Background: an optimization exercise with open tools, aiming at small area, a short achievable clock period and few clock cycles. Do not read the settings as production practice. At most, simulation tests tie the RTL to the original design; equivalence was not proved. The series may have gaps, and a smaller design here may also do less where the tests do not look. Only the layout flow was run in runs 2 to 5; the RTL was not checked for function there.

$ cat flow/config.mk
export PLATFORM = sky130hd
export DESIGN_NAME = maxfinder
export DESIGN_NICKNAME = maxfinder
export VERILOG_FILES = /design/flow/design.v
export SDC_FILE = /design/flow/constraint.sdc
export NUM_CORES = 4
export LEC_CHECK = 0
export CAP_MARGIN = 20
export CORE_MARGIN = 2
export CORE_UTILIZATION = 40
export SLEW_MARGIN = 20
$ cat flow/constraint.sdc
create_clock -name core_clock -period 9.0 [get_ports {clk}]
set_input_delay 1.8000 -clock core_clock [delete_from_list [all_inputs] [get_ports {clk}]]
set_output_delay 1.8000 -clock core_clock [all_outputs]
set_load 0.01 [all_outputs]
$ cat flow/design.v
module C2(d00, d01, d10, d11, a1, b1, a0, b0, out);
	input d00, d01, d10, d11, a1, b1, a0, b0;
	output out;
	wire s1, s0;
	assign s1 = a1 || b1;
	assign s0 = a0 && b0;
	assign out = {s1, s0} == 2'b00 ? d00:
	     	{s1, s0} == 2'b01 ? d01:
	     	{s1, s0} == 2'b10 ? d10: d11;
endmodule
module Not(x, nx);
input x;
output nx;
C2 myc2(1'b1, 1'b1, 1'b1, 1'b0, x, x, x, x, nx);
endmodule
module Xor(a, b, c, out);
input a, b, c;
output out;
wire nc;
Not mynot(c, nc);
C2 myc2(c, nc, nc, c, a, b, a, b, out);
endmodule
module Co(a, b, c, out);
input a, b, c;
output out;
C2 myc2(1'b0, c, c, 1'b1, a, b, a, b, out);
endmodule
module FA(a, b, ci, co, res);
input a, b, ci;
output co, res;
Xor myxor(a, b, ci, res);
Co myco(a, b, ci, co);
endmodule
module And1bit(a, b, res);
input a, b;
output res;
C2 myc2(1'b0, 1'b0, 1'b0, 1'b1, a, b, a, b, res);
endmodule
module And5bit(a, b, res);
input [4:0] a, b;
output [4:0] res;
C2 myc21(1'b0, 1'b0, 1'b0, 1'b1, a[4], b[4], a[4], b[4], res[4]);
C2 myc22(1'b0, 1'b0, 1'b0, 1'b1, a[3], b[3], a[3], b[3], res[3]);
C2 myc23(1'b0, 1'b0, 1'b0, 1'b1, a[2], b[2], a[2], b[2], res[2]);
C2 myc24(1'b0, 1'b0, 1'b0, 1'b1, a[1], b[1], a[1], b[1], res[1]);
C2 myc25(1'b0, 1'b0, 1'b0, 1'b1, a[0], b[0], a[0], b[0], res[0]);
endmodule
module Or1bit(a0, a1, a2, a3, a4, a5, out);
input a0, a1, a2, a3, a4, a5;
output out;
wire w1, w2, w3, w4;
C2 myc21(1'b0, 1'b1, 1'b1, 1'b1, a0, a1, a0, a1, w1);
C2 myc22(1'b0, 1'b1, 1'b1, 1'b1, a2, a3, a2, a3, w2);
C2 myc23(1'b0, 1'b1, 1'b1, 1'b1, a4, a5, a4, a5, w3);
C2 myc24(1'b0, 1'b1, 1'b1, 1'b1, w1, w2, w1, w2, w4);
C2 myc25(1'b0, 1'b1, 1'b1, 1'b1, w4, w3, w4, w3, out);
endmodule
module Adder11(a, b, out);
	input [9:0] a, b;
	output [10:0] out;
	wire [10:0] c;
	FA FA1(a[0], b[0], 1'b0, c[0], out[0]);
	FA FA2(a[1], b[1], c[0], c[1], out[1]);
	FA FA3(a[2], b[2], c[1], c[2], out[2]);
	FA FA4(a[3], b[3], c[2], c[3], out[3]);
	FA FA5(a[4], b[4], c[3], c[4], out[4]);
	FA FA6(a[5], b[5], c[4], c[5], out[5]);
	FA FA7(a[6], b[6], c[5], c[6], out[6]);
	FA FA8(a[7], b[7], c[6], c[7], out[7]);
	FA FA9(a[8], b[8], c[7], c[8], out[8]);
	FA FA10(a[9], b[9], c[8], c[9], out[9]);
	FA FA11(a[9], b[9], c[9], c[10], out[10]);
endmodule	 
module Adder12(a, b, out);
	input [10:0] a, b;
	output [11:0] out;
	wire [11:0] c;
	FA FA1(a[0], b[0], 1'b0, c[0], out[0]);
	FA FA2(a[1], b[1], c[0], c[1], out[1]);
	FA FA3(a[2], b[2], c[1], c[2], out[2]);
	FA FA4(a[3], b[3], c[2], c[3], out[3]);
	FA FA5(a[4], b[4], c[3], c[4], out[4]);
	FA FA6(a[5], b[5], c[4], c[5], out[5]);
	FA FA7(a[6], b[6], c[5], c[6], out[6]);
	FA FA8(a[7], b[7], c[6], c[7], out[7]);
	FA FA9(a[8], b[8], c[7], c[8], out[8]);
	FA FA10(a[9], b[9], c[8], c[9], out[9]);
	FA FA11(a[10], b[10], c[9], c[10], out[10]); 
	FA FA12(a[10], b[10], c[10], c[11], out[11]);
endmodule	 
module Abs #(parameter N = 5) (a, signbit, out);
    input[N-1:0] a;
    input signbit;
    output[N-1:0] out;
    wire [10:0] tmpout;
    wire[N-1:0] not_a;
    wire co;
    genvar i;
    generate
        for (i = 0; i < N; i = i + 1) begin
            Xor xor_ins(a[i], signbit, 1'b0, not_a[i]);
        end
    endgenerate
   Adder11 adder1 ({{(10-N){1'b0}}, not_a}, {{9{1'b0}}, signbit}, tmpout);
   assign out = tmpout[N-1:0];
endmodule
module Cell(input xn, am, Sin, Cin, output Cout, Sout);
  wire t;
  And1bit myand1(xn, am, t);
  wire xortmp;
  Xor myxor(t, Sin, Cin, Sout);
  Xor myxor3(Sin, Cin, 1'b0, t1);
  And1bit myand2(t, t1, t2);
  And1bit myand3(Cin, Sin, t3);
  Or1bit myor1(t2, t3, 1'b0, 1'b0, 1'b0, 1'b0, Cout);
endmodule
module Multiplier(a_2, x_2, out);
  parameter m = 5;
  parameter n = 5;
  output [m+n-1:0] out;
  wire [m+n-1:0] product;
  input [m-1:0] a_2;
  input [n-1:0] x_2;
  wire [m-1:0] a;
  wire [n-1:0] x;
  Abs #(m) a1(a_2, a_2[m - 1], a);
  Abs #(m) a2(x_2, x_2[m - 1], x);
  wire c_partial[m*n:0] ;
  wire s_partial[m*n:0] ;
  genvar i;
  generate
    for(i=0; i<m; i=i+1)
    begin
      Cell mycell(x[0], a[i], 1'b0, 1'b0, c_partial[i], s_partial[i]);
    end
  endgenerate
  genvar j, k;
  generate
    for(k=0; k<n-1; k=k+1)
    begin
      for(j=0; j<m-1; j=j+1)
      begin
  	 Cell mycell2(x[k + 1], a[j], s_partial[m*(k + 1) + j - m + 1], c_partial[m*(k+1)+j-m], c_partial[m*(k+1)+j], s_partial[m*(k+1)+j]);
      end
    end
  endgenerate
  genvar z;
  generate
    for(z=0; z<n-1; z=z+1)
    begin
      Cell c_middle_last_col(x[z+1], a[+(m-1)], 1'b0, c_partial[m*(z+1)+(m-1)-m], c_partial[m*(z+1)+(m-1)], s_partial[m*(z+1)+(m-1)]);
    end
  endgenerate
  wire c_last_partial[m-1:0] ;
  wire s_last_partial[m-2:0] ;
  assign c_last_partial[0] = 1'b0;
  genvar l;
  generate
    for(l=0; l<m-1; l=l+1)
    begin
      FA c_last(c_partial[(n-1)*m+l], s_partial[(n-1)*m+l+1], c_last_partial[l], c_last_partial[l+1], s_last_partial[l]);
    end
  endgenerate
  generate
    for(i=0; i<n; i=i+1)
    begin
      assign product[i] = s_partial[m*i];
    end
  endgenerate
  generate
    for(i=n; i<n+m-1; i=i+1)
    begin
      assign product[i] = s_last_partial[i-n];
    end
  endgenerate
  assign product[m+n-1] = c_last_partial[m-2];
  wire signbit_res;
  Xor xor1(a_2[m-1], x_2[n-1], 1'b0, signbit_res);
  Abs #(m+n) newAbs(product, signbit_res, out);
endmodule
module Mux2to1(a, b, sel, c);
	input [4:0] a, b;
	input sel;
	output [4:0] c;
	C2 myc2(a[0], a[0], b[0], b[0], sel, sel, sel, sel, c[0]); 
	C2 myc21(a[1], a[1], b[1], b[1], sel, sel, sel, sel, c[1]);
	C2 myc22(a[2], a[2], b[2], b[2], sel, sel, sel, sel, c[2]);
	C2 myc23(a[3], a[3], b[3], b[3], sel, sel, sel, sel, c[3]);
	C2 myc24(a[4], a[4], b[4], b[4], sel, sel, sel, sel, c[4]);
endmodule    
module iszer(A, out);
input [4:0] A;
output out;
Or1bit myOr1(A[4], A[3], A[2], A[1], A[0], 1'b0, out);
endmodule
module reg5bit(a, en, clk, rst, out);
input clk, rst, en;
input [4:0] a;
output [4:0] out;
wire b4, b3, b2, b1, b0;
S2 reg4(out[4], a[4], 1'b0, 1'b0, 1'b0, 1'b0, en, en, rst, clk, b4);
S2 reg3(out[3], a[3], 1'b0, 1'b0, 1'b0, 1'b0, en, en, rst, clk, b3);
S2 reg2(out[2], a[2], 1'b0, 1'b0, 1'b0, 1'b0, en, en, rst, clk, b2);
S2 reg1(out[1], a[1], 1'b0, 1'b0, 1'b0, 1'b0, en, en, rst, clk, b1);
S2 reg0(out[0], a[0], 1'b0, 1'b0, 1'b0, 1'b0, en, en, rst, clk, b0);
assign out = {b4, b3, b2, b1, b0};
endmodule
module reg10bit(A, clk, rst, out);
input clk, rst;
input [9:0] A;
output [9:0] out;
wire b9, b8, b7, b6, b5, b4, b3, b2, b1, b0;
S2 reg9(A[9], 1'b0, 1'b0, 1'b0, 1'b0, 1'b0, 1'b0, 1'b0, rst, clk, b9);
S2 reg8(A[8], 1'b0, 1'b0, 1'b0, 1'b0, 1'b0, 1'b0, 1'b0,  rst, clk, b8);
S2 reg7(A[7], 1'b0, 1'b0, 1'b0, 1'b0, 1'b0, 1'b0, 1'b0,  rst, clk, b7);
S2 reg6(A[6], 1'b0, 1'b0, 1'b0, 1'b0, 1'b0, 1'b0, 1'b0,  rst, clk, b6);
S2 reg5(A[5], 1'b0, 1'b0, 1'b0, 1'b0, 1'b0, 1'b0, 1'b0, rst, clk, b5);
S2 reg4(A[4], 1'b0, 1'b0, 1'b0, 1'b0, 1'b0, 1'b0, 1'b0,  rst, clk, b4);
S2 reg3(A[3], 01'b0, 1'b0, 1'b0, 1'b0, 1'b0, 1'b0, 1'b0,  rst, clk, b3);
S2 reg2(A[2], 1'b0, 1'b0, 1'b0, 1'b0, 1'b0, 1'b0, 1'b0,  rst, clk, b2);
S2 reg1(A[1], 01'b0, 1'b0, 1'b0, 1'b0, 1'b0, 1'b0, 1'b0,  rst, clk, b1);
S2 reg0(A[0], 01'b0, 1'b0, 1'b0, 1'b0, 1'b0, 1'b0, 1'b0,  rst, clk, b0);
assign out = {b9, b8, b7, b6, b5, b4, b3, b2, b1, b0};
endmodule
module S2(d00, d01, d10, d11, a1, b1, a0, b0, clr, clk, out);
input d00, d01, d10, d11, a1, b1, a0, b0, clr, clk;
output reg out;
wire s1, s0, d;
assign s1 = a1 || b1;
assign s0 = a0 && b0;
assign d = {s1, s0} == 2'b00 ? d00 :
	   {s1, s0} == 2'b01 ? d01 :
	   {s1, s0} == 2'b10 ? d10 : d11;
always@(posedge clk) begin
	if (clr) out <= 1'b0;
	else out <= d;
end
endmodule
module Actfun(A, out);
input [11:0] A;
output [4:0] out;
wire lb;
wire[11:0] B;
assign lb = A[11];
C2 c0(A[11], 1'b0, 1'b0, 1'b0, lb, lb, lb, lb, B[11]);
C2 c1(A[10], 1'b0, 1'b0, 1'b0, lb, lb, lb, lb, B[10]);
C2 c2(A[9], 1'b0, 1'b0, 1'b0, lb, lb, lb, lb, B[9]);
C2 c3(A[8], 1'b0, 1'b0, 1'b0, lb, lb, lb, lb, B[8]);
C2 c4(A[7], 1'b0, 1'b0, 1'b0, lb, lb, lb, lb, B[7]);
C2 c5(A[6], 1'b0, 1'b0, 1'b0, lb, lb, lb, lb, B[6]);
C2 c6(A[5], 1'b0, 1'b0, 1'b0, lb, lb, lb, lb, B[5]);
C2 c7(A[4], 1'b0, 1'b0, 1'b0, lb, lb, lb, lb, B[4]);
C2 c8(A[3], 1'b0, 1'b0, 1'b0, lb, lb, lb, lb, B[3]);
C2 c9(A[2], 1'b0, 1'b0, 1'b0, lb, lb, lb, lb, B[2]);
C2 c10(A[1], 1'b0, 1'b0, 1'b0, lb, lb, lb, lb, B[1]);
C2 c11(A[0], 1'b0, 1'b0, 1'b0, lb, lb, lb, lb, B[0]);
assign out = {B[11], B[6:3]};
endmodule
module PU(x1, w1, x2, w2, x3, w3, x4, w4, clk, rst, out);
input [4:0] x1, x2, x3, x4, w1, w2, w3, w4;
input clk, rst;
output [4:0] out;
wire [9:0] mres1, mres2, mres3, mres4, mreg1, mreg2, mreg3, mreg4;
wire [10:0] addres1, addres2;
wire [11:0] addres3;
Multiplier mul1(x1, w1, mres1);
Multiplier mul2(x2, w2, mres2);
Multiplier mul3(x3, w3, mres3);
Multiplier mul4(x4, w4, mres4);
reg10bit reg1(mres1, clk, rst, mreg1);
reg10bit reg2(mres2, clk, rst, mreg2);
reg10bit reg3(mres3, clk, rst, mreg3);
reg10bit reg4(mres4, clk, rst, mreg4);
Adder11 add1(mreg1, mreg2, addres1);
Adder11 add2(mreg3, mreg4, addres2);
Adder12 add3(addres1, addres2, addres3);
Actfun myfun(addres3, out);
endmodule
module DataPath(clk, rst, ix1, ix2, ix3, ix4, ieps, wen, wene, sel, zer, out);
input clk, rst, wen, wene, sel;
input [4:0] ix1, ix2, ix3, ix4, ieps;
output zer;
output [4:0] out;
wire [4:0] xp1, xp2, xp3, xp4, w1, w2, w3, w4, x1, x2, x3, x4, eps, initx1, initx2, initx3, initx4;
wire zx1, zx2, zx3, zx4, nsel;
Mux2to1 mux1(ix1, xp1, sel, w1);
Mux2to1 mux2(ix2, xp2, sel, w2);
Mux2to1 mux3(ix3, xp3, sel, w3);
Mux2to1 mux4(ix4, xp4, sel, w4);
Not Not1(sel, nsel);
reg5bit my_x1(w1, wen, clk, rst, x1);
reg5bit my_x2(w2, wen, clk, rst, x2);
reg5bit my_x3(w3, wen, clk, rst, x3);
reg5bit my_x4(w4, wen, clk, rst, x4);
reg5bit my_ix1(ix1, nsel, clk, rst, initx1);
reg5bit my_ix2(ix2, nsel, clk, rst, initx2);
reg5bit my_ix3(ix3, nsel, clk, rst, initx3);
reg5bit my_ix4(ix4, nsel, clk, rst, initx4);
reg5bit my_eps(ieps, wene, clk, rst, eps);
wire [4:0] one2c = 4'b01000;
PU PU1(x1, one2c, x2, eps, x3, eps, x4, eps, clk, rst, xp1);
PU PU2(x1, eps, x2, one2c, x3, eps, x4, eps, clk, rst, xp2);
PU PU3(x1, eps, x2, eps, x3, one2c, x4, eps, clk, rst, xp3);
PU PU4(x1, eps, x2, eps, x3, eps, x4, one2c, clk, rst, xp4);
iszer zerx1(x1, zx1);
iszer zerx2(x2, zx2);
iszer zerx3(x3, zx3);
iszer zerx4(x4, zx4);
wire [4:0] resx1, resx2, resx3, resx4;
And5bit myand1({5{zx1}}, initx1, resx1);
And5bit myand2({5{zx2}}, initx2, resx2);
And5bit myand3({5{zx3}}, initx3, resx3);
And5bit myand4({5{zx4}}, initx4, resx4);
Or1bit myor1(resx1[0], resx2[0], resx3[0], resx4[0], 1'b0, 1'b0, out[0]);
Or1bit myor2(resx1[1], resx2[1], resx3[1], resx4[1], 1'b0, 1'b0, out[1]);
Or1bit myor3(resx1[2], resx2[2], resx3[2], resx4[2], 1'b0, 1'b0, out[2]);
Or1bit myor4(resx1[3], resx2[3], resx3[3], resx4[3], 1'b0, 1'b0, out[3]);
Or1bit myor5(resx1[4], resx2[4], resx3[4], resx4[4], 1'b0, 1'b0, out[4]);
wire rega1, rega2, rega3, rega4, rega5, rega6;
And1bit myand5(zx1, zx2, rega1);
And1bit myand6(zx1, zx3, rega2);
And1bit myand7(zx1, zx4, rega3);
And1bit myand8(zx2, zx3, rega4);
And1bit myand9(zx2, zx4, rega5);
And1bit myand10(zx3, zx4, rega6);
Or1bit mynewor(rega1, rega2, rega3, rega4, rega5, rega6, zer);
endmodule
module controller(clk, rst, start, zer, wen, wenep, sel, done);
	input clk, rst, start, zer;
	output wen, wenep, sel, done;
	wire Q1, Q2, Q3, Q21, Q22, Q23, Q31, Q32, wen2;
	S2 newQ1(1'b0, 1'b1, 1'b0, 1'b0, Q1, zer, Q2, Q3, rst, clk, Q1);
	C2 newQ21(1'b0, 1'b0, 1'b1, 1'b0, Q2, Q2, Q3, Q3, Q21);
	C2 newQ22(1'b0, 1'b0, 1'b0, 1'b1, Q2, Q2, zer, zer, Q22);
	C2 newQ23(1'b0, 1'b1, 1'b0, 1'b0, Q2, start, Q3, Q3, Q23);
	S2 newQ2(Q23, Q23, 1'b1, 1'b1, Q21, Q22, 1'b1, 1'b1, rst, clk, Q2);
	C2 newQ31(1'b0, 1'b0, 1'b1, 1'b0, Q2, Q2, Q3, Q3, Q31);
	C2 newQ32(1'b0, 1'b1, 1'b0, 1'b0, Q1, Q2, start, start, Q32);
	S2 newQ3(1'b0, 1'b0, 1'b1, 1'b1, Q31, Q32, 1'b1, 1'b1, rst, clk, Q3);
	C2 newwen1(1'b0, 1'b1, 1'b0, 1'b0, Q1, Q2, Q3, Q3, wenep);
	C2 newwen2(1'b0, 1'b1, 1'b0, 1'b0, Q1, Q1, Q2, Q3, sel);
	C2 newwen(1'b0, 1'b0, 1'b1, 1'b1, wenep, sel, 1'b1, 1'b1, wen);
	C2 newdone(1'b0, 1'b1, 1'b0, 1'b0, Q2, Q3, Q1, Q1, done);
endmodule
module maxfinder(clk, rst, start, x1, x2, x3, x4, eps, done, result);
input clk, start, rst;
input [4:0] x1, x2, x3, x4, eps;
output done;
output [4:0] result;
wire wen, wenep, sel, zer;
DataPath datapath(clk, rst, x1, x2, x3, x4, eps, wen, wenep, sel, zer, result);
controller con(clk, rst, start, zer, wen, wenep, sel, done);
endmodule
$ cat flow/run.sh
#!/bin/bash
# synth_recipe.tcl (not shown) runs the flow's synth.tcl, then flattens the netlist and writes it again
# the make line also repeats each setting of config.mk as NAME=value (left out here)
make -C /OpenROAD-flow-scripts/flow DESIGN_CONFIG=/design/flow/config.mk WORK_HOME=/design/flow/orfs CLKGATE_MAP_FILE= SYNTH_SCRIPT=/design/flow/synth_recipe.tcl finish
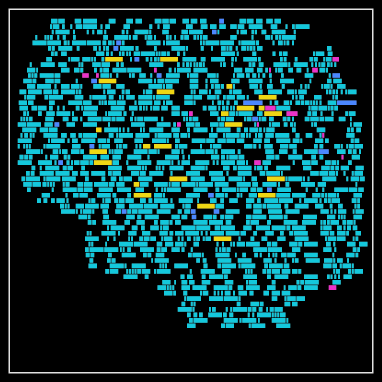
**Above:** run 1 (cells by drive strength).
Drawn at 2 px/micron.
[magenta] drive 2 | cells: 15 | most used: inv_2
[blue] drive 3 to 4 | cells: 21 | most used: buf_4
[cyan] drive 1 or less | cells: 1354 | most used: ha_1
[yellow] drive 6 and up | cells: 23 | most used: clkbuf_16
buffers outside the clock class: 42
area grow syn2layout: 10.0%
Setup WS post-layout: 2.55 ns
fin area: 13800 sq um

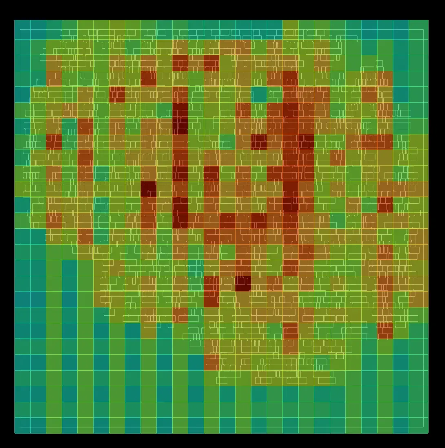
**Above:** run 1 (track usage over the die).
met2 usage: 0.318
met3 Track Usage GR: 0.0256
average wire per standard cell: 15.9 microns
Core Util, Final: 0.448
gr usage total: 0.184

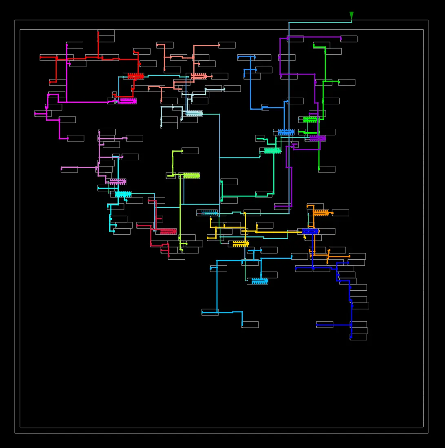
**Above:** run 1 (the clock tree on the layout).
CTS buffer count: 17
seq_cells: 116

==> impl_metrics.env, run 1 <==
export IMPL_crit_fanout=5
export IMPL_fin_tns_setup_ns=0
export IMPL_synth_edf_count=0
export IMPL_fp_dieH_microns=181
export IMPL_cts_root_buf="clkbuf_16"
export IMPL_yosys_mux_area_fraction=0.00689
export IMPL_drive_above_1_share=0.0418
export IMPL_critical_path_top_delay_family="adder cells"
export IMPL_clk_share=0.0399
export IMPL_yosys_area_share_simple=0.146
export IMPL_grt_overflow=0
export IMPL_wirelength_microns=28800
export IMPL_grt_pass1_wl_microns=47100
export IMPL_setup_worst_path_start_class="flop"
export IMPL_multi_input_area_sq_um=9150
export IMPL_startpoint="datapath.PU4.reg3.reg1.out$_SDFF_PP0_"
export IMPL_n_all_inverters=232
export IMPL_htreeDepth=4
export IMPL_min_path_type="reg2reg"
export IMPL_netlist_instances=1384
export IMPL_slowest_delay_ns=0.46
export IMPL_synth_top_cell_by_area="ha_1"
export IMPL_ys_top_cells_by_area="ha_1 23%, dfxtp_1 19%, fa_1 18%"
export IMPL_cts_setup_buffers=0
export IMPL_grt_max_degree=62
export IMPL_antenna_found_initial=1
export IMPL_cp_slowest_cell="fa_1"
export IMPL_finalHoldViolCount=0
export IMPL_synth_seq_cells=116
export IMPL_yosys_cell_types_count=69
export IMPL_critical_path_endpoint_type="flop"
export IMPL_grt_pass1_vias=9153
export IMPL_gp_congestion=0.836
export IMPL_cp_num_buf_inv=5
export IMPL_io_buffers=33
export IMPL_drt_iter0_markers=453
export IMPL_setup_viol=0
export IMPL_endpoint="datapath.my_x1.reg1.out$_SDFFE_PP0P_"
export IMPL_r2r_cells=26
export IMPL_tightest_slew_ns=0.950
export IMPL_crit_top_cell="fa_1"
export IMPL_die_area_sq_um=32800
export IMPL_fin_skew_ns=0.0141
export IMPL_n_fill_cell=3003
export IMPL_maxCapViolCount=0
export IMPL_rr_endpoint="datapath.my_x1.reg1.out$_SDFFE_PP0P_"
export IMPL_synth_top_family_by_area="adder cells"
export IMPL_hold_depth=2
export IMPL_cts_tree="yes"
export IMPL_multi_input_gates=991
export IMPL_n_tap_cell=396
export IMPL_syn_avg_cell_area_sq_um=9.05
export IMPL_status="finished clean"
export IMPL_clk_latency_ns=0.44
export IMPL_ctsResizeCount=0
export IMPL_cp_depth=26
export IMPL_synth_compound_area_frac=0.104
export IMPL_core_area_sq_um=30700
export IMPL_yosys_area_share_adder=0.419
export IMPL_yosys_most_used_dff="dfxtp_1"
export IMPL_dominant_cells="multi-input gates"
export IMPL_seq_share=0.168
export IMPL_cts_sinks=116
export IMPL_r2r_start="datapath.PU4.reg3.reg1.out$_SDFF_PP0_"
export IMPL_synthTopCellsByCount="234 x ha_1, 228 x inv_1, 116 x dfxtp_1"
export IMPL_route_detailed_drc=0
Testbench counts for the RTL of run 1, summed over its fixed seeds: cycles 21,968.
[run 1: routing by layer]
layer	routed length, microns	part of all wire	GRT usage	vias up
met5	0	0	0	-
met4	335	0.012	0.0403	0
met3	985	0.034	0.0256	32
met2	13900	0.48	0.318	125
met1	13500	0.47	0.244	4357
li1	-	-	-	4438
[run 1: stage by stage]
stage	std cells	hold slack (ns)	cell area (sq um)	util	setup WS (ns)
after floorplan	1386	0.432	12500	-	3.09
after global placement	1777	0.439	13200	0.430	2.66
after detailed placement	1777	0.443	13200	0.430	2.60
after CTS	1809	0.452	13800	0.448	2.53
after global routing	1809	0.473	13800	0.448	2.01
final	1810	0.451	13800	0.448	2.55
--- run 2 (diff from run 1) ---
==> flow/design.v (replaced) <==
module maxfinder(clk, rst, start, x1, x2, x3, x4, eps, done, result);
input clk, start, rst;
input [4:0] x1, x2, x3, x4, eps;
output reg done;
output [4:0] result;
reg busy;
reg [3:0] v1, v2, v3, v4;
wire signed [4:0] a1 = start ? x1 : {1'b0, v1};
wire signed [4:0] a2 = start ? x2 : {1'b0, v2};
wire signed [4:0] a3 = start ? x3 : {1'b0, v3};
wire signed [4:0] a4 = start ? x4 : {1'b0, v4};
wire signed [4:0] e = eps;
function [3:0] act(input signed [10:0] s);
    act = s[10] ? 4'd0 : s[6:3];
endfunction
wire signed [10:0] s1 = 8 * a1 + e * (a2 + a3 + a4);
wire signed [10:0] s2 = 8 * a2 + e * (a1 + a3 + a4);
wire signed [10:0] s3 = 8 * a3 + e * (a1 + a2 + a4);
wire signed [10:0] s4 = 8 * a4 + e * (a1 + a2 + a3);
wire [3:0] n1 = act(s1), n2 = act(s2), n3 = act(s3), n4 = act(s4);
function lt2(input f1, f2, f3, f4);
    lt2 = !((f1 & (f2 | f3 | f4)) | (f2 & (f3 | f4)) | (f3 & f4));
endfunction
wire last = lt2(|a1, |a2, |a3, |a4) | lt2(|n1, |n2, |n3, |n4);
wire run = start | busy;
always @(posedge clk) begin
    v1 <= n1; v2 <= n2; v3 <= n3; v4 <= n4;
    if (rst) begin
        busy <= 1'b0;
        done <= 1'b0;
    end else begin
        busy <= run & !last;
        done <= run & last;
    end
end
assign result = ({5{|v1}} & x1) | ({5{|v2}} & x2) | ({5{|v3}} & x3) | ({5{|v4}} & x4);
endmodule
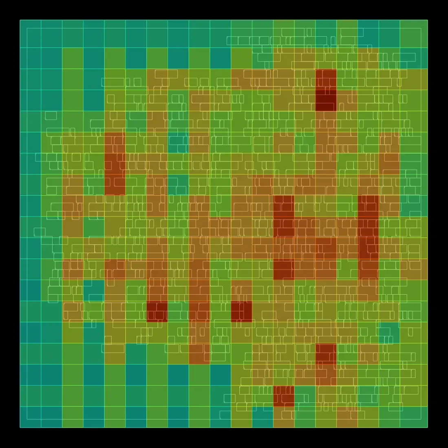
**Above:** run 2 (track usage over the die).
gr busiest metal: met2
met3 Track Usage GR: 0.0167
gr usage total: 0.190
average wire per standard cell: 15.1 microns

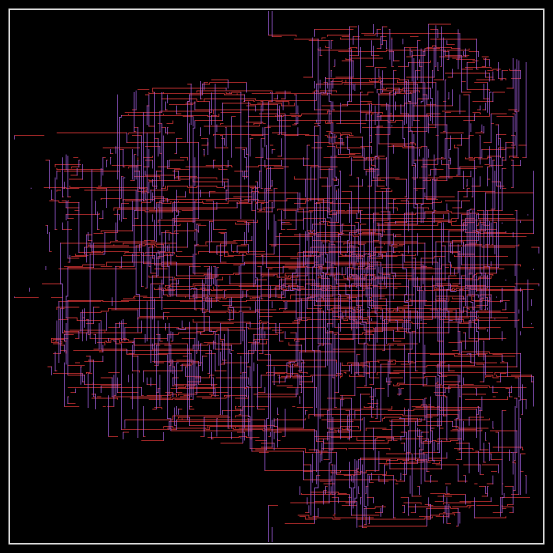
**Above:** run 2 (metal layers overlaid).
Drawn at 4 px/micron. Two of the layers only.
[purple] met2 | wire length: 7570 microns
[red] met1 | wire length: 7620 microns
total vias in the final route: 5160
final WL: 16000 microns

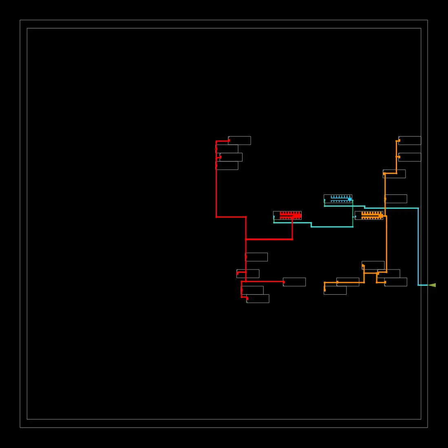
**Above:** run 2 (the clock tree on the layout).
clock sink total: 18
CTS root buf: clkbuf_16
CTS buffer count: 3
seq_cells: 18

==> run 2 against run 1 <==
  * Register-to-register slack lost 0.51 ns
  * Still clean on timing, DRC and antenna
  * Largest cell class unchanged
  * Fmax fell by 25%
==> impl_metrics.env, run 2 <==
export IMPL_status="finished clean"
export IMPL_maxCapViolCount=0
export IMPL_synthTopCellsByCount="149 x inv_1, 115 x fa_1, 92 x ha_1"
export IMPL_yosys_area_share_adder=0.520
export IMPL_slowest_delay_ns=0.49
export IMPL_grt_pass1_vias=5443
export IMPL_cp_num_buf_inv=5
export IMPL_multi_input_area_sq_um=5740
export IMPL_fp_dieH_microns=133
export IMPL_critical_path_top_delay_family="adder cells"
export IMPL_ys_top_cells_by_area="fa_1 34%, ha_1 17%, inv_1 8.4%"
export IMPL_die_area_sq_um=17800
export IMPL_synth_top_cell_by_area="fa_1"
export IMPL_fin_tns_setup_ns=0
export IMPL_drive_above_1_share=0.120
export IMPL_finalHoldViolCount=0
export IMPL_cts_tree="yes"
export IMPL_route_detailed_drc=0
export IMPL_critical_path_endpoint_type="flop"
export IMPL_grt_max_degree=30
export IMPL_grt_overflow=0
export IMPL_netlist_instances=741
export IMPL_cts_setup_buffers=0
export IMPL_placed_area_sq_um=7830
export IMPL_tightest_slew_ns=0.881
export IMPL_core_area_sq_um=16500
export IMPL_final_util=0.482
export IMPL_min_path_type="reg2reg"
export IMPL_synth_compound_area_frac=0.0657
export IMPL_crit_top_cell="fa_1"
export IMPL_setup_viol=0
export IMPL_whs_ns=0.567
export IMPL_crit_fanout=2
export IMPL_io_buffers=33
export IMPL_gp_congestion=0.920
export IMPL_antenna_found_initial=0
export IMPL_finalWorstSetupSlack_ns=0.340
export IMPL_setup_worst_path_start_class="input port"
export IMPL_synth_seq_cells=18
export IMPL_drt_iter0_markers=261
export IMPL_pre_cts_ws_ns=-0.322
export IMPL_yosys_mux_area_fraction=0.0328
export IMPL_htreeDepth=1
export IMPL_syn_avg_cell_area_sq_um=9.02
export IMPL_fin_skew_ns=0.00478
export IMPL_yosys_most_used_dff="dfxtp_1"
export IMPL_synth_edf_count=0
export IMPL_n_fill_cell=1603
[run 2: changes by cell type in the layout (fill, tap and decap cells not counted), moves of 18 or more]
cell	change
ha_1	-143
dfxtp_1	-98
inv_1	-79
nand2_1	-71
buf_4	+70
a21oi_1	-59
nor2b_1	-37
xor2_1	-22
nor2_1	-18
[run 2: routing by layer]
metal | up-vias | global-route usage | wire [microns]
met1 | 2525 | 0.276 | 7620
li1 | 2516 | - | -
met2 | 111 | 0.321 | 7570
met5 | - | 0 | 0
met4 | 0 | 0.0165 | 87
met3 | 8 | 0.0167 | 731
[run 2: final cells by class]
type                            count  area share
Multi-Input combinational cell    559       0.723
Timing Repair Buffer              113       0.117
Inverter                          149      0.0704
Sequential cell                    18      0.0454
Tap cell                          220      0.0347
Clock buffer                        3     0.00945
[run 2: final timing paths]
kind                                      start               to  slack [ns]  cells after the start
worst min register to register  busy$_SDFF_PP0_  done$_SDFF_PP0_        0.57                      2
worst max-delay path                      x1[0]  busy$_SDFF_PP0_        0.34                     29
worst max register to register    v1[0]$_DFF_P_  busy$_SDFF_PP0_        2.04                     28
worst min-delay path            busy$_SDFF_PP0_  done$_SDFF_PP0_        0.57                      2
--- run 3 (diff from run 2) ---
--- a/flow/config.mk
+++ b/flow/config.mk
@@ -5,7 +5,9 @@
 export SDC_FILE = /design/flow/constraint.sdc
 export NUM_CORES = 4
 export LEC_CHECK = 0
+export ABC_CLOCK_PERIOD_IN_PS = 4000
 export CAP_MARGIN = 20
 export CORE_MARGIN = 2
 export CORE_UTILIZATION = 40
+export SETUP_SLACK_MARGIN = 3
 export SLEW_MARGIN = 20
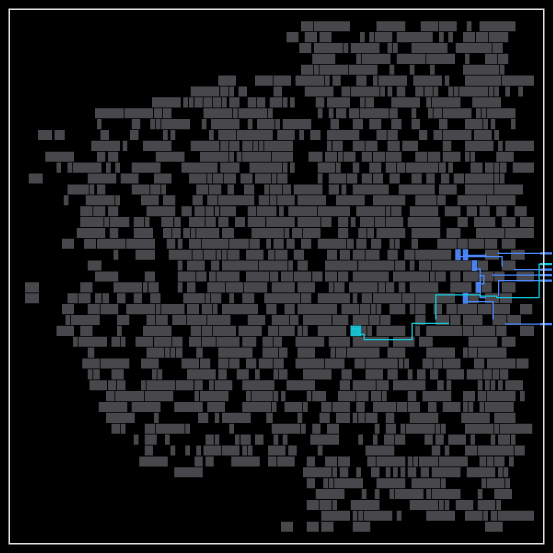
**Above:** run 3 (wires at chosen ports, followed through buffers).
Drawn at 4 px/micron.
[cyan] `rst` | bits: 1 | direction: input | end cells: 1 | buffers: 1 | wire: 72.8 microns
[blue] `result` | bits: 5 | direction: output | end cells: 5 | buffers: 5 | wire: 98.4 microns
# port buffers: 33
Top Ports: 34

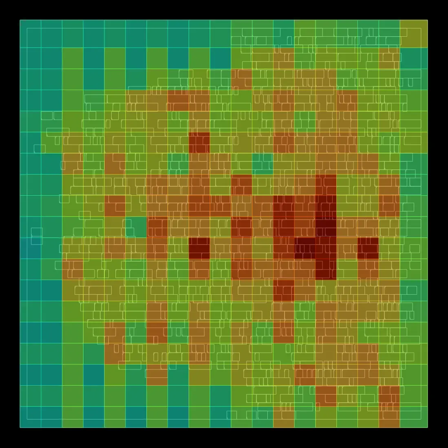
**Above:** run 3 (track usage over the die).
average wire per standard cell: 15.9 microns
met3 Track Usage GR: 0.0198
met2 usage: 0.347
gr usage total: 0.199

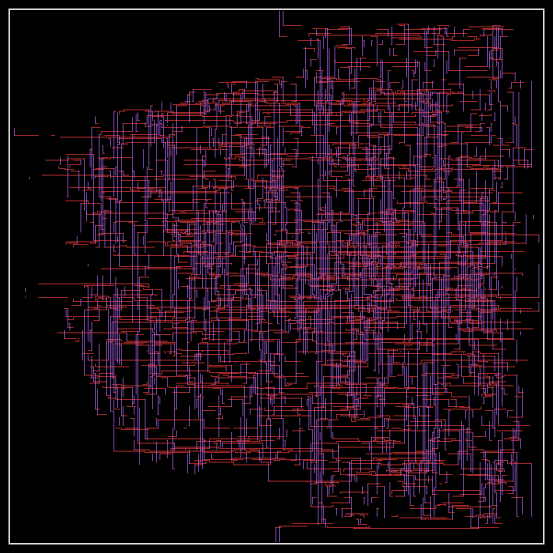
**Above:** run 3 (metal layers overlaid).
Drawn at 4 px/micron. Two of the layers only.
[purple] met2 | wire length: 8300 microns
[red] met1 | wire length: 7990 microns
total vias in the final route: 5315
final WL: 17300 microns

==> run 3 against run 2 <==
  * Hold slack got worse by 0.015 ns
  * Global-route usage rose by 0.93 points
  * Critical path depth rose by 2
  * Core utilization rose by 6.3 points
==> impl_metrics.env, run 3 <==
export IMPL_wl_met3_microns=778
export IMPL_syn_cell_area_sq_um=6680
export IMPL_top_usage_layer="met2"
export IMPL_area_share_nonclk_buffers=0.136
export IMPL_drive_above_1_share=0.307
export IMPL_route_detailed_drc=0
export IMPL_final_antenna_net_count=0
export IMPL_grt_overflow=0
export IMPL_setup_worst_path_start_class="input port"
export IMPL_n_tap_cell=220
export IMPL_finalHoldViolCount=0
export IMPL_multi_input_gates=559
export IMPL_pre_cts_ws_ns=-0.0528
export IMPL_async_reset_ff_frac=0
export IMPL_fp_row_count=47
export IMPL_viasPerCell=4.89
export IMPL_core_area_sq_um=16500
export IMPL_netlist_instances=741
export IMPL_final_cell_area_sq_um=8980
export IMPL_period_share=0.904
export IMPL_clk_share=0.00989
export IMPL_synth_seq_cells=18
export IMPL_multi_input_area_sq_um=6480
export IMPL_cts_buffers=3
export IMPL_maxUsedRoutingLayer="met4"
export IMPL_htreeDepth=1
export IMPL_die_area_sq_um=17800
export IMPL_dpl_cell_count=1015
export IMPL_cts_hold_buf=0
export IMPL_placed_area_sq_um=7640
export IMPL_dominant_cells="multi-input gates"
export IMPL_min_path_type="reg2reg"
export IMPL_fmax_ghz=0.123
export IMPL_yosysMostFrequentCell="inv_1"
export IMPL_clkbuf_count=4
export IMPL_yosys_most_used_dff="dfxtp_1"
export IMPL_buffers=137
export IMPL_fin_skew_ns=0.00199
export IMPL_drt_pass1_iterations=5
export IMPL_slew_limit_headroom=0.458
export IMPL_setup_viol=0
export IMPL_final_util=0.546
export IMPL_tightest_slew_ns=0.810
export IMPL_n_all_inverters=149
export IMPL_cts_root_buf="clkbuf_16"
export IMPL_slowest_delay_ns=0.51
export IMPL_clkSlewWorstSetupHoldPaths_ns=0.05
export IMPL_fin_tns_setup_ns=0
export IMPL_multi_input_area_share=0.721
export IMPL_n_fill_cell=1492
export IMPL_status="finished clean"
export IMPL_dr_wl_met2_microns=8300
export IMPL_grt_max_degree=30
export IMPL_fin_cells=1087
export IMPL_cts_tree="yes"
export IMPL_final_common_cell="inv_1"
export IMPL_fin_crit_ns=8.14
export IMPL_synthDominantCellAreaShare=0.345
export IMPL_crit_required_ns=9.13
export IMPL_synth_edf_count=0
export IMPL_fp_dieH_microns=133
export IMPL_ys_top_cells_by_area="fa_1 34%, ha_1 17%, inv_1 8.4%"
export IMPL_cts_sinks=18
export IMPL_cp_slowest_cell="fa_1"
export IMPL_synthTopCellsByCount="149 x inv_1, 115 x fa_1, 92 x ha_1"
export IMPL_crit_fanout=5
export IMPL_n_sequential_cell=18
export IMPL_die_w_microns=133
export IMPL_gp_congestion=0.929
export IMPL_crit_type="in2reg"
export IMPL_final_cell_mix="120 x inv_1, 106 x fa_1, 90 x buf_4"
export IMPL_crit_top_cell="fa_1"
export IMPL_start_util=0.406
export IMPL_wl_met1_microns=7990
export IMPL_maxCapViolCount=0
export IMPL_synth_top_cell_by_area="fa_1"
export IMPL_grt_pass1_vias=5655
export IMPL_grt_use_met1=0.277
export IMPL_critical_path_endpoint_type="flop"
export IMPL_drt_iter0_markers=276
export IMPL_final_seq_area_sq_um=360
export IMPL_antenna_found_initial=0
export IMPL_yosys_cell_types_count=44
export IMPL_seq_share=0.0401
export IMPL_clk_latency_ns=0.25
export IMPL_slew_violations=0
export IMPL_ys_seq_area_frac=0.0539
export IMPL_grt_pass1_wl_microns=28300
export IMPL_whs_ns=0.553
export IMPL_hpwlAfterDp_microns=13800
export IMPL_finalWorstSetupSlack_ns=0.863
export IMPL_area_growth_pct=34.4
export IMPL_syn_avg_cell_area_sq_um=9.02
[run 3: critical path, delay by kind of cell]
family	cells	cell delay (ns)
compound gates	7	1.15
xor+xnor	2	0.43
fa+ha+maj	10	3.56
buf+inv	6	0.47
mux	1	0.32
simple gates	5	0.53
[run 3: worst paths after layout]
check / endpoint / from / depth (start not counted) / slack [ns]
max: done$_SDFF_PP0_ / start / 31 / 0.86
min: done$_SDFF_PP0_ / busy$_SDFF_PP0_ / 2 / 0.55
max reg2reg: done$_SDFF_PP0_ / v1[0]$_DFF_P_ / 29 / 2.35
min reg2reg: done$_SDFF_PP0_ / busy$_SDFF_PP0_ / 2 / 0.55
[run 3: timing repair]
action,CTS,global route
gates resized for setup,101,72
endpoints found under the setup margin,18,18
gates cloned,2,0
pin swaps,66,75
setup buffers,40,26
[run 3: logic make-up (layout without fill, tap and decap cells)]
kind of cell | Yosys count | count (layout) | share of synthesized area
adder cells (fa/ha/maj) | 209 | 209 | 0.520
AO/OA/AOI/OAI | 68 | 68 | 0.0657
buffers and inverters | 164 | 290 | 0.0921
flip-flops | 18 | 18 | 0.0539
multiplexers | 21 | 21 | 0.0328
XOR/XNOR | 49 | 49 | 0.0683
AND/OR/NAND/NOR | 212 | 212 | 0.167
--- run 4 (diff from run 3) ---
==> flow/config.mk (replaced) <==
export PLATFORM = sky130hd
export DESIGN_NAME = maxfinder
export DESIGN_NICKNAME = maxfinder
export VERILOG_FILES = /design/flow/design.v
export SDC_FILE = /design/flow/constraint.sdc
export NUM_CORES = 4
export LEC_CHECK = 0
export CAP_MARGIN = 20
export CORE_MARGIN = 2
export CORE_UTILIZATION = 60
export SETUP_SLACK_MARGIN = 4
export SLEW_MARGIN = 20
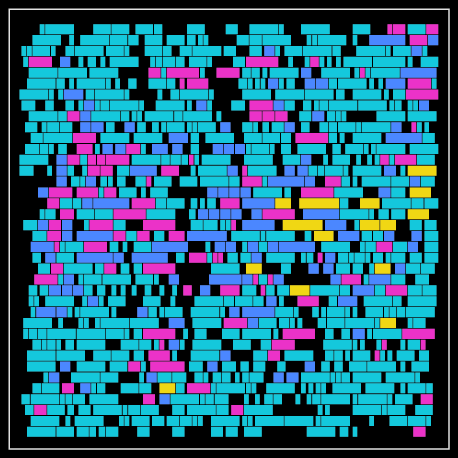
**Above:** run 4 (cells by drive strength).
Drawn at 4 px/micron.
[blue] drive 3 to 4 | cells: 122 | most used: buf_4
[yellow] drive 6 and up | cells: 15 | most used: buf_6
[cyan] drive 1 or less | cells: 625 | most used: inv_1
[magenta] drive 2 | cells: 96 | most used: inv_2
area grow syn2layout: 28.4%
Setup WS post-layout: 0.841 ns
buffers outside the clock class: 128

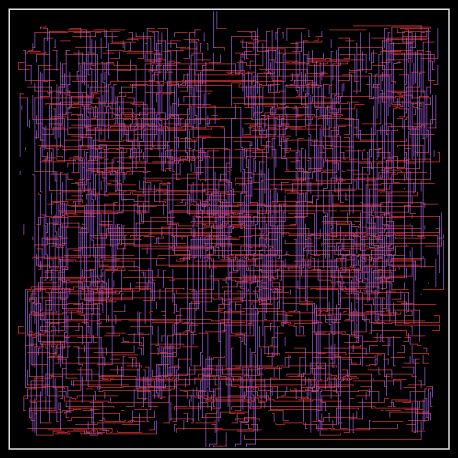
**Above:** run 4 (metal layers overlaid).
Drawn at 4 px/micron. Two of the layers only.
[red] met1 | wire length: 7700 microns
[purple] met2 | wire length: 8840 microns

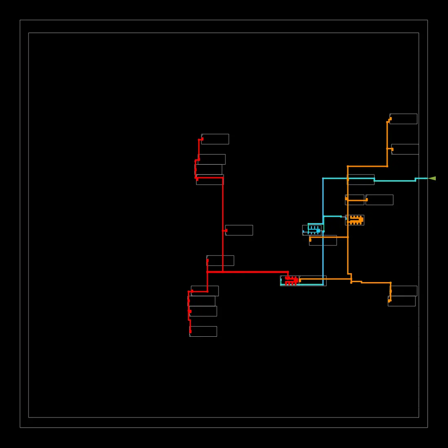
**Above:** run 4 (the clock tree on the layout).
CTS root buf: clkbuf_8
H-tree Lvls: 1

==> run 4 against run 3 <==
  * Highest routed layer unchanged
  * Synthesized cell count is the same
  * Via count grew 4.8%
  * Final area fell by 4.5%
  * Fmax fell by 0.27%
  * Area after synthesis unchanged
  * Wire length rose by 5.1%
  * Critical path depth is 3 lower
  * Sequential share of layout area is 0.19 points higher
==> impl_metrics.env, run 4 <==
export IMPL_final_seq_area_sq_um=360
export IMPL_drt_iter0_markers=306
export IMPL_clkbuf_count=4
export IMPL_final_antenna_net_count=0
export IMPL_drive_above_1_share=0.272
export IMPL_fmax_ghz=0.123
export IMPL_synth_xor_area_frac=0.0683
export IMPL_fp_dieH_microns=110
export IMPL_n_tap_cell=140
export IMPL_crit_top_cell="fa_1"
export IMPL_fin_skew_ns=0.00485
export IMPL_grt_overflow=0
export IMPL_synth_compound_area_frac=0.0657
export IMPL_start_util=0.616
export IMPL_met3_usage=0.0421
export IMPL_reg2reg_setup_slack_ns=2.32
export IMPL_crit_type="in2reg"
export IMPL_fin_tns_setup_ns=0
export IMPL_async_reset_ff_frac=0
export IMPL_period_share=0.907
export IMPL_grt_util_met2=0.533
export IMPL_r2r_start="v1[0]$_DFF_P_"
export IMPL_status="finished clean"
export IMPL_hpwlAfterDp_microns=13900
export IMPL_yosys_most_used_dff="dfxtp_1"
export IMPL_cts_sinks=18
export IMPL_syn_avg_cell_area_sq_um=9.02
export IMPL_r2r_cells=26
export IMPL_ys_seq_area_frac=0.0539
export IMPL_setup_viol=0
export IMPL_die_w_microns=110
export IMPL_wirelength_microns=18200
export IMPL_multi_input_area_sq_um=6310
export IMPL_yosysMostFrequentCell="inv_1"
export IMPL_final_common_cell="inv_1"
export IMPL_yosys_mux_area_fraction=0.0328
export IMPL_wl_met3_microns=1320
export IMPL_tightest_slew_ns=0.841
export IMPL_rr_endpoint="busy$_SDFF_PP0_"
export IMPL_grt_max_degree=18
export IMPL_top_usage_layer="met2"
export IMPL_wl_met1_microns=7700
export IMPL_viasPerCell=5.58
export IMPL_io_buffers=33
export IMPL_hold_end="done$_SDFF_PP0_"
export IMPL_grt_use_met1=0.425
export IMPL_crit_required_ns=9.16
export IMPL_cts_hold_buf=0
export IMPL_cts_tree="yes"
export IMPL_synth_top_cell_by_area="fa_1"
export IMPL_n_all_inverters=149
export IMPL_ys_top_cells_by_area="fa_1 34%, ha_1 17%, inv_1 8.4%"
export IMPL_maxUsedRoutingLayer="met4"
export IMPL_maxCapViolCount=0
export IMPL_grt_usage=0.313
export IMPL_cp_depth=28
export IMPL_clk_share=0.00642
export IMPL_multi_input_gates=559
export IMPL_drt_pass1_iterations=5
export IMPL_cp_slowest_cell="fa_1"
run 4: timing repair:
item                       in CTS  in global routing
pin swaps                      65                 47
setup endpoints to repair      18                 18
buffers inserted               45                 12
hold endpoints to repair        0                  0
gates cloned                    2                  0
gates resized for setup        97                 41
run 4: metrics by stage:
stage               worst slack (ns)  instance area [sq um]  hold WS [ns]  utilization
floorplan                      0.954                   6840         0.482            -
global placement               0.139                   7540         0.507        0.696
detailed placement            0.0114                   7540         0.533        0.696
CTS                            0.911                   8340         0.534        0.769
global route                   0.680                   8580         0.600        0.792
finish                         0.841                   8580         0.578        0.792
run 4: cell families (layout without fill, tap and decap cells):
group	after synthesis	count (layout)
fa+ha+maj	209	209
flops	18	18
buf+inv	164	281
mux	21	21
xor+xnor	49	49
simple gates	212	212
compound gates	68	68
==> run 5: a larger rewrite; changed files in full <==
==> flow/design.v <==
module maxfinder(clk, rst, start, x1, x2, x3, x4, eps, done, result);
input clk, start, rst;
input [4:0] x1, x2, x3, x4, eps;
output reg done;
output [4:0] result;
reg busy;
reg [3:0] v1, v2, v3, v4;
wire signed [4:0] a1 = start ? x1 : {1'b0, v1};
wire signed [4:0] a2 = start ? x2 : {1'b0, v2};
wire signed [4:0] a3 = start ? x3 : {1'b0, v3};
wire signed [4:0] a4 = start ? x4 : {1'b0, v4};
wire [3:0] n1, n2, n3, n4;
wire signed [6:0] t1 = a2 + a3 + a4;
wire p1_1;
assign p1_1 = eps[0] & t1[0];
wire p1_2;
assign p1_2 = eps[0] & t1[1];
wire p1_3;
assign p1_3 = eps[0] & t1[2];
wire p1_4;
assign p1_4 = eps[0] & t1[3];
wire p1_5;
assign p1_5 = eps[0] & t1[4];
wire p1_6;
assign p1_6 = eps[0] & t1[5];
wire p1_7;
assign p1_7 = eps[0] & t1[6];
wire p1_8;
assign p1_8 = eps[1] & t1[0];
wire p1_9;
assign p1_9 = eps[1] & t1[1];
wire p1_10;
assign p1_10 = eps[1] & t1[2];
wire p1_11;
assign p1_11 = eps[1] & t1[3];
wire p1_12;
assign p1_12 = eps[1] & t1[4];
wire p1_13;
assign p1_13 = eps[1] & t1[5];
wire p1_14;
assign p1_14 = eps[1] & t1[6];
wire p1_15;
assign p1_15 = eps[2] & t1[0];
wire p1_16;
assign p1_16 = eps[2] & t1[1];
wire p1_17;
assign p1_17 = eps[2] & t1[2];
wire p1_18;
assign p1_18 = eps[2] & t1[3];
wire p1_19;
assign p1_19 = eps[2] & t1[4];
wire p1_20;
assign p1_20 = eps[2] & t1[5];
wire p1_21;
assign p1_21 = eps[2] & t1[6];
wire p1_22;
assign p1_22 = eps[3] & t1[0];
wire p1_23;
assign p1_23 = eps[3] & t1[1];
wire p1_24;
assign p1_24 = eps[3] & t1[2];
wire p1_25;
assign p1_25 = eps[3] & t1[3];
wire p1_26;
assign p1_26 = eps[3] & t1[4];
wire p1_27;
assign p1_27 = eps[3] & t1[5];
wire p1_28;
assign p1_28 = eps[3] & t1[6];
wire s1_s29;
wire s1_c30;
assign s1_s29 = a1[1] ^ ~t1[0];
assign s1_c30 = a1[1] & ~t1[0];
wire s1_s31;
wire s1_c32;
assign s1_s31 = a1[2] ^ ~t1[1];
assign s1_c32 = a1[2] & ~t1[1];
wire s1_s33;
wire s1_c34;
assign s1_s33 = a1[3] ^ ~t1[2] ^ ~p1_7;
assign s1_c34 = (a1[3] & ~t1[2]) | (a1[3] & ~p1_7) | (~t1[2] & ~p1_7);
wire s1_s35;
wire s1_c36;
assign s1_s35 = ~a1[4] ^ ~t1[3];
assign s1_c36 = ~a1[4] & ~t1[3];
wire s1_s37;
wire s1_c38;
assign s1_s37 = a1[0] ^ p1_4;
assign s1_c38 = a1[0] & p1_4;
wire s1_s39;
wire s1_c40;
assign s1_s39 = p1_5 ^ p1_11 ^ p1_17;
assign s1_c40 = (p1_5 & p1_11) | (p1_5 & p1_17) | (p1_11 & p1_17);
wire s1_s41;
wire s1_c42;
assign s1_s41 = p1_23 ^ 1'b1;
assign s1_c42 = p1_23 & 1'b1;
wire s1_s43;
wire s1_c44;
assign s1_s43 = p1_6 ^ p1_12 ^ p1_18;
assign s1_c44 = (p1_6 & p1_12) | (p1_6 & p1_18) | (p1_12 & p1_18);
wire s1_s45;
wire s1_c46;
assign s1_s45 = p1_24 ^ s1_c30 ^ s1_s31;
assign s1_c46 = (p1_24 & s1_c30) | (p1_24 & s1_s31) | (s1_c30 & s1_s31);
wire s1_s47;
wire s1_c48;
assign s1_s47 = p1_13 ^ p1_19 ^ p1_25;
assign s1_c48 = (p1_13 & p1_19) | (p1_13 & p1_25) | (p1_19 & p1_25);
wire s1_s49;
wire s1_c50;
assign s1_s49 = 1'b1 ^ s1_c32 ^ s1_s33;
assign s1_c50 = (1'b1 & s1_c32) | (1'b1 & s1_s33) | (s1_c32 & s1_s33);
wire s1_s51;
wire s1_c52;
assign s1_s51 = ~p1_14 ^ p1_20 ^ p1_26;
assign s1_c52 = (~p1_14 & p1_20) | (~p1_14 & p1_26) | (p1_20 & p1_26);
wire s1_s53;
wire s1_c54;
assign s1_s53 = 1'b1 ^ s1_c34 ^ s1_s35;
assign s1_c54 = (1'b1 & s1_c34) | (1'b1 & s1_s35) | (s1_c34 & s1_s35);
wire s1_s55;
wire s1_c56;
assign s1_s55 = ~t1[4] ^ ~p1_21 ^ p1_27;
assign s1_c56 = (~t1[4] & ~p1_21) | (~t1[4] & p1_27) | (~p1_21 & p1_27);
wire s1_s57;
wire s1_c58;
assign s1_s57 = 1'b1 ^ s1_c36;
assign s1_c58 = 1'b1 & s1_c36;
wire s1_s59;
wire s1_c60;
assign s1_s59 = ~t1[5] ^ ~p1_28;
assign s1_c60 = ~t1[5] & ~p1_28;
wire s1_s61;
wire s1_c62;
assign s1_s61 = p1_10 ^ p1_16;
assign s1_c62 = p1_10 & p1_16;
wire s1_s63;
wire s1_c64;
assign s1_s63 = s1_s29 ^ s1_c38 ^ s1_s39;
assign s1_c64 = (s1_s29 & s1_c38) | (s1_s29 & s1_s39) | (s1_c38 & s1_s39);
wire s1_s65;
wire s1_c66;
assign s1_s65 = s1_c40 ^ s1_c42 ^ s1_s43;
assign s1_c66 = (s1_c40 & s1_c42) | (s1_c40 & s1_s43) | (s1_c42 & s1_s43);
wire s1_s67;
wire s1_c68;
assign s1_s67 = s1_c44 ^ s1_c46 ^ s1_s47;
assign s1_c68 = (s1_c44 & s1_c46) | (s1_c44 & s1_s47) | (s1_c46 & s1_s47);
wire s1_s69;
wire s1_c70;
assign s1_s69 = s1_c48 ^ s1_c50 ^ s1_s51;
assign s1_c70 = (s1_c48 & s1_c50) | (s1_c48 & s1_s51) | (s1_c50 & s1_s51);
wire s1_s71;
wire s1_c72;
assign s1_s71 = s1_c52 ^ s1_c54 ^ s1_s55;
assign s1_c72 = (s1_c52 & s1_c54) | (s1_c52 & s1_s55) | (s1_c54 & s1_s55);
wire s1_s73;
wire s1_c74;
assign s1_s73 = 1'b1 ^ s1_c56 ^ s1_c58;
assign s1_c74 = (1'b1 & s1_c56) | (1'b1 & s1_c58) | (s1_c56 & s1_c58);
wire s1_s75;
wire s1_c76;
assign s1_s75 = t1[6] ^ 1'b1;
assign s1_c76 = t1[6] & 1'b1;
wire s1_s77;
wire s1_c78;
assign s1_s77 = p1_3 ^ p1_9;
assign s1_c78 = p1_3 & p1_9;
wire s1_s79;
wire s1_c80;
assign s1_s79 = p1_22 ^ s1_s37 ^ s1_s61;
assign s1_c80 = (p1_22 & s1_s37) | (p1_22 & s1_s61) | (s1_s37 & s1_s61);
wire s1_s81;
wire s1_c82;
assign s1_s81 = s1_s41 ^ s1_c62 ^ s1_s63;
assign s1_c82 = (s1_s41 & s1_c62) | (s1_s41 & s1_s63) | (s1_c62 & s1_s63);
wire s1_s83;
wire s1_c84;
assign s1_s83 = s1_s45 ^ s1_c64 ^ s1_s65;
assign s1_c84 = (s1_s45 & s1_c64) | (s1_s45 & s1_s65) | (s1_c64 & s1_s65);
wire s1_s85;
wire s1_c86;
assign s1_s85 = s1_s49 ^ s1_c66 ^ s1_s67;
assign s1_c86 = (s1_s49 & s1_c66) | (s1_s49 & s1_s67) | (s1_c66 & s1_s67);
wire s1_s87;
wire s1_c88;
assign s1_s87 = s1_s53 ^ s1_c68 ^ s1_s69;
assign s1_c88 = (s1_s53 & s1_c68) | (s1_s53 & s1_s69) | (s1_c68 & s1_s69);
wire s1_s89;
wire s1_c90;
assign s1_s89 = s1_s57 ^ s1_c70 ^ s1_s71;
assign s1_c90 = (s1_s57 & s1_c70) | (s1_s57 & s1_s71) | (s1_c70 & s1_s71);
wire s1_s91;
wire s1_c92;
assign s1_s91 = s1_s59 ^ s1_c72 ^ s1_s73;
assign s1_c92 = (s1_s59 & s1_c72) | (s1_s59 & s1_s73) | (s1_c72 & s1_s73);
wire s1_s93;
wire s1_c94;
assign s1_s93 = s1_c60 ^ s1_c74 ^ s1_s75;
assign s1_c94 = (s1_c60 & s1_c74) | (s1_c60 & s1_s75) | (s1_c74 & s1_s75);
wire [10:0] s1__r0 = {s1_c92, s1_c90, s1_c88, s1_c86, s1_c84, s1_c82, s1_c80, s1_c78, p1_15, p1_2, p1_1};
wire [10:0] s1__r1 = {s1_s93, s1_s91, s1_s89, s1_s87, s1_s85, s1_s83, s1_s81, s1_s79, s1_s77, p1_8, 1'b0};
wire [10:0] s1_ = s1__r0 + s1__r1;
assign n1 = s1_[10] ? 4'd0 : s1_[6:3];
wire signed [6:0] t2 = a1 + a3 + a4;
wire p2_95;
assign p2_95 = eps[0] & t2[0];
wire p2_96;
assign p2_96 = eps[0] & t2[1];
wire p2_97;
assign p2_97 = eps[0] & t2[2];
wire p2_98;
assign p2_98 = eps[0] & t2[3];
wire p2_99;
assign p2_99 = eps[0] & t2[4];
wire p2_100;
assign p2_100 = eps[0] & t2[5];
wire p2_101;
assign p2_101 = eps[0] & t2[6];
wire p2_102;
assign p2_102 = eps[1] & t2[0];
wire p2_103;
assign p2_103 = eps[1] & t2[1];
wire p2_104;
assign p2_104 = eps[1] & t2[2];
wire p2_105;
assign p2_105 = eps[1] & t2[3];
wire p2_106;
assign p2_106 = eps[1] & t2[4];
wire p2_107;
assign p2_107 = eps[1] & t2[5];
wire p2_108;
assign p2_108 = eps[1] & t2[6];
wire p2_109;
assign p2_109 = eps[2] & t2[0];
wire p2_110;
assign p2_110 = eps[2] & t2[1];
wire p2_111;
assign p2_111 = eps[2] & t2[2];
wire p2_112;
assign p2_112 = eps[2] & t2[3];
wire p2_113;
assign p2_113 = eps[2] & t2[4];
wire p2_114;
assign p2_114 = eps[2] & t2[5];
wire p2_115;
assign p2_115 = eps[2] & t2[6];
wire p2_116;
assign p2_116 = eps[3] & t2[0];
wire p2_117;
assign p2_117 = eps[3] & t2[1];
wire p2_118;
assign p2_118 = eps[3] & t2[2];
wire p2_119;
assign p2_119 = eps[3] & t2[3];
wire p2_120;
assign p2_120 = eps[3] & t2[4];
wire p2_121;
assign p2_121 = eps[3] & t2[5];
wire p2_122;
assign p2_122 = eps[3] & t2[6];
wire s2_s123;
wire s2_c124;
assign s2_s123 = a2[1] ^ ~t2[0];
assign s2_c124 = a2[1] & ~t2[0];
wire s2_s125;
wire s2_c126;
assign s2_s125 = a2[2] ^ ~t2[1];
assign s2_c126 = a2[2] & ~t2[1];
wire s2_s127;
wire s2_c128;
assign s2_s127 = a2[3] ^ ~t2[2] ^ ~p2_101;
assign s2_c128 = (a2[3] & ~t2[2]) | (a2[3] & ~p2_101) | (~t2[2] & ~p2_101);
wire s2_s129;
wire s2_c130;
assign s2_s129 = ~a2[4] ^ ~t2[3];
assign s2_c130 = ~a2[4] & ~t2[3];
wire s2_s131;
wire s2_c132;
assign s2_s131 = a2[0] ^ p2_98;
assign s2_c132 = a2[0] & p2_98;
wire s2_s133;
wire s2_c134;
assign s2_s133 = p2_99 ^ p2_105 ^ p2_111;
assign s2_c134 = (p2_99 & p2_105) | (p2_99 & p2_111) | (p2_105 & p2_111);
wire s2_s135;
wire s2_c136;
assign s2_s135 = p2_117 ^ 1'b1;
assign s2_c136 = p2_117 & 1'b1;
wire s2_s137;
wire s2_c138;
assign s2_s137 = p2_100 ^ p2_106 ^ p2_112;
assign s2_c138 = (p2_100 & p2_106) | (p2_100 & p2_112) | (p2_106 & p2_112);
wire s2_s139;
wire s2_c140;
assign s2_s139 = p2_118 ^ s2_c124 ^ s2_s125;
assign s2_c140 = (p2_118 & s2_c124) | (p2_118 & s2_s125) | (s2_c124 & s2_s125);
wire s2_s141;
wire s2_c142;
assign s2_s141 = p2_107 ^ p2_113 ^ p2_119;
assign s2_c142 = (p2_107 & p2_113) | (p2_107 & p2_119) | (p2_113 & p2_119);
wire s2_s143;
wire s2_c144;
assign s2_s143 = 1'b1 ^ s2_c126 ^ s2_s127;
assign s2_c144 = (1'b1 & s2_c126) | (1'b1 & s2_s127) | (s2_c126 & s2_s127);
wire s2_s145;
wire s2_c146;
assign s2_s145 = ~p2_108 ^ p2_114 ^ p2_120;
assign s2_c146 = (~p2_108 & p2_114) | (~p2_108 & p2_120) | (p2_114 & p2_120);
wire s2_s147;
wire s2_c148;
assign s2_s147 = 1'b1 ^ s2_c128 ^ s2_s129;
assign s2_c148 = (1'b1 & s2_c128) | (1'b1 & s2_s129) | (s2_c128 & s2_s129);
wire s2_s149;
wire s2_c150;
assign s2_s149 = ~t2[4] ^ ~p2_115 ^ p2_121;
assign s2_c150 = (~t2[4] & ~p2_115) | (~t2[4] & p2_121) | (~p2_115 & p2_121);
wire s2_s151;
wire s2_c152;
assign s2_s151 = 1'b1 ^ s2_c130;
assign s2_c152 = 1'b1 & s2_c130;
wire s2_s153;
wire s2_c154;
assign s2_s153 = ~t2[5] ^ ~p2_122;
assign s2_c154 = ~t2[5] & ~p2_122;
wire s2_s155;
wire s2_c156;
assign s2_s155 = p2_104 ^ p2_110;
assign s2_c156 = p2_104 & p2_110;
wire s2_s157;
wire s2_c158;
assign s2_s157 = s2_s123 ^ s2_c132 ^ s2_s133;
assign s2_c158 = (s2_s123 & s2_c132) | (s2_s123 & s2_s133) | (s2_c132 & s2_s133);
wire s2_s159;
wire s2_c160;
assign s2_s159 = s2_c134 ^ s2_c136 ^ s2_s137;
assign s2_c160 = (s2_c134 & s2_c136) | (s2_c134 & s2_s137) | (s2_c136 & s2_s137);
wire s2_s161;
wire s2_c162;
assign s2_s161 = s2_c138 ^ s2_c140 ^ s2_s141;
assign s2_c162 = (s2_c138 & s2_c140) | (s2_c138 & s2_s141) | (s2_c140 & s2_s141);
wire s2_s163;
wire s2_c164;
assign s2_s163 = s2_c142 ^ s2_c144 ^ s2_s145;
assign s2_c164 = (s2_c142 & s2_c144) | (s2_c142 & s2_s145) | (s2_c144 & s2_s145);
wire s2_s165;
wire s2_c166;
assign s2_s165 = s2_c146 ^ s2_c148 ^ s2_s149;
assign s2_c166 = (s2_c146 & s2_c148) | (s2_c146 & s2_s149) | (s2_c148 & s2_s149);
wire s2_s167;
wire s2_c168;
assign s2_s167 = 1'b1 ^ s2_c150 ^ s2_c152;
assign s2_c168 = (1'b1 & s2_c150) | (1'b1 & s2_c152) | (s2_c150 & s2_c152);
wire s2_s169;
wire s2_c170;
assign s2_s169 = t2[6] ^ 1'b1;
assign s2_c170 = t2[6] & 1'b1;
wire s2_s171;
wire s2_c172;
assign s2_s171 = p2_97 ^ p2_103;
assign s2_c172 = p2_97 & p2_103;
wire s2_s173;
wire s2_c174;
assign s2_s173 = p2_116 ^ s2_s131 ^ s2_s155;
assign s2_c174 = (p2_116 & s2_s131) | (p2_116 & s2_s155) | (s2_s131 & s2_s155);
wire s2_s175;
wire s2_c176;
assign s2_s175 = s2_s135 ^ s2_c156 ^ s2_s157;
assign s2_c176 = (s2_s135 & s2_c156) | (s2_s135 & s2_s157) | (s2_c156 & s2_s157);
wire s2_s177;
wire s2_c178;
assign s2_s177 = s2_s139 ^ s2_c158 ^ s2_s159;
assign s2_c178 = (s2_s139 & s2_c158) | (s2_s139 & s2_s159) | (s2_c158 & s2_s159);
wire s2_s179;
wire s2_c180;
assign s2_s179 = s2_s143 ^ s2_c160 ^ s2_s161;
assign s2_c180 = (s2_s143 & s2_c160) | (s2_s143 & s2_s161) | (s2_c160 & s2_s161);
wire s2_s181;
wire s2_c182;
assign s2_s181 = s2_s147 ^ s2_c162 ^ s2_s163;
assign s2_c182 = (s2_s147 & s2_c162) | (s2_s147 & s2_s163) | (s2_c162 & s2_s163);
wire s2_s183;
wire s2_c184;
assign s2_s183 = s2_s151 ^ s2_c164 ^ s2_s165;
assign s2_c184 = (s2_s151 & s2_c164) | (s2_s151 & s2_s165) | (s2_c164 & s2_s165);
wire s2_s185;
wire s2_c186;
assign s2_s185 = s2_s153 ^ s2_c166 ^ s2_s167;
assign s2_c186 = (s2_s153 & s2_c166) | (s2_s153 & s2_s167) | (s2_c166 & s2_s167);
wire s2_s187;
wire s2_c188;
assign s2_s187 = s2_c154 ^ s2_c168 ^ s2_s169;
assign s2_c188 = (s2_c154 & s2_c168) | (s2_c154 & s2_s169) | (s2_c168 & s2_s169);
wire [10:0] s2__r0 = {s2_c186, s2_c184, s2_c182, s2_c180, s2_c178, s2_c176, s2_c174, s2_c172, p2_109, p2_96, p2_95};
wire [10:0] s2__r1 = {s2_s187, s2_s185, s2_s183, s2_s181, s2_s179, s2_s177, s2_s175, s2_s173, s2_s171, p2_102, 1'b0};
wire [10:0] s2_ = s2__r0 + s2__r1;
assign n2 = s2_[10] ? 4'd0 : s2_[6:3];
wire signed [6:0] t3 = a1 + a2 + a4;
wire p3_189;
assign p3_189 = eps[0] & t3[0];
wire p3_190;
assign p3_190 = eps[0] & t3[1];
wire p3_191;
assign p3_191 = eps[0] & t3[2];
wire p3_192;
assign p3_192 = eps[0] & t3[3];
wire p3_193;
assign p3_193 = eps[0] & t3[4];
wire p3_194;
assign p3_194 = eps[0] & t3[5];
wire p3_195;
assign p3_195 = eps[0] & t3[6];
wire p3_196;
assign p3_196 = eps[1] & t3[0];
wire p3_197;
assign p3_197 = eps[1] & t3[1];
wire p3_198;
assign p3_198 = eps[1] & t3[2];
wire p3_199;
assign p3_199 = eps[1] & t3[3];
wire p3_200;
assign p3_200 = eps[1] & t3[4];
wire p3_201;
assign p3_201 = eps[1] & t3[5];
wire p3_202;
assign p3_202 = eps[1] & t3[6];
wire p3_203;
assign p3_203 = eps[2] & t3[0];
wire p3_204;
assign p3_204 = eps[2] & t3[1];
wire p3_205;
assign p3_205 = eps[2] & t3[2];
wire p3_206;
assign p3_206 = eps[2] & t3[3];
wire p3_207;
assign p3_207 = eps[2] & t3[4];
wire p3_208;
assign p3_208 = eps[2] & t3[5];
wire p3_209;
assign p3_209 = eps[2] & t3[6];
wire p3_210;
assign p3_210 = eps[3] & t3[0];
wire p3_211;
assign p3_211 = eps[3] & t3[1];
wire p3_212;
assign p3_212 = eps[3] & t3[2];
wire p3_213;
assign p3_213 = eps[3] & t3[3];
wire p3_214;
assign p3_214 = eps[3] & t3[4];
wire p3_215;
assign p3_215 = eps[3] & t3[5];
wire p3_216;
assign p3_216 = eps[3] & t3[6];
wire s3_s217;
wire s3_c218;
assign s3_s217 = a3[1] ^ ~t3[0];
assign s3_c218 = a3[1] & ~t3[0];
wire s3_s219;
wire s3_c220;
assign s3_s219 = a3[2] ^ ~t3[1];
assign s3_c220 = a3[2] & ~t3[1];
wire s3_s221;
wire s3_c222;
assign s3_s221 = a3[3] ^ ~t3[2] ^ ~p3_195;
assign s3_c222 = (a3[3] & ~t3[2]) | (a3[3] & ~p3_195) | (~t3[2] & ~p3_195);
wire s3_s223;
wire s3_c224;
assign s3_s223 = ~a3[4] ^ ~t3[3];
assign s3_c224 = ~a3[4] & ~t3[3];
wire s3_s225;
wire s3_c226;
assign s3_s225 = a3[0] ^ p3_192;
assign s3_c226 = a3[0] & p3_192;
wire s3_s227;
wire s3_c228;
assign s3_s227 = p3_193 ^ p3_199 ^ p3_205;
assign s3_c228 = (p3_193 & p3_199) | (p3_193 & p3_205) | (p3_199 & p3_205);
wire s3_s229;
wire s3_c230;
assign s3_s229 = p3_211 ^ 1'b1;
assign s3_c230 = p3_211 & 1'b1;
wire s3_s231;
wire s3_c232;
assign s3_s231 = p3_194 ^ p3_200 ^ p3_206;
assign s3_c232 = (p3_194 & p3_200) | (p3_194 & p3_206) | (p3_200 & p3_206);
wire s3_s233;
wire s3_c234;
assign s3_s233 = p3_212 ^ s3_c218 ^ s3_s219;
assign s3_c234 = (p3_212 & s3_c218) | (p3_212 & s3_s219) | (s3_c218 & s3_s219);
wire s3_s235;
wire s3_c236;
assign s3_s235 = p3_201 ^ p3_207 ^ p3_213;
assign s3_c236 = (p3_201 & p3_207) | (p3_201 & p3_213) | (p3_207 & p3_213);
wire s3_s237;
wire s3_c238;
assign s3_s237 = 1'b1 ^ s3_c220 ^ s3_s221;
assign s3_c238 = (1'b1 & s3_c220) | (1'b1 & s3_s221) | (s3_c220 & s3_s221);
wire s3_s239;
wire s3_c240;
assign s3_s239 = ~p3_202 ^ p3_208 ^ p3_214;
assign s3_c240 = (~p3_202 & p3_208) | (~p3_202 & p3_214) | (p3_208 & p3_214);
wire s3_s241;
wire s3_c242;
assign s3_s241 = 1'b1 ^ s3_c222 ^ s3_s223;
assign s3_c242 = (1'b1 & s3_c222) | (1'b1 & s3_s223) | (s3_c222 & s3_s223);
wire s3_s243;
wire s3_c244;
assign s3_s243 = ~t3[4] ^ ~p3_209 ^ p3_215;
assign s3_c244 = (~t3[4] & ~p3_209) | (~t3[4] & p3_215) | (~p3_209 & p3_215);
wire s3_s245;
wire s3_c246;
assign s3_s245 = 1'b1 ^ s3_c224;
assign s3_c246 = 1'b1 & s3_c224;
wire s3_s247;
wire s3_c248;
assign s3_s247 = ~t3[5] ^ ~p3_216;
assign s3_c248 = ~t3[5] & ~p3_216;
wire s3_s249;
wire s3_c250;
assign s3_s249 = p3_198 ^ p3_204;
assign s3_c250 = p3_198 & p3_204;
wire s3_s251;
wire s3_c252;
assign s3_s251 = s3_s217 ^ s3_c226 ^ s3_s227;
assign s3_c252 = (s3_s217 & s3_c226) | (s3_s217 & s3_s227) | (s3_c226 & s3_s227);
wire s3_s253;
wire s3_c254;
assign s3_s253 = s3_c228 ^ s3_c230 ^ s3_s231;
assign s3_c254 = (s3_c228 & s3_c230) | (s3_c228 & s3_s231) | (s3_c230 & s3_s231);
wire s3_s255;
wire s3_c256;
assign s3_s255 = s3_c232 ^ s3_c234 ^ s3_s235;
assign s3_c256 = (s3_c232 & s3_c234) | (s3_c232 & s3_s235) | (s3_c234 & s3_s235);
wire s3_s257;
wire s3_c258;
assign s3_s257 = s3_c236 ^ s3_c238 ^ s3_s239;
assign s3_c258 = (s3_c236 & s3_c238) | (s3_c236 & s3_s239) | (s3_c238 & s3_s239);
wire s3_s259;
wire s3_c260;
assign s3_s259 = s3_c240 ^ s3_c242 ^ s3_s243;
assign s3_c260 = (s3_c240 & s3_c242) | (s3_c240 & s3_s243) | (s3_c242 & s3_s243);
wire s3_s261;
wire s3_c262;
assign s3_s261 = 1'b1 ^ s3_c244 ^ s3_c246;
assign s3_c262 = (1'b1 & s3_c244) | (1'b1 & s3_c246) | (s3_c244 & s3_c246);
wire s3_s263;
wire s3_c264;
assign s3_s263 = t3[6] ^ 1'b1;
assign s3_c264 = t3[6] & 1'b1;
wire s3_s265;
wire s3_c266;
assign s3_s265 = p3_191 ^ p3_197;
assign s3_c266 = p3_191 & p3_197;
wire s3_s267;
wire s3_c268;
assign s3_s267 = p3_210 ^ s3_s225 ^ s3_s249;
assign s3_c268 = (p3_210 & s3_s225) | (p3_210 & s3_s249) | (s3_s225 & s3_s249);
wire s3_s269;
wire s3_c270;
assign s3_s269 = s3_s229 ^ s3_c250 ^ s3_s251;
assign s3_c270 = (s3_s229 & s3_c250) | (s3_s229 & s3_s251) | (s3_c250 & s3_s251);
wire s3_s271;
wire s3_c272;
assign s3_s271 = s3_s233 ^ s3_c252 ^ s3_s253;
assign s3_c272 = (s3_s233 & s3_c252) | (s3_s233 & s3_s253) | (s3_c252 & s3_s253);
wire s3_s273;
wire s3_c274;
assign s3_s273 = s3_s237 ^ s3_c254 ^ s3_s255;
assign s3_c274 = (s3_s237 & s3_c254) | (s3_s237 & s3_s255) | (s3_c254 & s3_s255);
wire s3_s275;
wire s3_c276;
assign s3_s275 = s3_s241 ^ s3_c256 ^ s3_s257;
assign s3_c276 = (s3_s241 & s3_c256) | (s3_s241 & s3_s257) | (s3_c256 & s3_s257);
wire s3_s277;
wire s3_c278;
assign s3_s277 = s3_s245 ^ s3_c258 ^ s3_s259;
assign s3_c278 = (s3_s245 & s3_c258) | (s3_s245 & s3_s259) | (s3_c258 & s3_s259);
wire s3_s279;
wire s3_c280;
assign s3_s279 = s3_s247 ^ s3_c260 ^ s3_s261;
assign s3_c280 = (s3_s247 & s3_c260) | (s3_s247 & s3_s261) | (s3_c260 & s3_s261);
wire s3_s281;
wire s3_c282;
assign s3_s281 = s3_c248 ^ s3_c262 ^ s3_s263;
assign s3_c282 = (s3_c248 & s3_c262) | (s3_c248 & s3_s263) | (s3_c262 & s3_s263);
wire [10:0] s3__r0 = {s3_c280, s3_c278, s3_c276, s3_c274, s3_c272, s3_c270, s3_c268, s3_c266, p3_203, p3_190, p3_189};
wire [10:0] s3__r1 = {s3_s281, s3_s279, s3_s277, s3_s275, s3_s273, s3_s271, s3_s269, s3_s267, s3_s265, p3_196, 1'b0};
wire [10:0] s3_ = s3__r0 + s3__r1;
assign n3 = s3_[10] ? 4'd0 : s3_[6:3];
wire signed [6:0] t4 = a1 + a2 + a3;
wire p4_283;
assign p4_283 = eps[0] & t4[0];
wire p4_284;
assign p4_284 = eps[0] & t4[1];
wire p4_285;
assign p4_285 = eps[0] & t4[2];
wire p4_286;
assign p4_286 = eps[0] & t4[3];
wire p4_287;
assign p4_287 = eps[0] & t4[4];
wire p4_288;
assign p4_288 = eps[0] & t4[5];
wire p4_289;
assign p4_289 = eps[0] & t4[6];
wire p4_290;
assign p4_290 = eps[1] & t4[0];
wire p4_291;
assign p4_291 = eps[1] & t4[1];
wire p4_292;
assign p4_292 = eps[1] & t4[2];
wire p4_293;
assign p4_293 = eps[1] & t4[3];
wire p4_294;
assign p4_294 = eps[1] & t4[4];
wire p4_295;
assign p4_295 = eps[1] & t4[5];
wire p4_296;
assign p4_296 = eps[1] & t4[6];
wire p4_297;
assign p4_297 = eps[2] & t4[0];
wire p4_298;
assign p4_298 = eps[2] & t4[1];
wire p4_299;
assign p4_299 = eps[2] & t4[2];
wire p4_300;
assign p4_300 = eps[2] & t4[3];
wire p4_301;
assign p4_301 = eps[2] & t4[4];
wire p4_302;
assign p4_302 = eps[2] & t4[5];
wire p4_303;
assign p4_303 = eps[2] & t4[6];
wire p4_304;
assign p4_304 = eps[3] & t4[0];
wire p4_305;
assign p4_305 = eps[3] & t4[1];
wire p4_306;
assign p4_306 = eps[3] & t4[2];
wire p4_307;
assign p4_307 = eps[3] & t4[3];
wire p4_308;
assign p4_308 = eps[3] & t4[4];
wire p4_309;
assign p4_309 = eps[3] & t4[5];
wire p4_310;
assign p4_310 = eps[3] & t4[6];
wire s4_s311;
wire s4_c312;
assign s4_s311 = a4[1] ^ ~t4[0];
assign s4_c312 = a4[1] & ~t4[0];
wire s4_s313;
wire s4_c314;
assign s4_s313 = a4[2] ^ ~t4[1];
assign s4_c314 = a4[2] & ~t4[1];
wire s4_s315;
wire s4_c316;
assign s4_s315 = a4[3] ^ ~t4[2] ^ ~p4_289;
assign s4_c316 = (a4[3] & ~t4[2]) | (a4[3] & ~p4_289) | (~t4[2] & ~p4_289);
wire s4_s317;
wire s4_c318;
assign s4_s317 = ~a4[4] ^ ~t4[3];
assign s4_c318 = ~a4[4] & ~t4[3];
wire s4_s319;
wire s4_c320;
assign s4_s319 = a4[0] ^ p4_286;
assign s4_c320 = a4[0] & p4_286;
wire s4_s321;
wire s4_c322;
assign s4_s321 = p4_287 ^ p4_293 ^ p4_299;
assign s4_c322 = (p4_287 & p4_293) | (p4_287 & p4_299) | (p4_293 & p4_299);
wire s4_s323;
wire s4_c324;
assign s4_s323 = p4_305 ^ 1'b1;
assign s4_c324 = p4_305 & 1'b1;
wire s4_s325;
wire s4_c326;
assign s4_s325 = p4_288 ^ p4_294 ^ p4_300;
assign s4_c326 = (p4_288 & p4_294) | (p4_288 & p4_300) | (p4_294 & p4_300);
wire s4_s327;
wire s4_c328;
assign s4_s327 = p4_306 ^ s4_c312 ^ s4_s313;
assign s4_c328 = (p4_306 & s4_c312) | (p4_306 & s4_s313) | (s4_c312 & s4_s313);
wire s4_s329;
wire s4_c330;
assign s4_s329 = p4_295 ^ p4_301 ^ p4_307;
assign s4_c330 = (p4_295 & p4_301) | (p4_295 & p4_307) | (p4_301 & p4_307);
wire s4_s331;
wire s4_c332;
assign s4_s331 = 1'b1 ^ s4_c314 ^ s4_s315;
assign s4_c332 = (1'b1 & s4_c314) | (1'b1 & s4_s315) | (s4_c314 & s4_s315);
wire s4_s333;
wire s4_c334;
assign s4_s333 = ~p4_296 ^ p4_302 ^ p4_308;
assign s4_c334 = (~p4_296 & p4_302) | (~p4_296 & p4_308) | (p4_302 & p4_308);
wire s4_s335;
wire s4_c336;
assign s4_s335 = 1'b1 ^ s4_c316 ^ s4_s317;
assign s4_c336 = (1'b1 & s4_c316) | (1'b1 & s4_s317) | (s4_c316 & s4_s317);
wire s4_s337;
wire s4_c338;
assign s4_s337 = ~t4[4] ^ ~p4_303 ^ p4_309;
assign s4_c338 = (~t4[4] & ~p4_303) | (~t4[4] & p4_309) | (~p4_303 & p4_309);
wire s4_s339;
wire s4_c340;
assign s4_s339 = 1'b1 ^ s4_c318;
assign s4_c340 = 1'b1 & s4_c318;
wire s4_s341;
wire s4_c342;
assign s4_s341 = ~t4[5] ^ ~p4_310;
assign s4_c342 = ~t4[5] & ~p4_310;
wire s4_s343;
wire s4_c344;
assign s4_s343 = p4_292 ^ p4_298;
assign s4_c344 = p4_292 & p4_298;
wire s4_s345;
wire s4_c346;
assign s4_s345 = s4_s311 ^ s4_c320 ^ s4_s321;
assign s4_c346 = (s4_s311 & s4_c320) | (s4_s311 & s4_s321) | (s4_c320 & s4_s321);
wire s4_s347;
wire s4_c348;
assign s4_s347 = s4_c322 ^ s4_c324 ^ s4_s325;
assign s4_c348 = (s4_c322 & s4_c324) | (s4_c322 & s4_s325) | (s4_c324 & s4_s325);
wire s4_s349;
wire s4_c350;
assign s4_s349 = s4_c326 ^ s4_c328 ^ s4_s329;
assign s4_c350 = (s4_c326 & s4_c328) | (s4_c326 & s4_s329) | (s4_c328 & s4_s329);
wire s4_s351;
wire s4_c352;
assign s4_s351 = s4_c330 ^ s4_c332 ^ s4_s333;
assign s4_c352 = (s4_c330 & s4_c332) | (s4_c330 & s4_s333) | (s4_c332 & s4_s333);
wire s4_s353;
wire s4_c354;
assign s4_s353 = s4_c334 ^ s4_c336 ^ s4_s337;
assign s4_c354 = (s4_c334 & s4_c336) | (s4_c334 & s4_s337) | (s4_c336 & s4_s337);
wire s4_s355;
wire s4_c356;
assign s4_s355 = 1'b1 ^ s4_c338 ^ s4_c340;
assign s4_c356 = (1'b1 & s4_c338) | (1'b1 & s4_c340) | (s4_c338 & s4_c340);
wire s4_s357;
wire s4_c358;
assign s4_s357 = t4[6] ^ 1'b1;
assign s4_c358 = t4[6] & 1'b1;
wire s4_s359;
wire s4_c360;
assign s4_s359 = p4_285 ^ p4_291;
assign s4_c360 = p4_285 & p4_291;
wire s4_s361;
wire s4_c362;
assign s4_s361 = p4_304 ^ s4_s319 ^ s4_s343;
assign s4_c362 = (p4_304 & s4_s319) | (p4_304 & s4_s343) | (s4_s319 & s4_s343);
wire s4_s363;
wire s4_c364;
assign s4_s363 = s4_s323 ^ s4_c344 ^ s4_s345;
assign s4_c364 = (s4_s323 & s4_c344) | (s4_s323 & s4_s345) | (s4_c344 & s4_s345);
wire s4_s365;
wire s4_c366;
assign s4_s365 = s4_s327 ^ s4_c346 ^ s4_s347;
assign s4_c366 = (s4_s327 & s4_c346) | (s4_s327 & s4_s347) | (s4_c346 & s4_s347);
wire s4_s367;
wire s4_c368;
assign s4_s367 = s4_s331 ^ s4_c348 ^ s4_s349;
assign s4_c368 = (s4_s331 & s4_c348) | (s4_s331 & s4_s349) | (s4_c348 & s4_s349);
wire s4_s369;
wire s4_c370;
assign s4_s369 = s4_s335 ^ s4_c350 ^ s4_s351;
assign s4_c370 = (s4_s335 & s4_c350) | (s4_s335 & s4_s351) | (s4_c350 & s4_s351);
wire s4_s371;
wire s4_c372;
assign s4_s371 = s4_s339 ^ s4_c352 ^ s4_s353;
assign s4_c372 = (s4_s339 & s4_c352) | (s4_s339 & s4_s353) | (s4_c352 & s4_s353);
wire s4_s373;
wire s4_c374;
assign s4_s373 = s4_s341 ^ s4_c354 ^ s4_s355;
assign s4_c374 = (s4_s341 & s4_c354) | (s4_s341 & s4_s355) | (s4_c354 & s4_s355);
wire s4_s375;
wire s4_c376;
assign s4_s375 = s4_c342 ^ s4_c356 ^ s4_s357;
assign s4_c376 = (s4_c342 & s4_c356) | (s4_c342 & s4_s357) | (s4_c356 & s4_s357);
wire [10:0] s4__r0 = {s4_c374, s4_c372, s4_c370, s4_c368, s4_c366, s4_c364, s4_c362, s4_c360, p4_297, p4_284, p4_283};
wire [10:0] s4__r1 = {s4_s375, s4_s373, s4_s371, s4_s369, s4_s367, s4_s365, s4_s363, s4_s361, s4_s359, p4_290, 1'b0};
wire [10:0] s4_ = s4__r0 + s4__r1;
assign n4 = s4_[10] ? 4'd0 : s4_[6:3];
function lt2(input f1, f2, f3, f4);
    lt2 = !((f1 & (f2 | f3 | f4)) | (f2 & (f3 | f4)) | (f3 & f4));
endfunction
wire last = lt2(|a1, |a2, |a3, |a4) | lt2(|n1, |n2, |n3, |n4);
wire run = start | busy;
always @(posedge clk) begin
    v1 <= n1; v2 <= n2; v3 <= n3; v4 <= n4;
    if (rst) begin
        busy <= 1'b0;
        done <= 1'b0;
    end else begin
        busy <= run & !last;
        done <= run & last;
    end
end
assign result = ({5{|v1}} & x1) | ({5{|v2}} & x2) | ({5{|v3}} & x3) | ({5{|v4}} & x4);
endmodule
==> flow/config.mk <==
export PLATFORM = sky130hd
export DESIGN_NAME = maxfinder
export DESIGN_NICKNAME = maxfinder
export VERILOG_FILES = /design/flow/design.v
export SDC_FILE = /design/flow/constraint.sdc
export NUM_CORES = 4
export LEC_CHECK = 0
export CAP_MARGIN = 20
export CORE_MARGIN = 2
export CORE_UTILIZATION = 40
export SLEW_MARGIN = 20
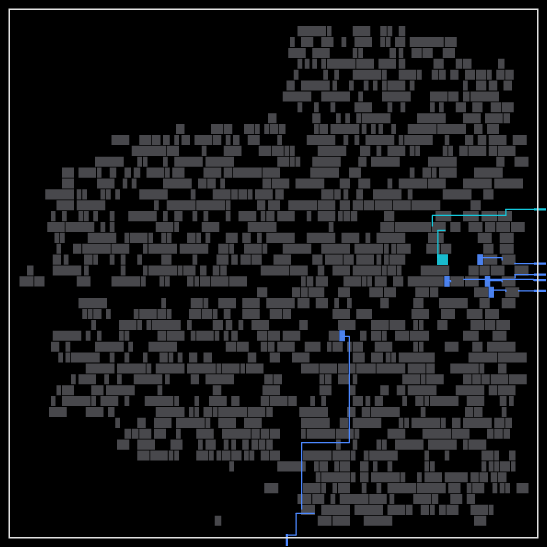
**Above:** run 5 (wires at chosen ports, followed through buffers).
Drawn at 4 px/micron.
[cyan] `rst` | bits: 1 | direction: input | end cells: 1 | buffers: 1 | wire: 38.4 microns
[blue] `result` | bits: 5 | direction: output | end cells: 5 | buffers: 5 | wire: 118 microns

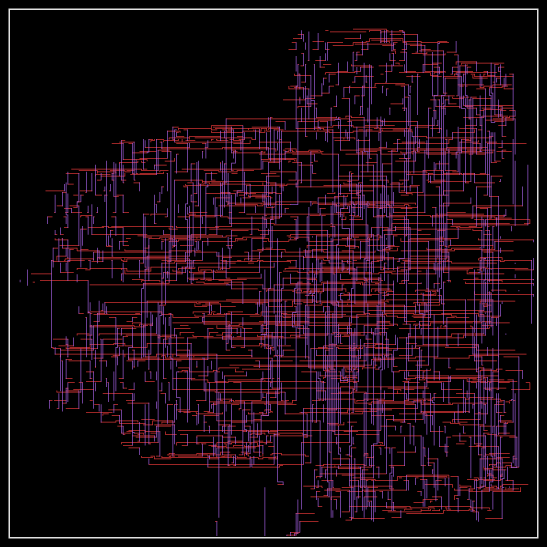
**Above:** run 5 (metal layers overlaid).
Drawn at 4 px/micron. Two of the layers only.
average wire per standard cell: 14.4 microns
total vias in the final route: 5030

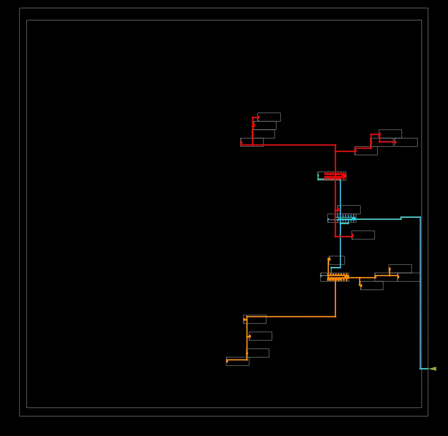
**Above:** run 5 (the clock tree on the layout).
CTS root buf: clkbuf_16

==> run 5 against run 4 <==
  * First-iteration DRC count is 31% lower
  * Largest cell class unchanged
  * Global-route usage is 14 points lower
  * Still clean on timing, DRC and antenna
  * Via count is 9.7% lower
  * Sequential share of layout area is 0.81 points higher
  * Area after synthesis is 2.3% lower
  * Clock skew is 0.0031 ns lower
==> impl_metrics.env, run 5 <==
export IMPL_wl_met3_microns=415
export IMPL_crit_top_cell="fa_1"
export IMPL_crit_required_ns=9.15
export IMPL_cts_tree="yes"
export IMPL_hpwlAfterDp_microns=12600
export IMPL_area_growth_pct=10.3
export IMPL_ys_seq_area_frac=0.0552
export IMPL_n_tap_cell=216
export IMPL_die_w_microns=132
export IMPL_final_antenna_net_count=0
export IMPL_yosys_most_used_dff="dfxtp_1"
export IMPL_synth_xor_area_frac=0.0674
export IMPL_status="finished clean"
export IMPL_multi_input_area_sq_um=5510
export IMPL_io_buffers=32
export IMPL_cts_sinks=18
export IMPL_fmax_ghz=0.118
export IMPL_viasPerCell=4.97
export IMPL_wl_met1_microns=7450
export IMPL_yosys_cell_types_count=53
export IMPL_start_util=0.410
export IMPL_ys_top_cells_by_area="fa_1 28%, ha_1 19%, inv_1 9.3%"
export IMPL_clkbuf_count=4
export IMPL_fin_skew_ns=0.00178
export IMPL_tightest_slew_ns=0.573
export IMPL_period_share=0.944
export IMPL_crit_type="in2reg"
export IMPL_final_common_cell="inv_1"
export IMPL_cts_hold_buf=0
export IMPL_yosys_area_share_adder=0.469
export IMPL_buffers=39
export IMPL_async_reset_ff_frac=0
export IMPL_syn_avg_cell_area_sq_um=8.51
export IMPL_fin_tns_setup_ns=0
export IMPL_drt_iter0_markers=210
export IMPL_maxUsedRoutingLayer="met4"
export IMPL_fp_dieH_microns=132
export IMPL_grt_max_degree=29
export IMPL_final_util=0.452
export IMPL_cts_setup_buffers=0
export IMPL_grt_usage=0.176
export IMPL_ctsResizeCount=0
export IMPL_yosysMostFrequentCell="inv_1"
export IMPL_yosys_mux_area_fraction=0.0282
export IMPL_final_seq_area_sq_um=360
export IMPL_wirelength_microns=14600
export IMPL_n_all_inverters=163
export IMPL_multi_input_gates=573
-- run 5: metrics by stage --
stage | hold slack [ns] | worst slack (ns) | cell area [sq um]
6_report | 0.549 | 0.502 | 7200
5_1_grt | 0.578 | 0.0209 | 7200
4_1_cts | 0.551 | 0.543 | 7210
3_5_place_dp | 0.539 | 0.296 | 7120
3_3_place_gp | 0.533 | 0.338 | 7120
2_1_floorplan | 0.492 | 1.27 | 6530
-- run 5: per-layer routing --
metal | vias up | global-route usage
li1 | 2527 | -
met1 | 2422 | 0.256
met2 | 70 | 0.292
met3 | 11 | 0.0127
met4 | 0 | 0.0320
met5 | - | 0
-- run 5: path summary, 6_finish.rpt --
| check | slack [ns] | startpoint | depth (start not counted) | to |
|---|---|---|---|---|
| worst min register to register | 0.55 | busy$_SDFF_PP0_ | 2 | done$_SDFF_PP0_ |
| worst max register to register | 2.57 | v2[0]$_DFF_P_ | 27 | busy$_SDFF_PP0_ |
| worst max-delay path | 0.50 | start | 23 | busy$_SDFF_PP0_ |
| worst min-delay path | 0.55 | busy$_SDFF_PP0_ | 2 | done$_SDFF_PP0_ |
--- run 6 (diff from run 5) ---
--- a/flow/design.v
+++ b/flow/design.v
@@ -5,10 +5,10 @@
 output [4:0] result;
 reg busy;
 reg [3:0] v1, v2, v3, v4;
-wire signed [4:0] a1 = start ? x1 : {1'b0, v1};
-wire signed [4:0] a2 = start ? x2 : {1'b0, v2};
-wire signed [4:0] a3 = start ? x3 : {1'b0, v3};
-wire signed [4:0] a4 = start ? x4 : {1'b0, v4};
+wire signed [4:0] a1 = busy ? {1'b0, v1} : x1;
+wire signed [4:0] a2 = busy ? {1'b0, v2} : x2;
+wire signed [4:0] a3 = busy ? {1'b0, v3} : x3;
+wire signed [4:0] a4 = busy ? {1'b0, v4} : x4;
 wire [3:0] n1, n2, n3, n4;
 wire signed [6:0] t1 = a2 + a3 + a4;
 wire p1_1;
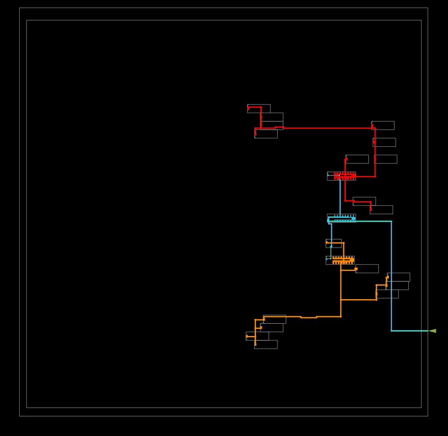
**Above:** run 6 (the clock tree on the layout).

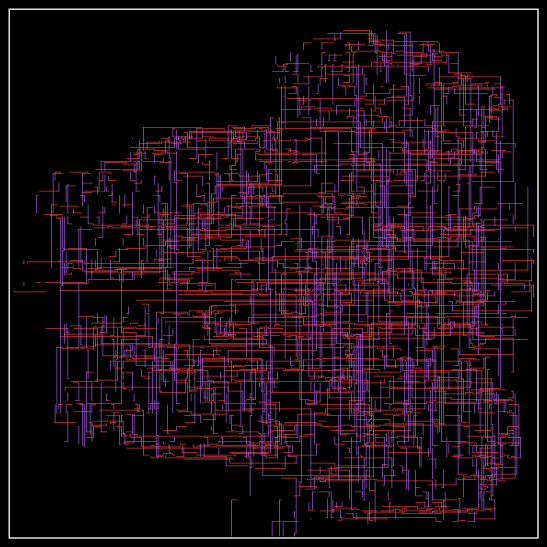
**Above:** run 6 (metal layers overlaid).
Drawn at 4 px/micron. Two of the layers only.
gr usage total: 0.177
average wire per standard cell: 14.5 microns
final WL: 14700 microns
total vias in the final route: 5046

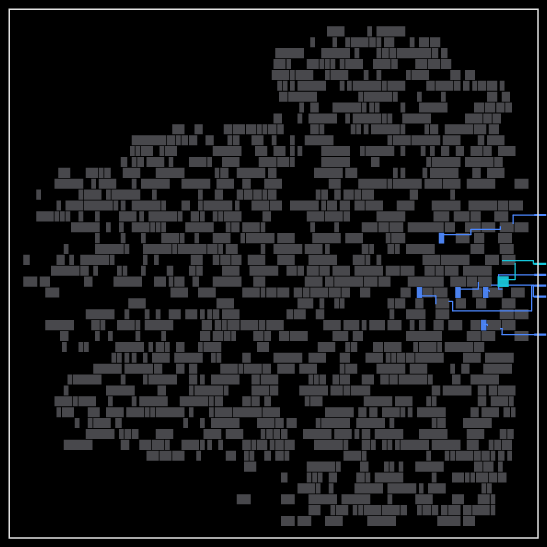
**Above:** run 6 (wires at chosen ports, followed through buffers).
Drawn at 4 px/micron.
[cyan] `rst` | bits: 1 | direction: input | end cells: 1 | buffers: 1 | wire: 17.1 microns
[blue] `result` | bits: 5 | direction: output | end cells: 5 | buffers: 5 | wire: 107 microns
# port buffers: 32

==> run 6 against run 5 <==
  * Largest cell class unchanged
  * Synthesized cell count is 0.13% higher
  * Core utilization is 0.10 points lower
  * Non-clock buffer count is 3 lower
  * Count of clock-buffer cells in the layout stayed put
  * Flip-flop and latch count stayed put
  * Register-to-register slack worse by 0.62 ns
  * Die area hardly changed
  * Wire length is 0.33% higher
  * Fmax is 4.5% higher
  * Hold slack better by 0.16 ns
  * Sequential share of layout area hardly changed
  * Via count is 0.32% higher
==> impl_metrics.env, run 6 <==
export IMPL_status="finished clean"
export IMPL_crit_type="in2reg"
export IMPL_synth_xor_area_frac=0.0674
export IMPL_pre_cts_ws_ns=0.601
export IMPL_final_seq_area_sq_um=360
export IMPL_reg2reg_setup_slack_ns=1.95
export IMPL_viasPerCell=4.99
export IMPL_whs_ns=0.708
export IMPL_cts_root_buf="clkbuf_16"
export IMPL_die_w_microns=132
export IMPL_cp_depth=27
export IMPL_final_util=0.451
export IMPL_multi_input_area_sq_um=5510
export IMPL_grt_use_met1=0.257
export IMPL_area_growth_pct=9.90
export IMPL_start_util=0.410
export IMPL_yosysMostFrequentCell="inv_1"
export IMPL_syn_avg_cell_area_sq_um=8.51
export IMPL_maxUsedRoutingLayer="met4"
export IMPL_r2r_cells=26
export IMPL_ctsResizeCount=0
export IMPL_fin_skew_ns=0.00172
export IMPL_crit_top_cell="fa_1"
export IMPL_placed_area_sq_um=7100
export IMPL_hpwlAfterDp_microns=12400
export IMPL_grt_max_degree=29
export IMPL_period_share=0.904
export IMPL_ys_seq_area_frac=0.0551
export IMPL_met3_usage=0.0115
export IMPL_hold_depth=2
export IMPL_final_common_cell="inv_1"
export IMPL_yosys_area_share_adder=0.469
export IMPL_wl_met1_microns=7470
export IMPL_tightest_slew_ns=0.594
export IMPL_fmax_ghz=0.123
export IMPL_cts_setup_buffers=0
export IMPL_cts_hold_buf=0
export IMPL_cts_tree="yes"
export IMPL_final_cell_area_sq_um=7180
export IMPL_yosys_cell_types_count=52
export IMPL_top_usage_layer="met2"
Testbench counts for the RTL of run 6, summed over its fixed seeds: cycles 4,587.
==> run 6: cell types whose count changed after synthesis, moves of 2 or more <==
cell,before,now
nand2_1,70,65
nor2b_1,12,16
mux2_2,10,7
and2_1,54,52
mux2i_1,6,8
nand3_1,1,3
nor3_1,7,9
nor4_1,2,0
==> run 6: cell type report <==
class	count	area share
Multi-Input combinational cell	573	0.767
Inverter	164	0.0857
Sequential cell	18	0.0502
Timing Repair Buffer	36	0.0474
Tap cell	216	0.0376
Clock buffer	4	0.0124
==> run 6: cell families (layout without fill, tap and decap cells) <==
| group | count (synthesis) | count (layout) |
|---|---|---|
| XOR/XNOR | 46 | 46 |
| flip-flops | 18 | 18 |
| adder cells (fa/ha/maj) | 191 | 191 |
| multiplexers | 17 | 17 |
| buffers and inverters | 177 | 204 |
| AO/OA/AOI/OAI | 108 | 108 |
| AND/OR/NAND/NOR | 211 | 211 |
==> run 6: path summary, 6_finish.rpt <==
path	from	end
setup / recovery	x2[0]	busy$_SDFF_PP0_
hold / removal	busy$_SDFF_PP0_	done$_SDFF_PP0_
setup reg to reg	busy$_SDFF_PP0_	busy$_SDFF_PP0_
hold reg to reg	busy$_SDFF_PP0_	done$_SDFF_PP0_
==> run 7: too many edits to list; what changed since run 6 <==
flow/design.v: 801 -> 718 lines; modules unchanged: 0
  maxfinder: edited, 801 -> 703 lines
  mf_fa: new, 4 lines
  mf_sel: new, 3 lines
  mf_fa1: new, 4 lines
  mf_ha: new, 4 lines
==> module mf_sel as of run 7 <==
module mf_sel(input [4:0] x, y, input nsx, sy, output [4:0] a);
assign a = (x & {5{nsx}}) | (y & {5{sy}});
endmodule
==> module mf_fa as of run 7 <==
module mf_fa(input a, b, c, output s, co);
assign s = a ^ b ^ c;
assign co = (a & b) | (a & c) | (b & c);
endmodule
==> module mf_ha as of run 7 <==
module mf_ha(input a, b, output s, co);
assign s = a ^ b;
assign co = a & b;
endmodule
==> module mf_fa1 as of run 7 <==
module mf_fa1(input a, b, output s, co);
assign s = ~(a ^ b);
assign co = a | b;
endmodule
==> flow/flow/run.sh (new file) <==
#!/bin/bash
export BUFFER_PORTS_ARGS="-buffer_cell sky130_fd_sc_hd__buf_1"
bash standard.sh > standard.log 2>&1
==> flow/standard.sh (new file) <==
#!/bin/bash
# synth_recipe.tcl (not shown) runs the flow's synth.tcl, then flattens the netlist and writes it again
# the make line also repeats each setting of config.mk as NAME=value (left out here)
make -C /OpenROAD-flow-scripts/flow DESIGN_CONFIG=/design/flow/config.mk WORK_HOME=/design/flow/orfs CLKGATE_MAP_FILE= SYNTH_SCRIPT=/design/flow/synth_recipe.tcl "${@:-finish}"
--- a/flow/config.mk
+++ b/flow/config.mk
@@ -8,4 +8,7 @@
 export CAP_MARGIN = 20
 export CORE_MARGIN = 2
-export CORE_UTILIZATION = 40
+export CORE_UTILIZATION = 60
+export SETUP_SLACK_MARGIN = 2.2
 export SLEW_MARGIN = 20
+export SYNTH_HIERARCHICAL = 1
+export SYNTH_MINIMUM_KEEP_SIZE = 0
removed: flow/run.sh
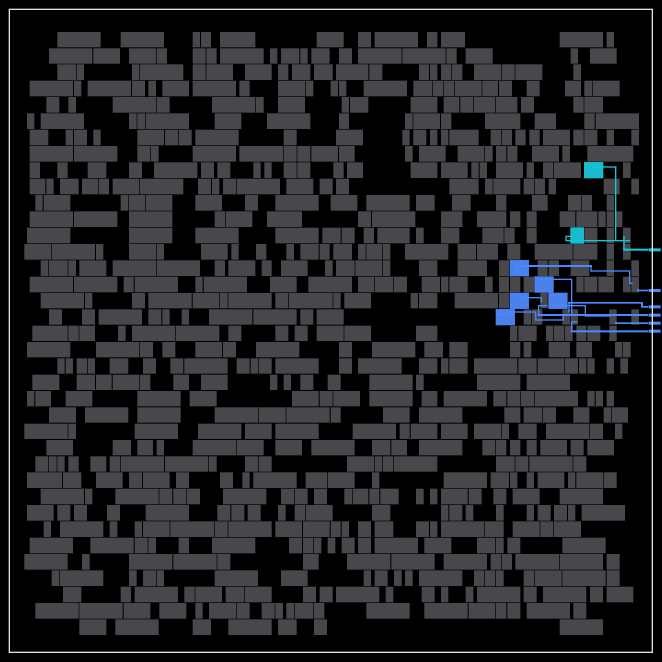
**Above:** run 7 (wires at chosen ports, followed through buffers).
Drawn at 6 px/micron.

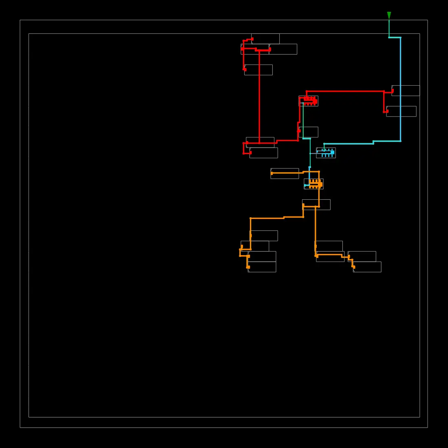
**Above:** run 7 (the clock tree on the layout).
CTS root buf: clkbuf_8

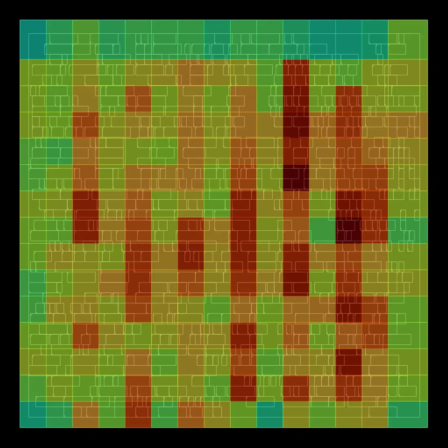
**Above:** run 7 (track usage over the die).
met1 Use GR: 0.378
gr usage total: 0.294
average wire per standard cell: 18.8 microns

==> run 7 against run 6 <==
  * Register-to-register slack improved by 1.0 ns
  * Critical endpoint is now v2[1]$_SDFF_PP0_
  * Synthesized cell count fell by 14%
  * Via count decreased by 2.2%
==> impl_metrics.env, run 7 <==
export IMPL_synthTopCellsByCount="113 x fa_1, 97 x and2_1, 90 x ha_1"
export IMPL_final_util=0.653
export IMPL_period_share=0.730
export IMPL_hpwlAfterDp_microns=12700
export IMPL_n_sequential_cell=18
export IMPL_grt_pass1_vias=5433
export IMPL_fin_cells=827
export IMPL_io_buffers=32
export IMPL_hold_end="ph2$_SDFF_PP0_"
export IMPL_yosys_mux_area_fraction=0.00335
export IMPL_synthDominantCellAreaShare=0.356
export IMPL_worstPathArrival_ns=6.75
export IMPL_critical_path_endpoint_type="flop"
export IMPL_clkSlewWorstSetupHoldPaths_ns=0.07
export IMPL_route_detailed_drc=0
export IMPL_hold_depth=3
export IMPL_tightest_slew_ns=0.728
export IMPL_viasPerCell=5.97
export IMPL_n_all_inverters=65
export IMPL_synth_compound_area_frac=0.119
export IMPL_multi_input_area_share=0.855
export IMPL_cp_num_buf_inv=1
export IMPL_finalHoldViolCount=0
export IMPL_area_share_nonclk_buffers=0.0223
export IMPL_cp_depth=18
export IMPL_syn_avg_cell_area_sq_um=9.62
export IMPL_yosys_most_used_dff="dfxtp_1"
export IMPL_yosys_area_share_adder=0.535
export IMPL_crit_fanout=5
export IMPL_worstHoldStart="ph2$_SDFF_PP0_"
export IMPL_ys_seq_area_frac=0.0567
export IMPL_critical_path_top_delay_family="adder cells"
export IMPL_buffers=36
export IMPL_grt_overflow=0
export IMPL_htreeDepth=1
export IMPL_syn_cell_area_sq_um=6360
export IMPL_cts_setup_buffers=0
export IMPL_slew_violations=0
export IMPL_gp_congestion=0.896
export IMPL_n_fill_cell=873
export IMPL_clkbuf_count=4
export IMPL_die_w_microns=107
export IMPL_synth_top_family_by_area="adder cells"
export IMPL_drt_pass1_iterations=5
export IMPL_cp_slowest_cell="fa_1"
export IMPL_setup_viol=0
export IMPL_final_seq_area_sq_um=362
export IMPL_maxCapViolCount=0
export IMPL_area_growth_pct=6.06
export IMPL_ys_top_cells_by_area="fa_1 36%, ha_1 18%, and2_1 9.5%"
export IMPL_netlist_instances=661
export IMPL_yosysMostFrequentCell="fa_1"
export IMPL_multi_input_area_sq_um=5760
export IMPL_n_tap_cell=136
export IMPL_finalWorstSetupSlack_ns=2.43
export IMPL_crit_top_cell="fa_1"
export IMPL_final_common_cell="fa_1"
export IMPL_seq_share=0.0536
export IMPL_crit_chain="buf_1, a22o_2, fa_1, ha_1, fa_1, a21o_1, a21oi_1, xnor2_2, and2_1, fa_1, fa_1, fa_1, ha_1, a21oi_1, o21ai_0, a21oi_1, xnor2_2, nor4b_2"
export IMPL_cts_hold_buf=0
export IMPL_async_reset_ff_frac=0
export IMPL_rr_endpoint="v2[1]$_SDFF_PP0_"
export IMPL_cts_tree="yes"
export IMPL_r2r_start="active$_SDFF_PP0_"
export IMPL_slew_limit_headroom=0.515
export IMPL_slowest_delay_ns=0.48
export IMPL_wirelength_microns=15500
export IMPL_startpoint="x3[1]"
export IMPL_ctsResizeCount=0
export IMPL_synth_xor_area_frac=0.0413
export IMPL_start_util=0.616
export IMPL_fmax_ghz=0.152
export IMPL_setup_worst_path_start_class="input port"
export IMPL_drive_above_1_share=0.0550
export IMPL_reg2reg_setup_slack_ns=2.97
export IMPL_yosys_cell_types_count=49
export IMPL_endpoint="v2[1]$_SDFF_PP0_"
export IMPL_final_cell_mix="113 x fa_1, 97 x and2_1, 90 x ha_1"
export IMPL_rsz0062_at_grt="true"
export IMPL_fin_skew_ns=0.00406
export IMPL_clk_latency_ns=0.26
export IMPL_pre_cts_ws_ns=2.00
export IMPL_fin_tns_setup_ns=0
export IMPL_synth_edf_count=0
export IMPL_whs_ns=0.607
export IMPL_status="finished clean"
export IMPL_r2r_cells=18
export IMPL_placed_area_sq_um=6640
export IMPL_crit_type="in2reg"
export IMPL_n_antenna_cell=0
export IMPL_cts_buffer_depth=2
export IMPL_multi_input_gates=568
export IMPL_final_cell_area_sq_um=6740
export IMPL_nNetsFinal=923
export IMPL_grt_max_degree=31
export IMPL_clk_share=0.00816
export IMPL_dominant_cells="multi-input gates"
export IMPL_cts_sinks=18
export IMPL_min_path_type="reg2reg"
export IMPL_num_vias=4934
Testbench counts for the RTL of run 7, summed over its fixed seeds: cycles 3,201.
run 7: changes by cell type after synthesis, moves of 12 or more:
cell / delta
inv_1: -98
and2_1: +45
nand2_1: -28
nand3_1: +25
fa_1: +23
a22o_1: +21
nor2_1: -15
nor2b_1: -14
o2111ai_1: +12
run 7: per-module statistics from Yosys, one instance, submodules excluded:
module / cells inside / flops+latches / copies in the design
mf_fa: 1 / 0 / 108
mf_ha: 1 / 0 / 20
maxfinder: 513 / 18 / 1
mf_sel: 5 / 0 / 4
run 7: routing by layer:
metal  up-vias  track usage  part of all wire
met3        32       0.0274             0.049
met4         0       0.0788             0.029
met5         -            0                 0
met1      2457        0.378              0.42
li1       2317            -                 -
met2       128        0.530              0.50
--- run 8 (diff from run 7) ---
--- a/flow/config.mk
+++ b/flow/config.mk
@@ -7,8 +7,9 @@
 export LEC_CHECK = 0
 export CAP_MARGIN = 20
 export CORE_MARGIN = 2
-export CORE_UTILIZATION = 60
+export CORE_UTILIZATION = 40
 export SETUP_SLACK_MARGIN = 2.2
 export SLEW_MARGIN = 20
 export SYNTH_HIERARCHICAL = 1
 export SYNTH_MINIMUM_KEEP_SIZE = 0
+export TNS_END_PERCENT = 0
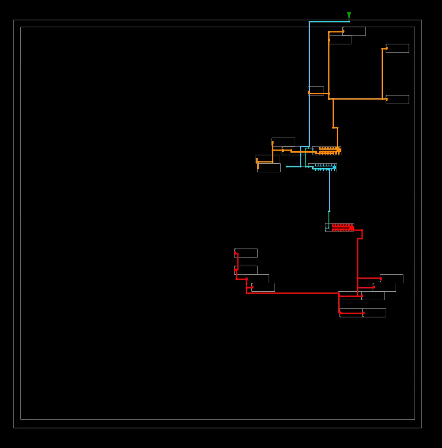
**Above:** run 8 (the clock tree on the layout).
CTS root buf: clkbuf_16

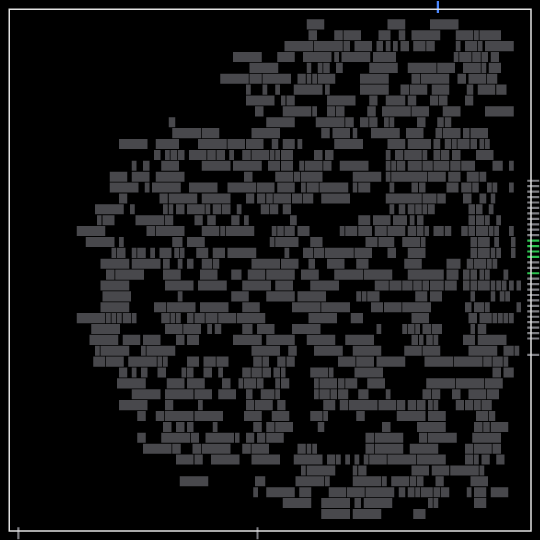
**Above:** run 8 (pin map).
Drawn at 4 px/micron. Pins as bars across the die edge, other pins in grey.
[green] `result` | pins: 5 | direction: output | edge: right
[blue] `clk` | pins: 1 | direction: input | edge: top
all pins by edge: 31 right, 2 bottom, 1 top

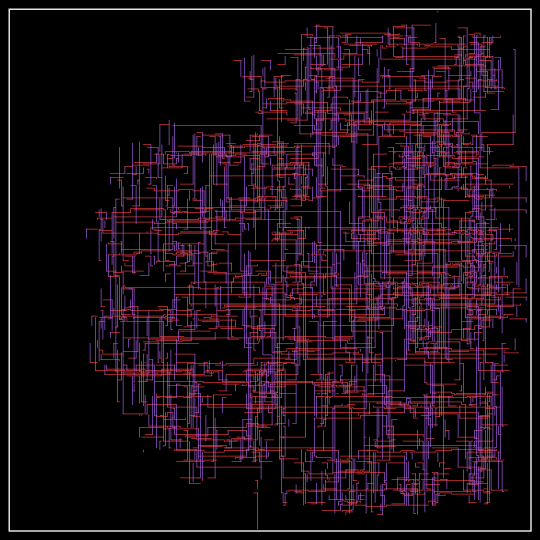
**Above:** run 8 (metal layers overlaid).
Drawn at 4 px/micron. Two of the layers only.
[purple] met2 | wire length: 7800 microns
[red] met1 | wire length: 6820 microns
gr usage total: 0.195
average wire per standard cell: 17.3 microns
total vias in the final route: 4957
final WL: 15700 microns

==> run 8 against run 7 <==
  * Critical path type unchanged
  * Still clean on timing, DRC and antenna
  * Core utilization fell by 22 points
  * Count of clock-buffer cells in the layout did not move
  * Wire length rose by 1.1%
==> impl_metrics.env, run 8 <==
export IMPL_yosys_area_share_adder=0.535
export IMPL_grt_overflow=0
export IMPL_yosys_cell_types_count=49
export IMPL_drt_pass1_iterations=5
export IMPL_crit_chain="buf_1, a22o_2, fa_1, ha_1, fa_1, a21o_1, a21oi_1, xnor2_1, and2_1, fa_1, fa_1, fa_1, ha_1, a21oi_1, o21ai_0, a31oi_1, xnor2_1, and3_1"
export IMPL_slew_limit_headroom=0.570
export IMPL_n_fill_cell=1519
export IMPL_synth_xor_area_frac=0.0413
export IMPL_cp_num_buf_inv=1
export IMPL_cp_depth=18
export IMPL_final_seq_area_sq_um=360
export IMPL_clk_share=0.0130
export IMPL_seq_share=0.0525
export IMPL_rr_endpoint="v4[2]$_SDFF_PP0_"
export IMPL_startpoint="x1[1]"
export IMPL_area_share_nonclk_buffers=0.0230
export IMPL_status="finished clean"
export IMPL_io_buffers=32
export IMPL_whs_ns=0.613
export IMPL_route_detailed_drc=0
export IMPL_final_common_cell="fa_1"
export IMPL_n_sequential_cell=18
export IMPL_multi_input_area_sq_um=5740
export IMPL_multi_input_area_share=0.837
export IMPL_yosys_most_used_dff="dfxtp_1"
export IMPL_synth_top_family_by_area="adder cells"
export IMPL_dominant_cells="multi-input gates"
export IMPL_slowest_delay_ns=0.51
export IMPL_n_all_inverters=65
export IMPL_rsz0062_at_grt="true"
export IMPL_fin_tns_setup_ns=0
export IMPL_cts_hold_buf=0
export IMPL_htreeDepth=1
export IMPL_ctsResizeCount=0
export IMPL_crit_fanout=5
export IMPL_finalHoldViolCount=0
export IMPL_worstHoldStart="ph2$_SDFF_PP0_"
export IMPL_final_cell_mix="113 x fa_1, 97 x and2_1, 90 x ha_1"
export IMPL_drive_above_1_share=0.0491
export IMPL_reg2reg_setup_slack_ns=3.07
export IMPL_cts_sinks=18
export IMPL_grt_max_degree=31
export IMPL_buffers=37
export IMPL_hold_end="ph2$_SDFF_PP0_"
export IMPL_fmax_ghz=0.152
export IMPL_n_tap_cell=216
export IMPL_cts_setup_buffers=0
export IMPL_clkSlewWorstSetupHoldPaths_ns=0.06
export IMPL_hpwlAfterDp_microns=13000
export IMPL_endpoint="v4[2]$_SDFF_PP0_"
export IMPL_hold_depth=3
export IMPL_ys_top_cells_by_area="fa_1 36%, ha_1 18%, and2_1 9.5%"
export IMPL_critical_path_endpoint_type="flop"
export IMPL_multi_input_gates=568
export IMPL_r2r_start="active$_SDFF_PP0_"
export IMPL_fin_skew_ns=0.00147
export IMPL_start_util=0.405
export IMPL_async_reset_ff_frac=0
export IMPL_synthTopCellsByCount="113 x fa_1, 97 x and2_1, 90 x ha_1"
export IMPL_viasPerCell=5.46
export IMPL_tightest_slew_ns=0.646
export IMPL_yosys_mux_area_fraction=0.00335
export IMPL_gp_congestion=0.930
export IMPL_n_antenna_cell=0
export IMPL_area_growth_pct=7.89
export IMPL_die_w_microns=130
-- run 8: cell counts after synthesis --
Identical to the previous run, type by type.
-- run 8: stage by stage --
| stage | util | instance area [sq um] | cells | setup slack, ns |
|---|---|---|---|---|
| 2_1_floorplan | - | 6370 | 664 | 2.72 |
| 3_3_place_gp | 0.429 | 6740 | 904 | 2.07 |
| 3_5_place_dp | 0.429 | 6740 | 904 | 1.99 |
| 4_1_cts | 0.435 | 6830 | 908 | 2.25 |
| 5_1_grt | 0.437 | 6860 | 908 | 2.18 |
| 6_report | 0.437 | 6860 | 908 | 2.43 |
-- run 8: per-layer routing --
layer,share of wire,vias up,global-route usage,routed length [microns]
met5,0,-,0,0
li1,-,2306,-,-
met3,0.038,32,0.0103,598
met2,0.50,146,0.350,7800
met1,0.43,2473,0.256,6820
met4,0.032,0,0.0595,509
--- run 9 (diff from run 8) ---
--- a/flow/config.mk
+++ b/flow/config.mk
@@ -8,8 +8,7 @@
 export CAP_MARGIN = 20
 export CORE_MARGIN = 2
 export CORE_UTILIZATION = 40
-export SETUP_SLACK_MARGIN = 2.2
+export SETUP_SLACK_MARGIN = 2.1
 export SLEW_MARGIN = 20
 export SYNTH_HIERARCHICAL = 1
 export SYNTH_MINIMUM_KEEP_SIZE = 0
-export TNS_END_PERCENT = 0
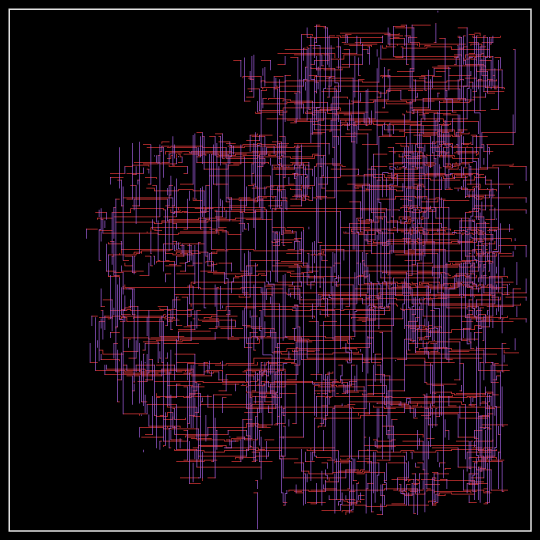
**Above:** run 9 (metal layers overlaid).
Drawn at 4 px/micron. Two of the layers only.
[red] met1 | wire length: 6850 microns
[purple] met2 | wire length: 7780 microns
total vias in the final route: 4939
average wire per standard cell: 17.3 microns

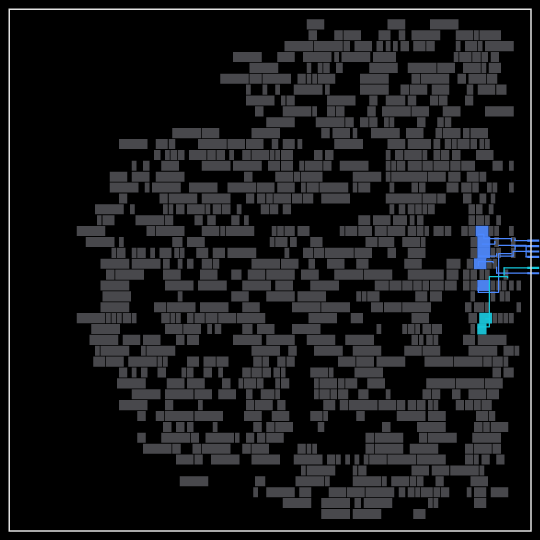
**Above:** run 9 (wires at chosen ports, followed through buffers).
Drawn at 4 px/micron.
[cyan] `rst` | bits: 1 | direction: input | end cells: 2 | buffers: 1 | wire: 29.6 microns
[blue] `result` | bits: 5 | direction: output | end cells: 5 | buffers: 5 | wire: 79.8 microns

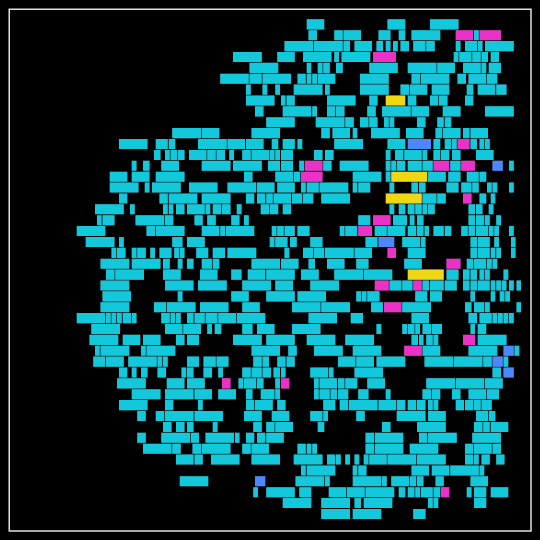
**Above:** run 9 (cells by drive strength).
Drawn at 4 px/micron.
[magenta] drive 2 | cells: 21 | most used: a22o_2
[blue] drive 3 to 4 | cells: 7 | most used: buf_4
[yellow] drive 6 and up | cells: 4 | most used: clkbuf_16
[cyan] drive 1 or less | cells: 660 | most used: fa_1

==> run 9 against run 8 <==
  * Still clean
  * First-iteration DRC count is 1.1% lower
  * Hold slack worse by 0.00058 ns
  * Count of clock-buffer cells in the layout unchanged
  * Sequential share of layout area about the same
  * Die area is the same
  * Cell count unchanged
  * Critical path depth unchanged
  * Fmax is 1.1% lower
  * Critical path type unchanged
  * Critical endpoint is now v2[1]$_SDFF_PP0_
  * Highest routed layer unchanged
==> impl_metrics.env, run 9 <==
export IMPL_cts_setup_buffers=0
export IMPL_area_growth_pct=7.66
export IMPL_n_antenna_cell=0
export IMPL_whs_ns=0.612
export IMPL_multi_input_gates=568
export IMPL_seq_share=0.0527
export IMPL_route_detailed_drc=0
export IMPL_synth_top_family_by_area="adder cells"
export IMPL_fmax_ghz=0.150
export IMPL_grt_max_degree=31
export IMPL_finalHoldViolCount=0
export IMPL_crit_fanout=5
export IMPL_status="finished clean"
export IMPL_io_buffers=32
export IMPL_wirelength_microns=15700
export IMPL_multi_input_area_share=0.836
export IMPL_hold_depth=3
export IMPL_worstHoldStart="ph2$_SDFF_PP0_"
export IMPL_cts_sinks=18
export IMPL_hpwlAfterDp_microns=13000
export IMPL_critical_path_endpoint_type="flop"
export IMPL_rr_endpoint="v2[1]$_SDFF_PP0_"
export IMPL_yosys_mux_area_fraction=0.00335
export IMPL_n_fill_cell=1521
export IMPL_yosys_most_used_dff="dfxtp_1"
export IMPL_crit_chain="buf_1, a22o_2, fa_1, ha_1, fa_1, a21o_1, a21oi_1, xnor2_1, and2_1, fa_1, fa_1, fa_1, ha_1, nand2_1, nor3_1, a21oi_1, xnor2_1, nor4b_2"
export IMPL_start_util=0.405
export IMPL_die_w_microns=130
export IMPL_grt_usage=0.195
export IMPL_final_cell_area_sq_um=6840
export IMPL_cp_depth=18
export IMPL_ys_top_cells_by_area="fa_1 36%, ha_1 18%, and2_1 9.5%"
export IMPL_synthTopCellsByCount="113 x fa_1, 97 x and2_1, 90 x ha_1"
export IMPL_hold_end="ph2$_SDFF_PP0_"
export IMPL_endpoint="v2[1]$_SDFF_PP0_"
export IMPL_cp_num_buf_inv=1
export IMPL_fin_cells=908
export IMPL_n_sequential_cell=18
export IMPL_buffers=37
export IMPL_final_util=0.436
export IMPL_fin_skew_ns=0.00133
export IMPL_r2r_start="active$_SDFF_PP0_"
export IMPL_n_tap_cell=216
export IMPL_n_all_inverters=65
export IMPL_multi_input_area_sq_um=5720
export IMPL_yosys_cell_types_count=49
export IMPL_clk_share=0.0130
export IMPL_slew_limit_headroom=0.572
export IMPL_synth_xor_area_frac=0.0413
export IMPL_cts_root_buf="clkbuf_16"
export IMPL_grt_overflow=0
export IMPL_viasPerCell=5.44
export IMPL_slowest_delay_ns=0.53
export IMPL_startpoint="x1[1]"
export IMPL_dpl_cell_count=904
export IMPL_async_reset_ff_frac=0
[run 9: metal layers]
| layer | vias to the layer above | GRT usage | wire [microns] |
|---|---|---|---|
| met5 | - | 0 | 0 |
| li1 | 2305 | - | - |
| met2 | 138 | 0.350 | 7780 |
| met1 | 2466 | 0.256 | 6850 |
| met3 | 30 | 0.0103 | 566 |
| met4 | 0 | 0.0595 | 476 |
[run 9: what timing repair did]
item | 4_1_cts | 5_1_grt
gates resized for setup | 0 | 5
endpoints found under the setup margin | 0 | 13
endpoints found under the hold margin | 0 | 0
hold buffers | 0 | 0
[run 9: per-module statistics from Yosys (local to each module, per instance)]
module,cells inside,area (sq um),copies in the design,flip-flops and latches
mf_fa,1,20.0,108,0
mf_sel,5,43.8,4,0
mf_ha,1,12.5,20,0
maxfinder,513,3770,1,18
[run 9: stage by stage]
stage	setup slack (ns)
6_report	2.35
5_1_grt	2.11
4_1_cts	2.25
3_5_place_dp	1.99
3_3_place_gp	2.07
2_1_floorplan	2.72
[run 9: logic make-up after synthesis]
logic type / after synthesis
fa+ha+maj: 204
flops: 18
simple gates: 218
xor+xnor: 30
compound gates: 110
other cells: 1
buf+inv: 78
mux: 2

==> screenshots <==
Wires at chosen ports, followed through buffers.
panel A
Drawn at 6 px/micron.
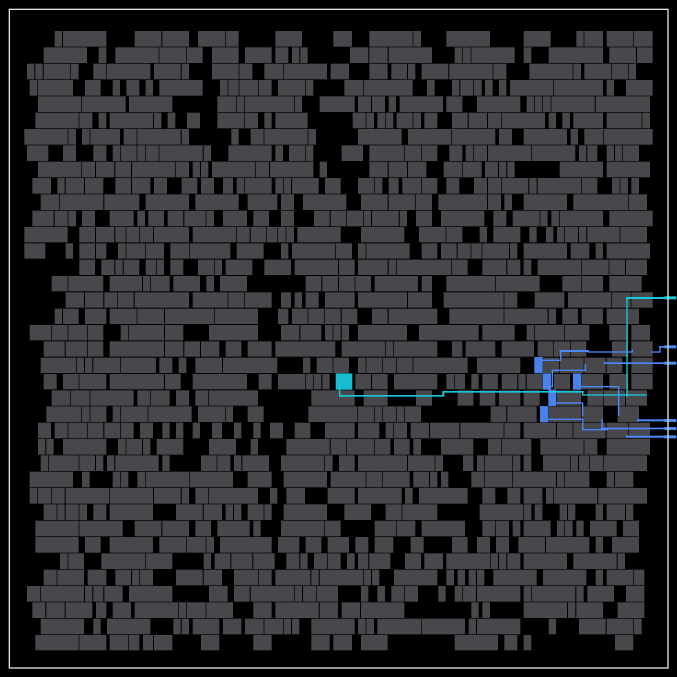
panel B
Drawn at 4 px/micron.
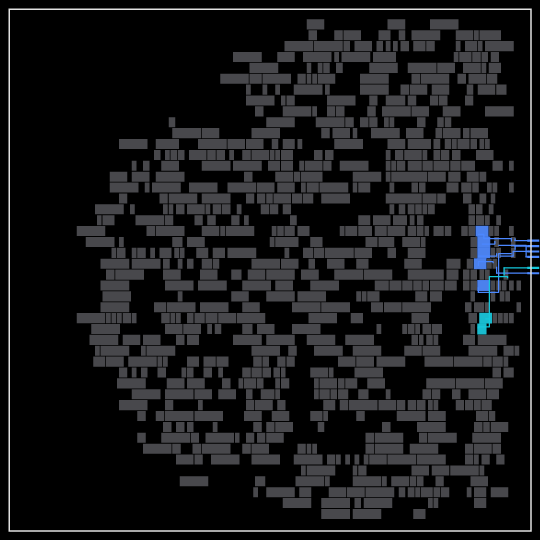
panel C
Drawn at 4 px/micron.
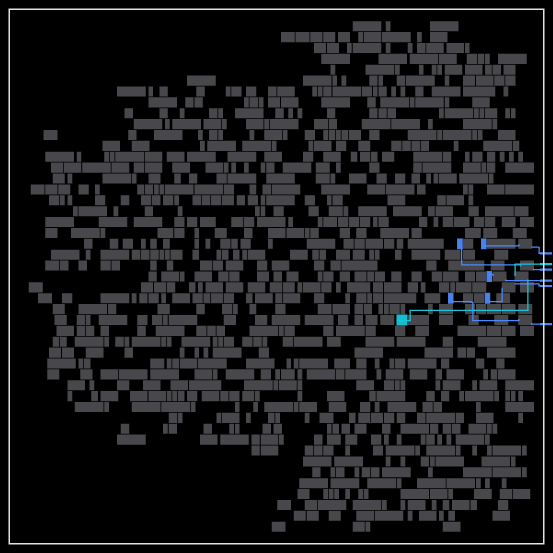
panel D
Drawn at 4 px/micron.
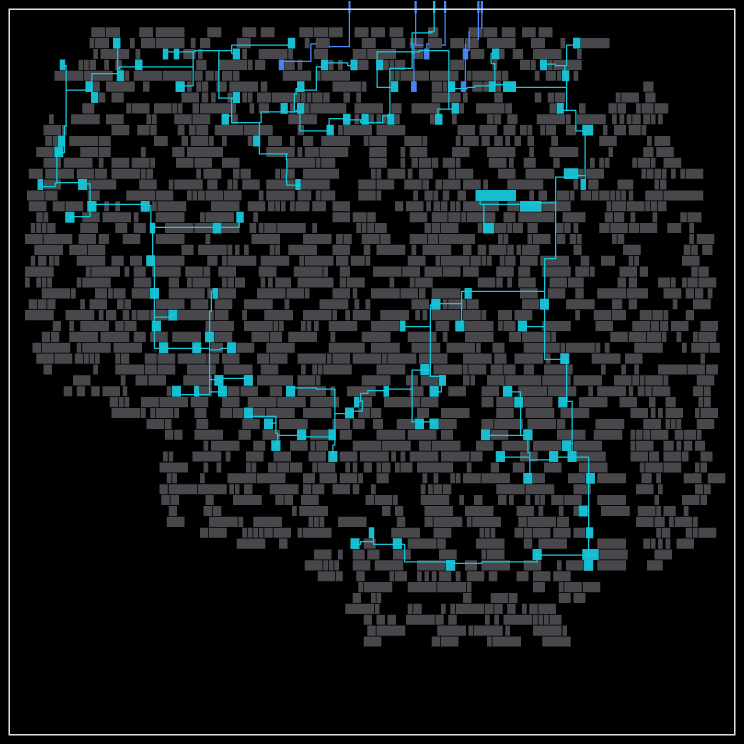
Panel D comes from run 1.
Panel C comes from run 2.
Panel B comes from run 8.
Panel A comes from run 4.
Of these, smallest die: panel A


==> layout pictures side by side <==
Track usage over the die.
Plate I
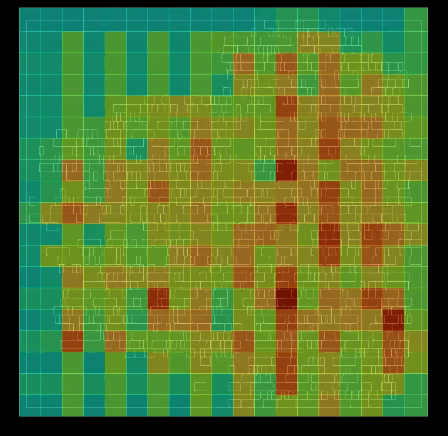
Plate II
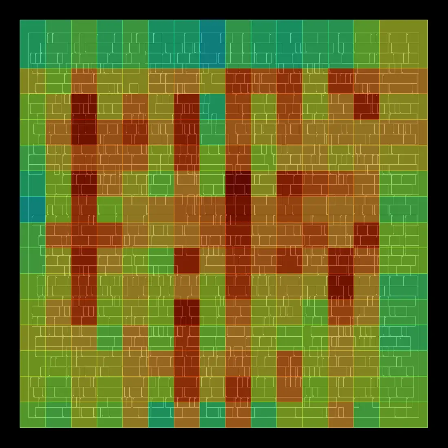
Plate III
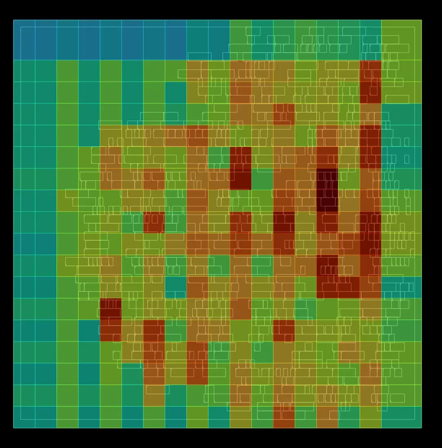
- Plate II = run 4
- Plate I = run 6
- Plate III = run 9

==> what the ideal ports hide <==
The flow's constraints put no driver on any port. The routed layouts listed below were extracted and timed again, unchanged, in two steps. Step 1 (the two cells are an assumption about what drives the block):
set clk [get_ports {clk}]
set_driving_cell -lib_cell sky130_fd_sc_hd__clkbuf_16 $clk
set_driving_cell -lib_cell sky130_fd_sc_hd__buf_2 [delete_from_list [all_inputs] $clk]
Step 2 times the ports against the registers' clock, not the clock port: input delays grow and output delays shrink by t, the midpoint of the rising clock arrivals with the driver on. Slacks: ideal / step 1 / step 2; pairs: ideal / step 1.
| run | t (ns) | setup WS [ns] | slew at the worst register clock pin (ns) |
|---|---|---|---|
| run 1 | 0.479 | 2.548 / 2.548 / 2.548 | 0.07 / 0.07 |
| run 2 | 0.281 | 0.340 / 0.340 / 0.059 | 0.05 / 0.05 |
| run 3 | 0.284 | 0.863 / 0.850 / 0.566 | 0.05 / 0.05 |
| run 4 | 0.287 | 0.841 / 0.826 / 0.538 | 0.08 / 0.08 |
| run 5 | 0.289 | 0.502 / 0.505 / 0.216 | 0.06 / 0.06 |
| run 6 | 0.286 | 0.867 / 0.876 / 0.590 | 0.06 / 0.06 |
| run 7 | 0.284 | 2.428 / 2.433 / 2.149 | 0.07 / 0.07 |
| run 8 | 0.287 | 2.425 / 2.434 / 2.146 | 0.06 / 0.06 |
| run 9 | 0.284 | 2.353 / 2.358 / 2.074 | 0.06 / 0.06 |
After both steps setup and hold are still met in every run listed. For run 4, which loses most, drivers alone change the setup slack by -0.015 ns; drivers and shift together by -0.303 ns.
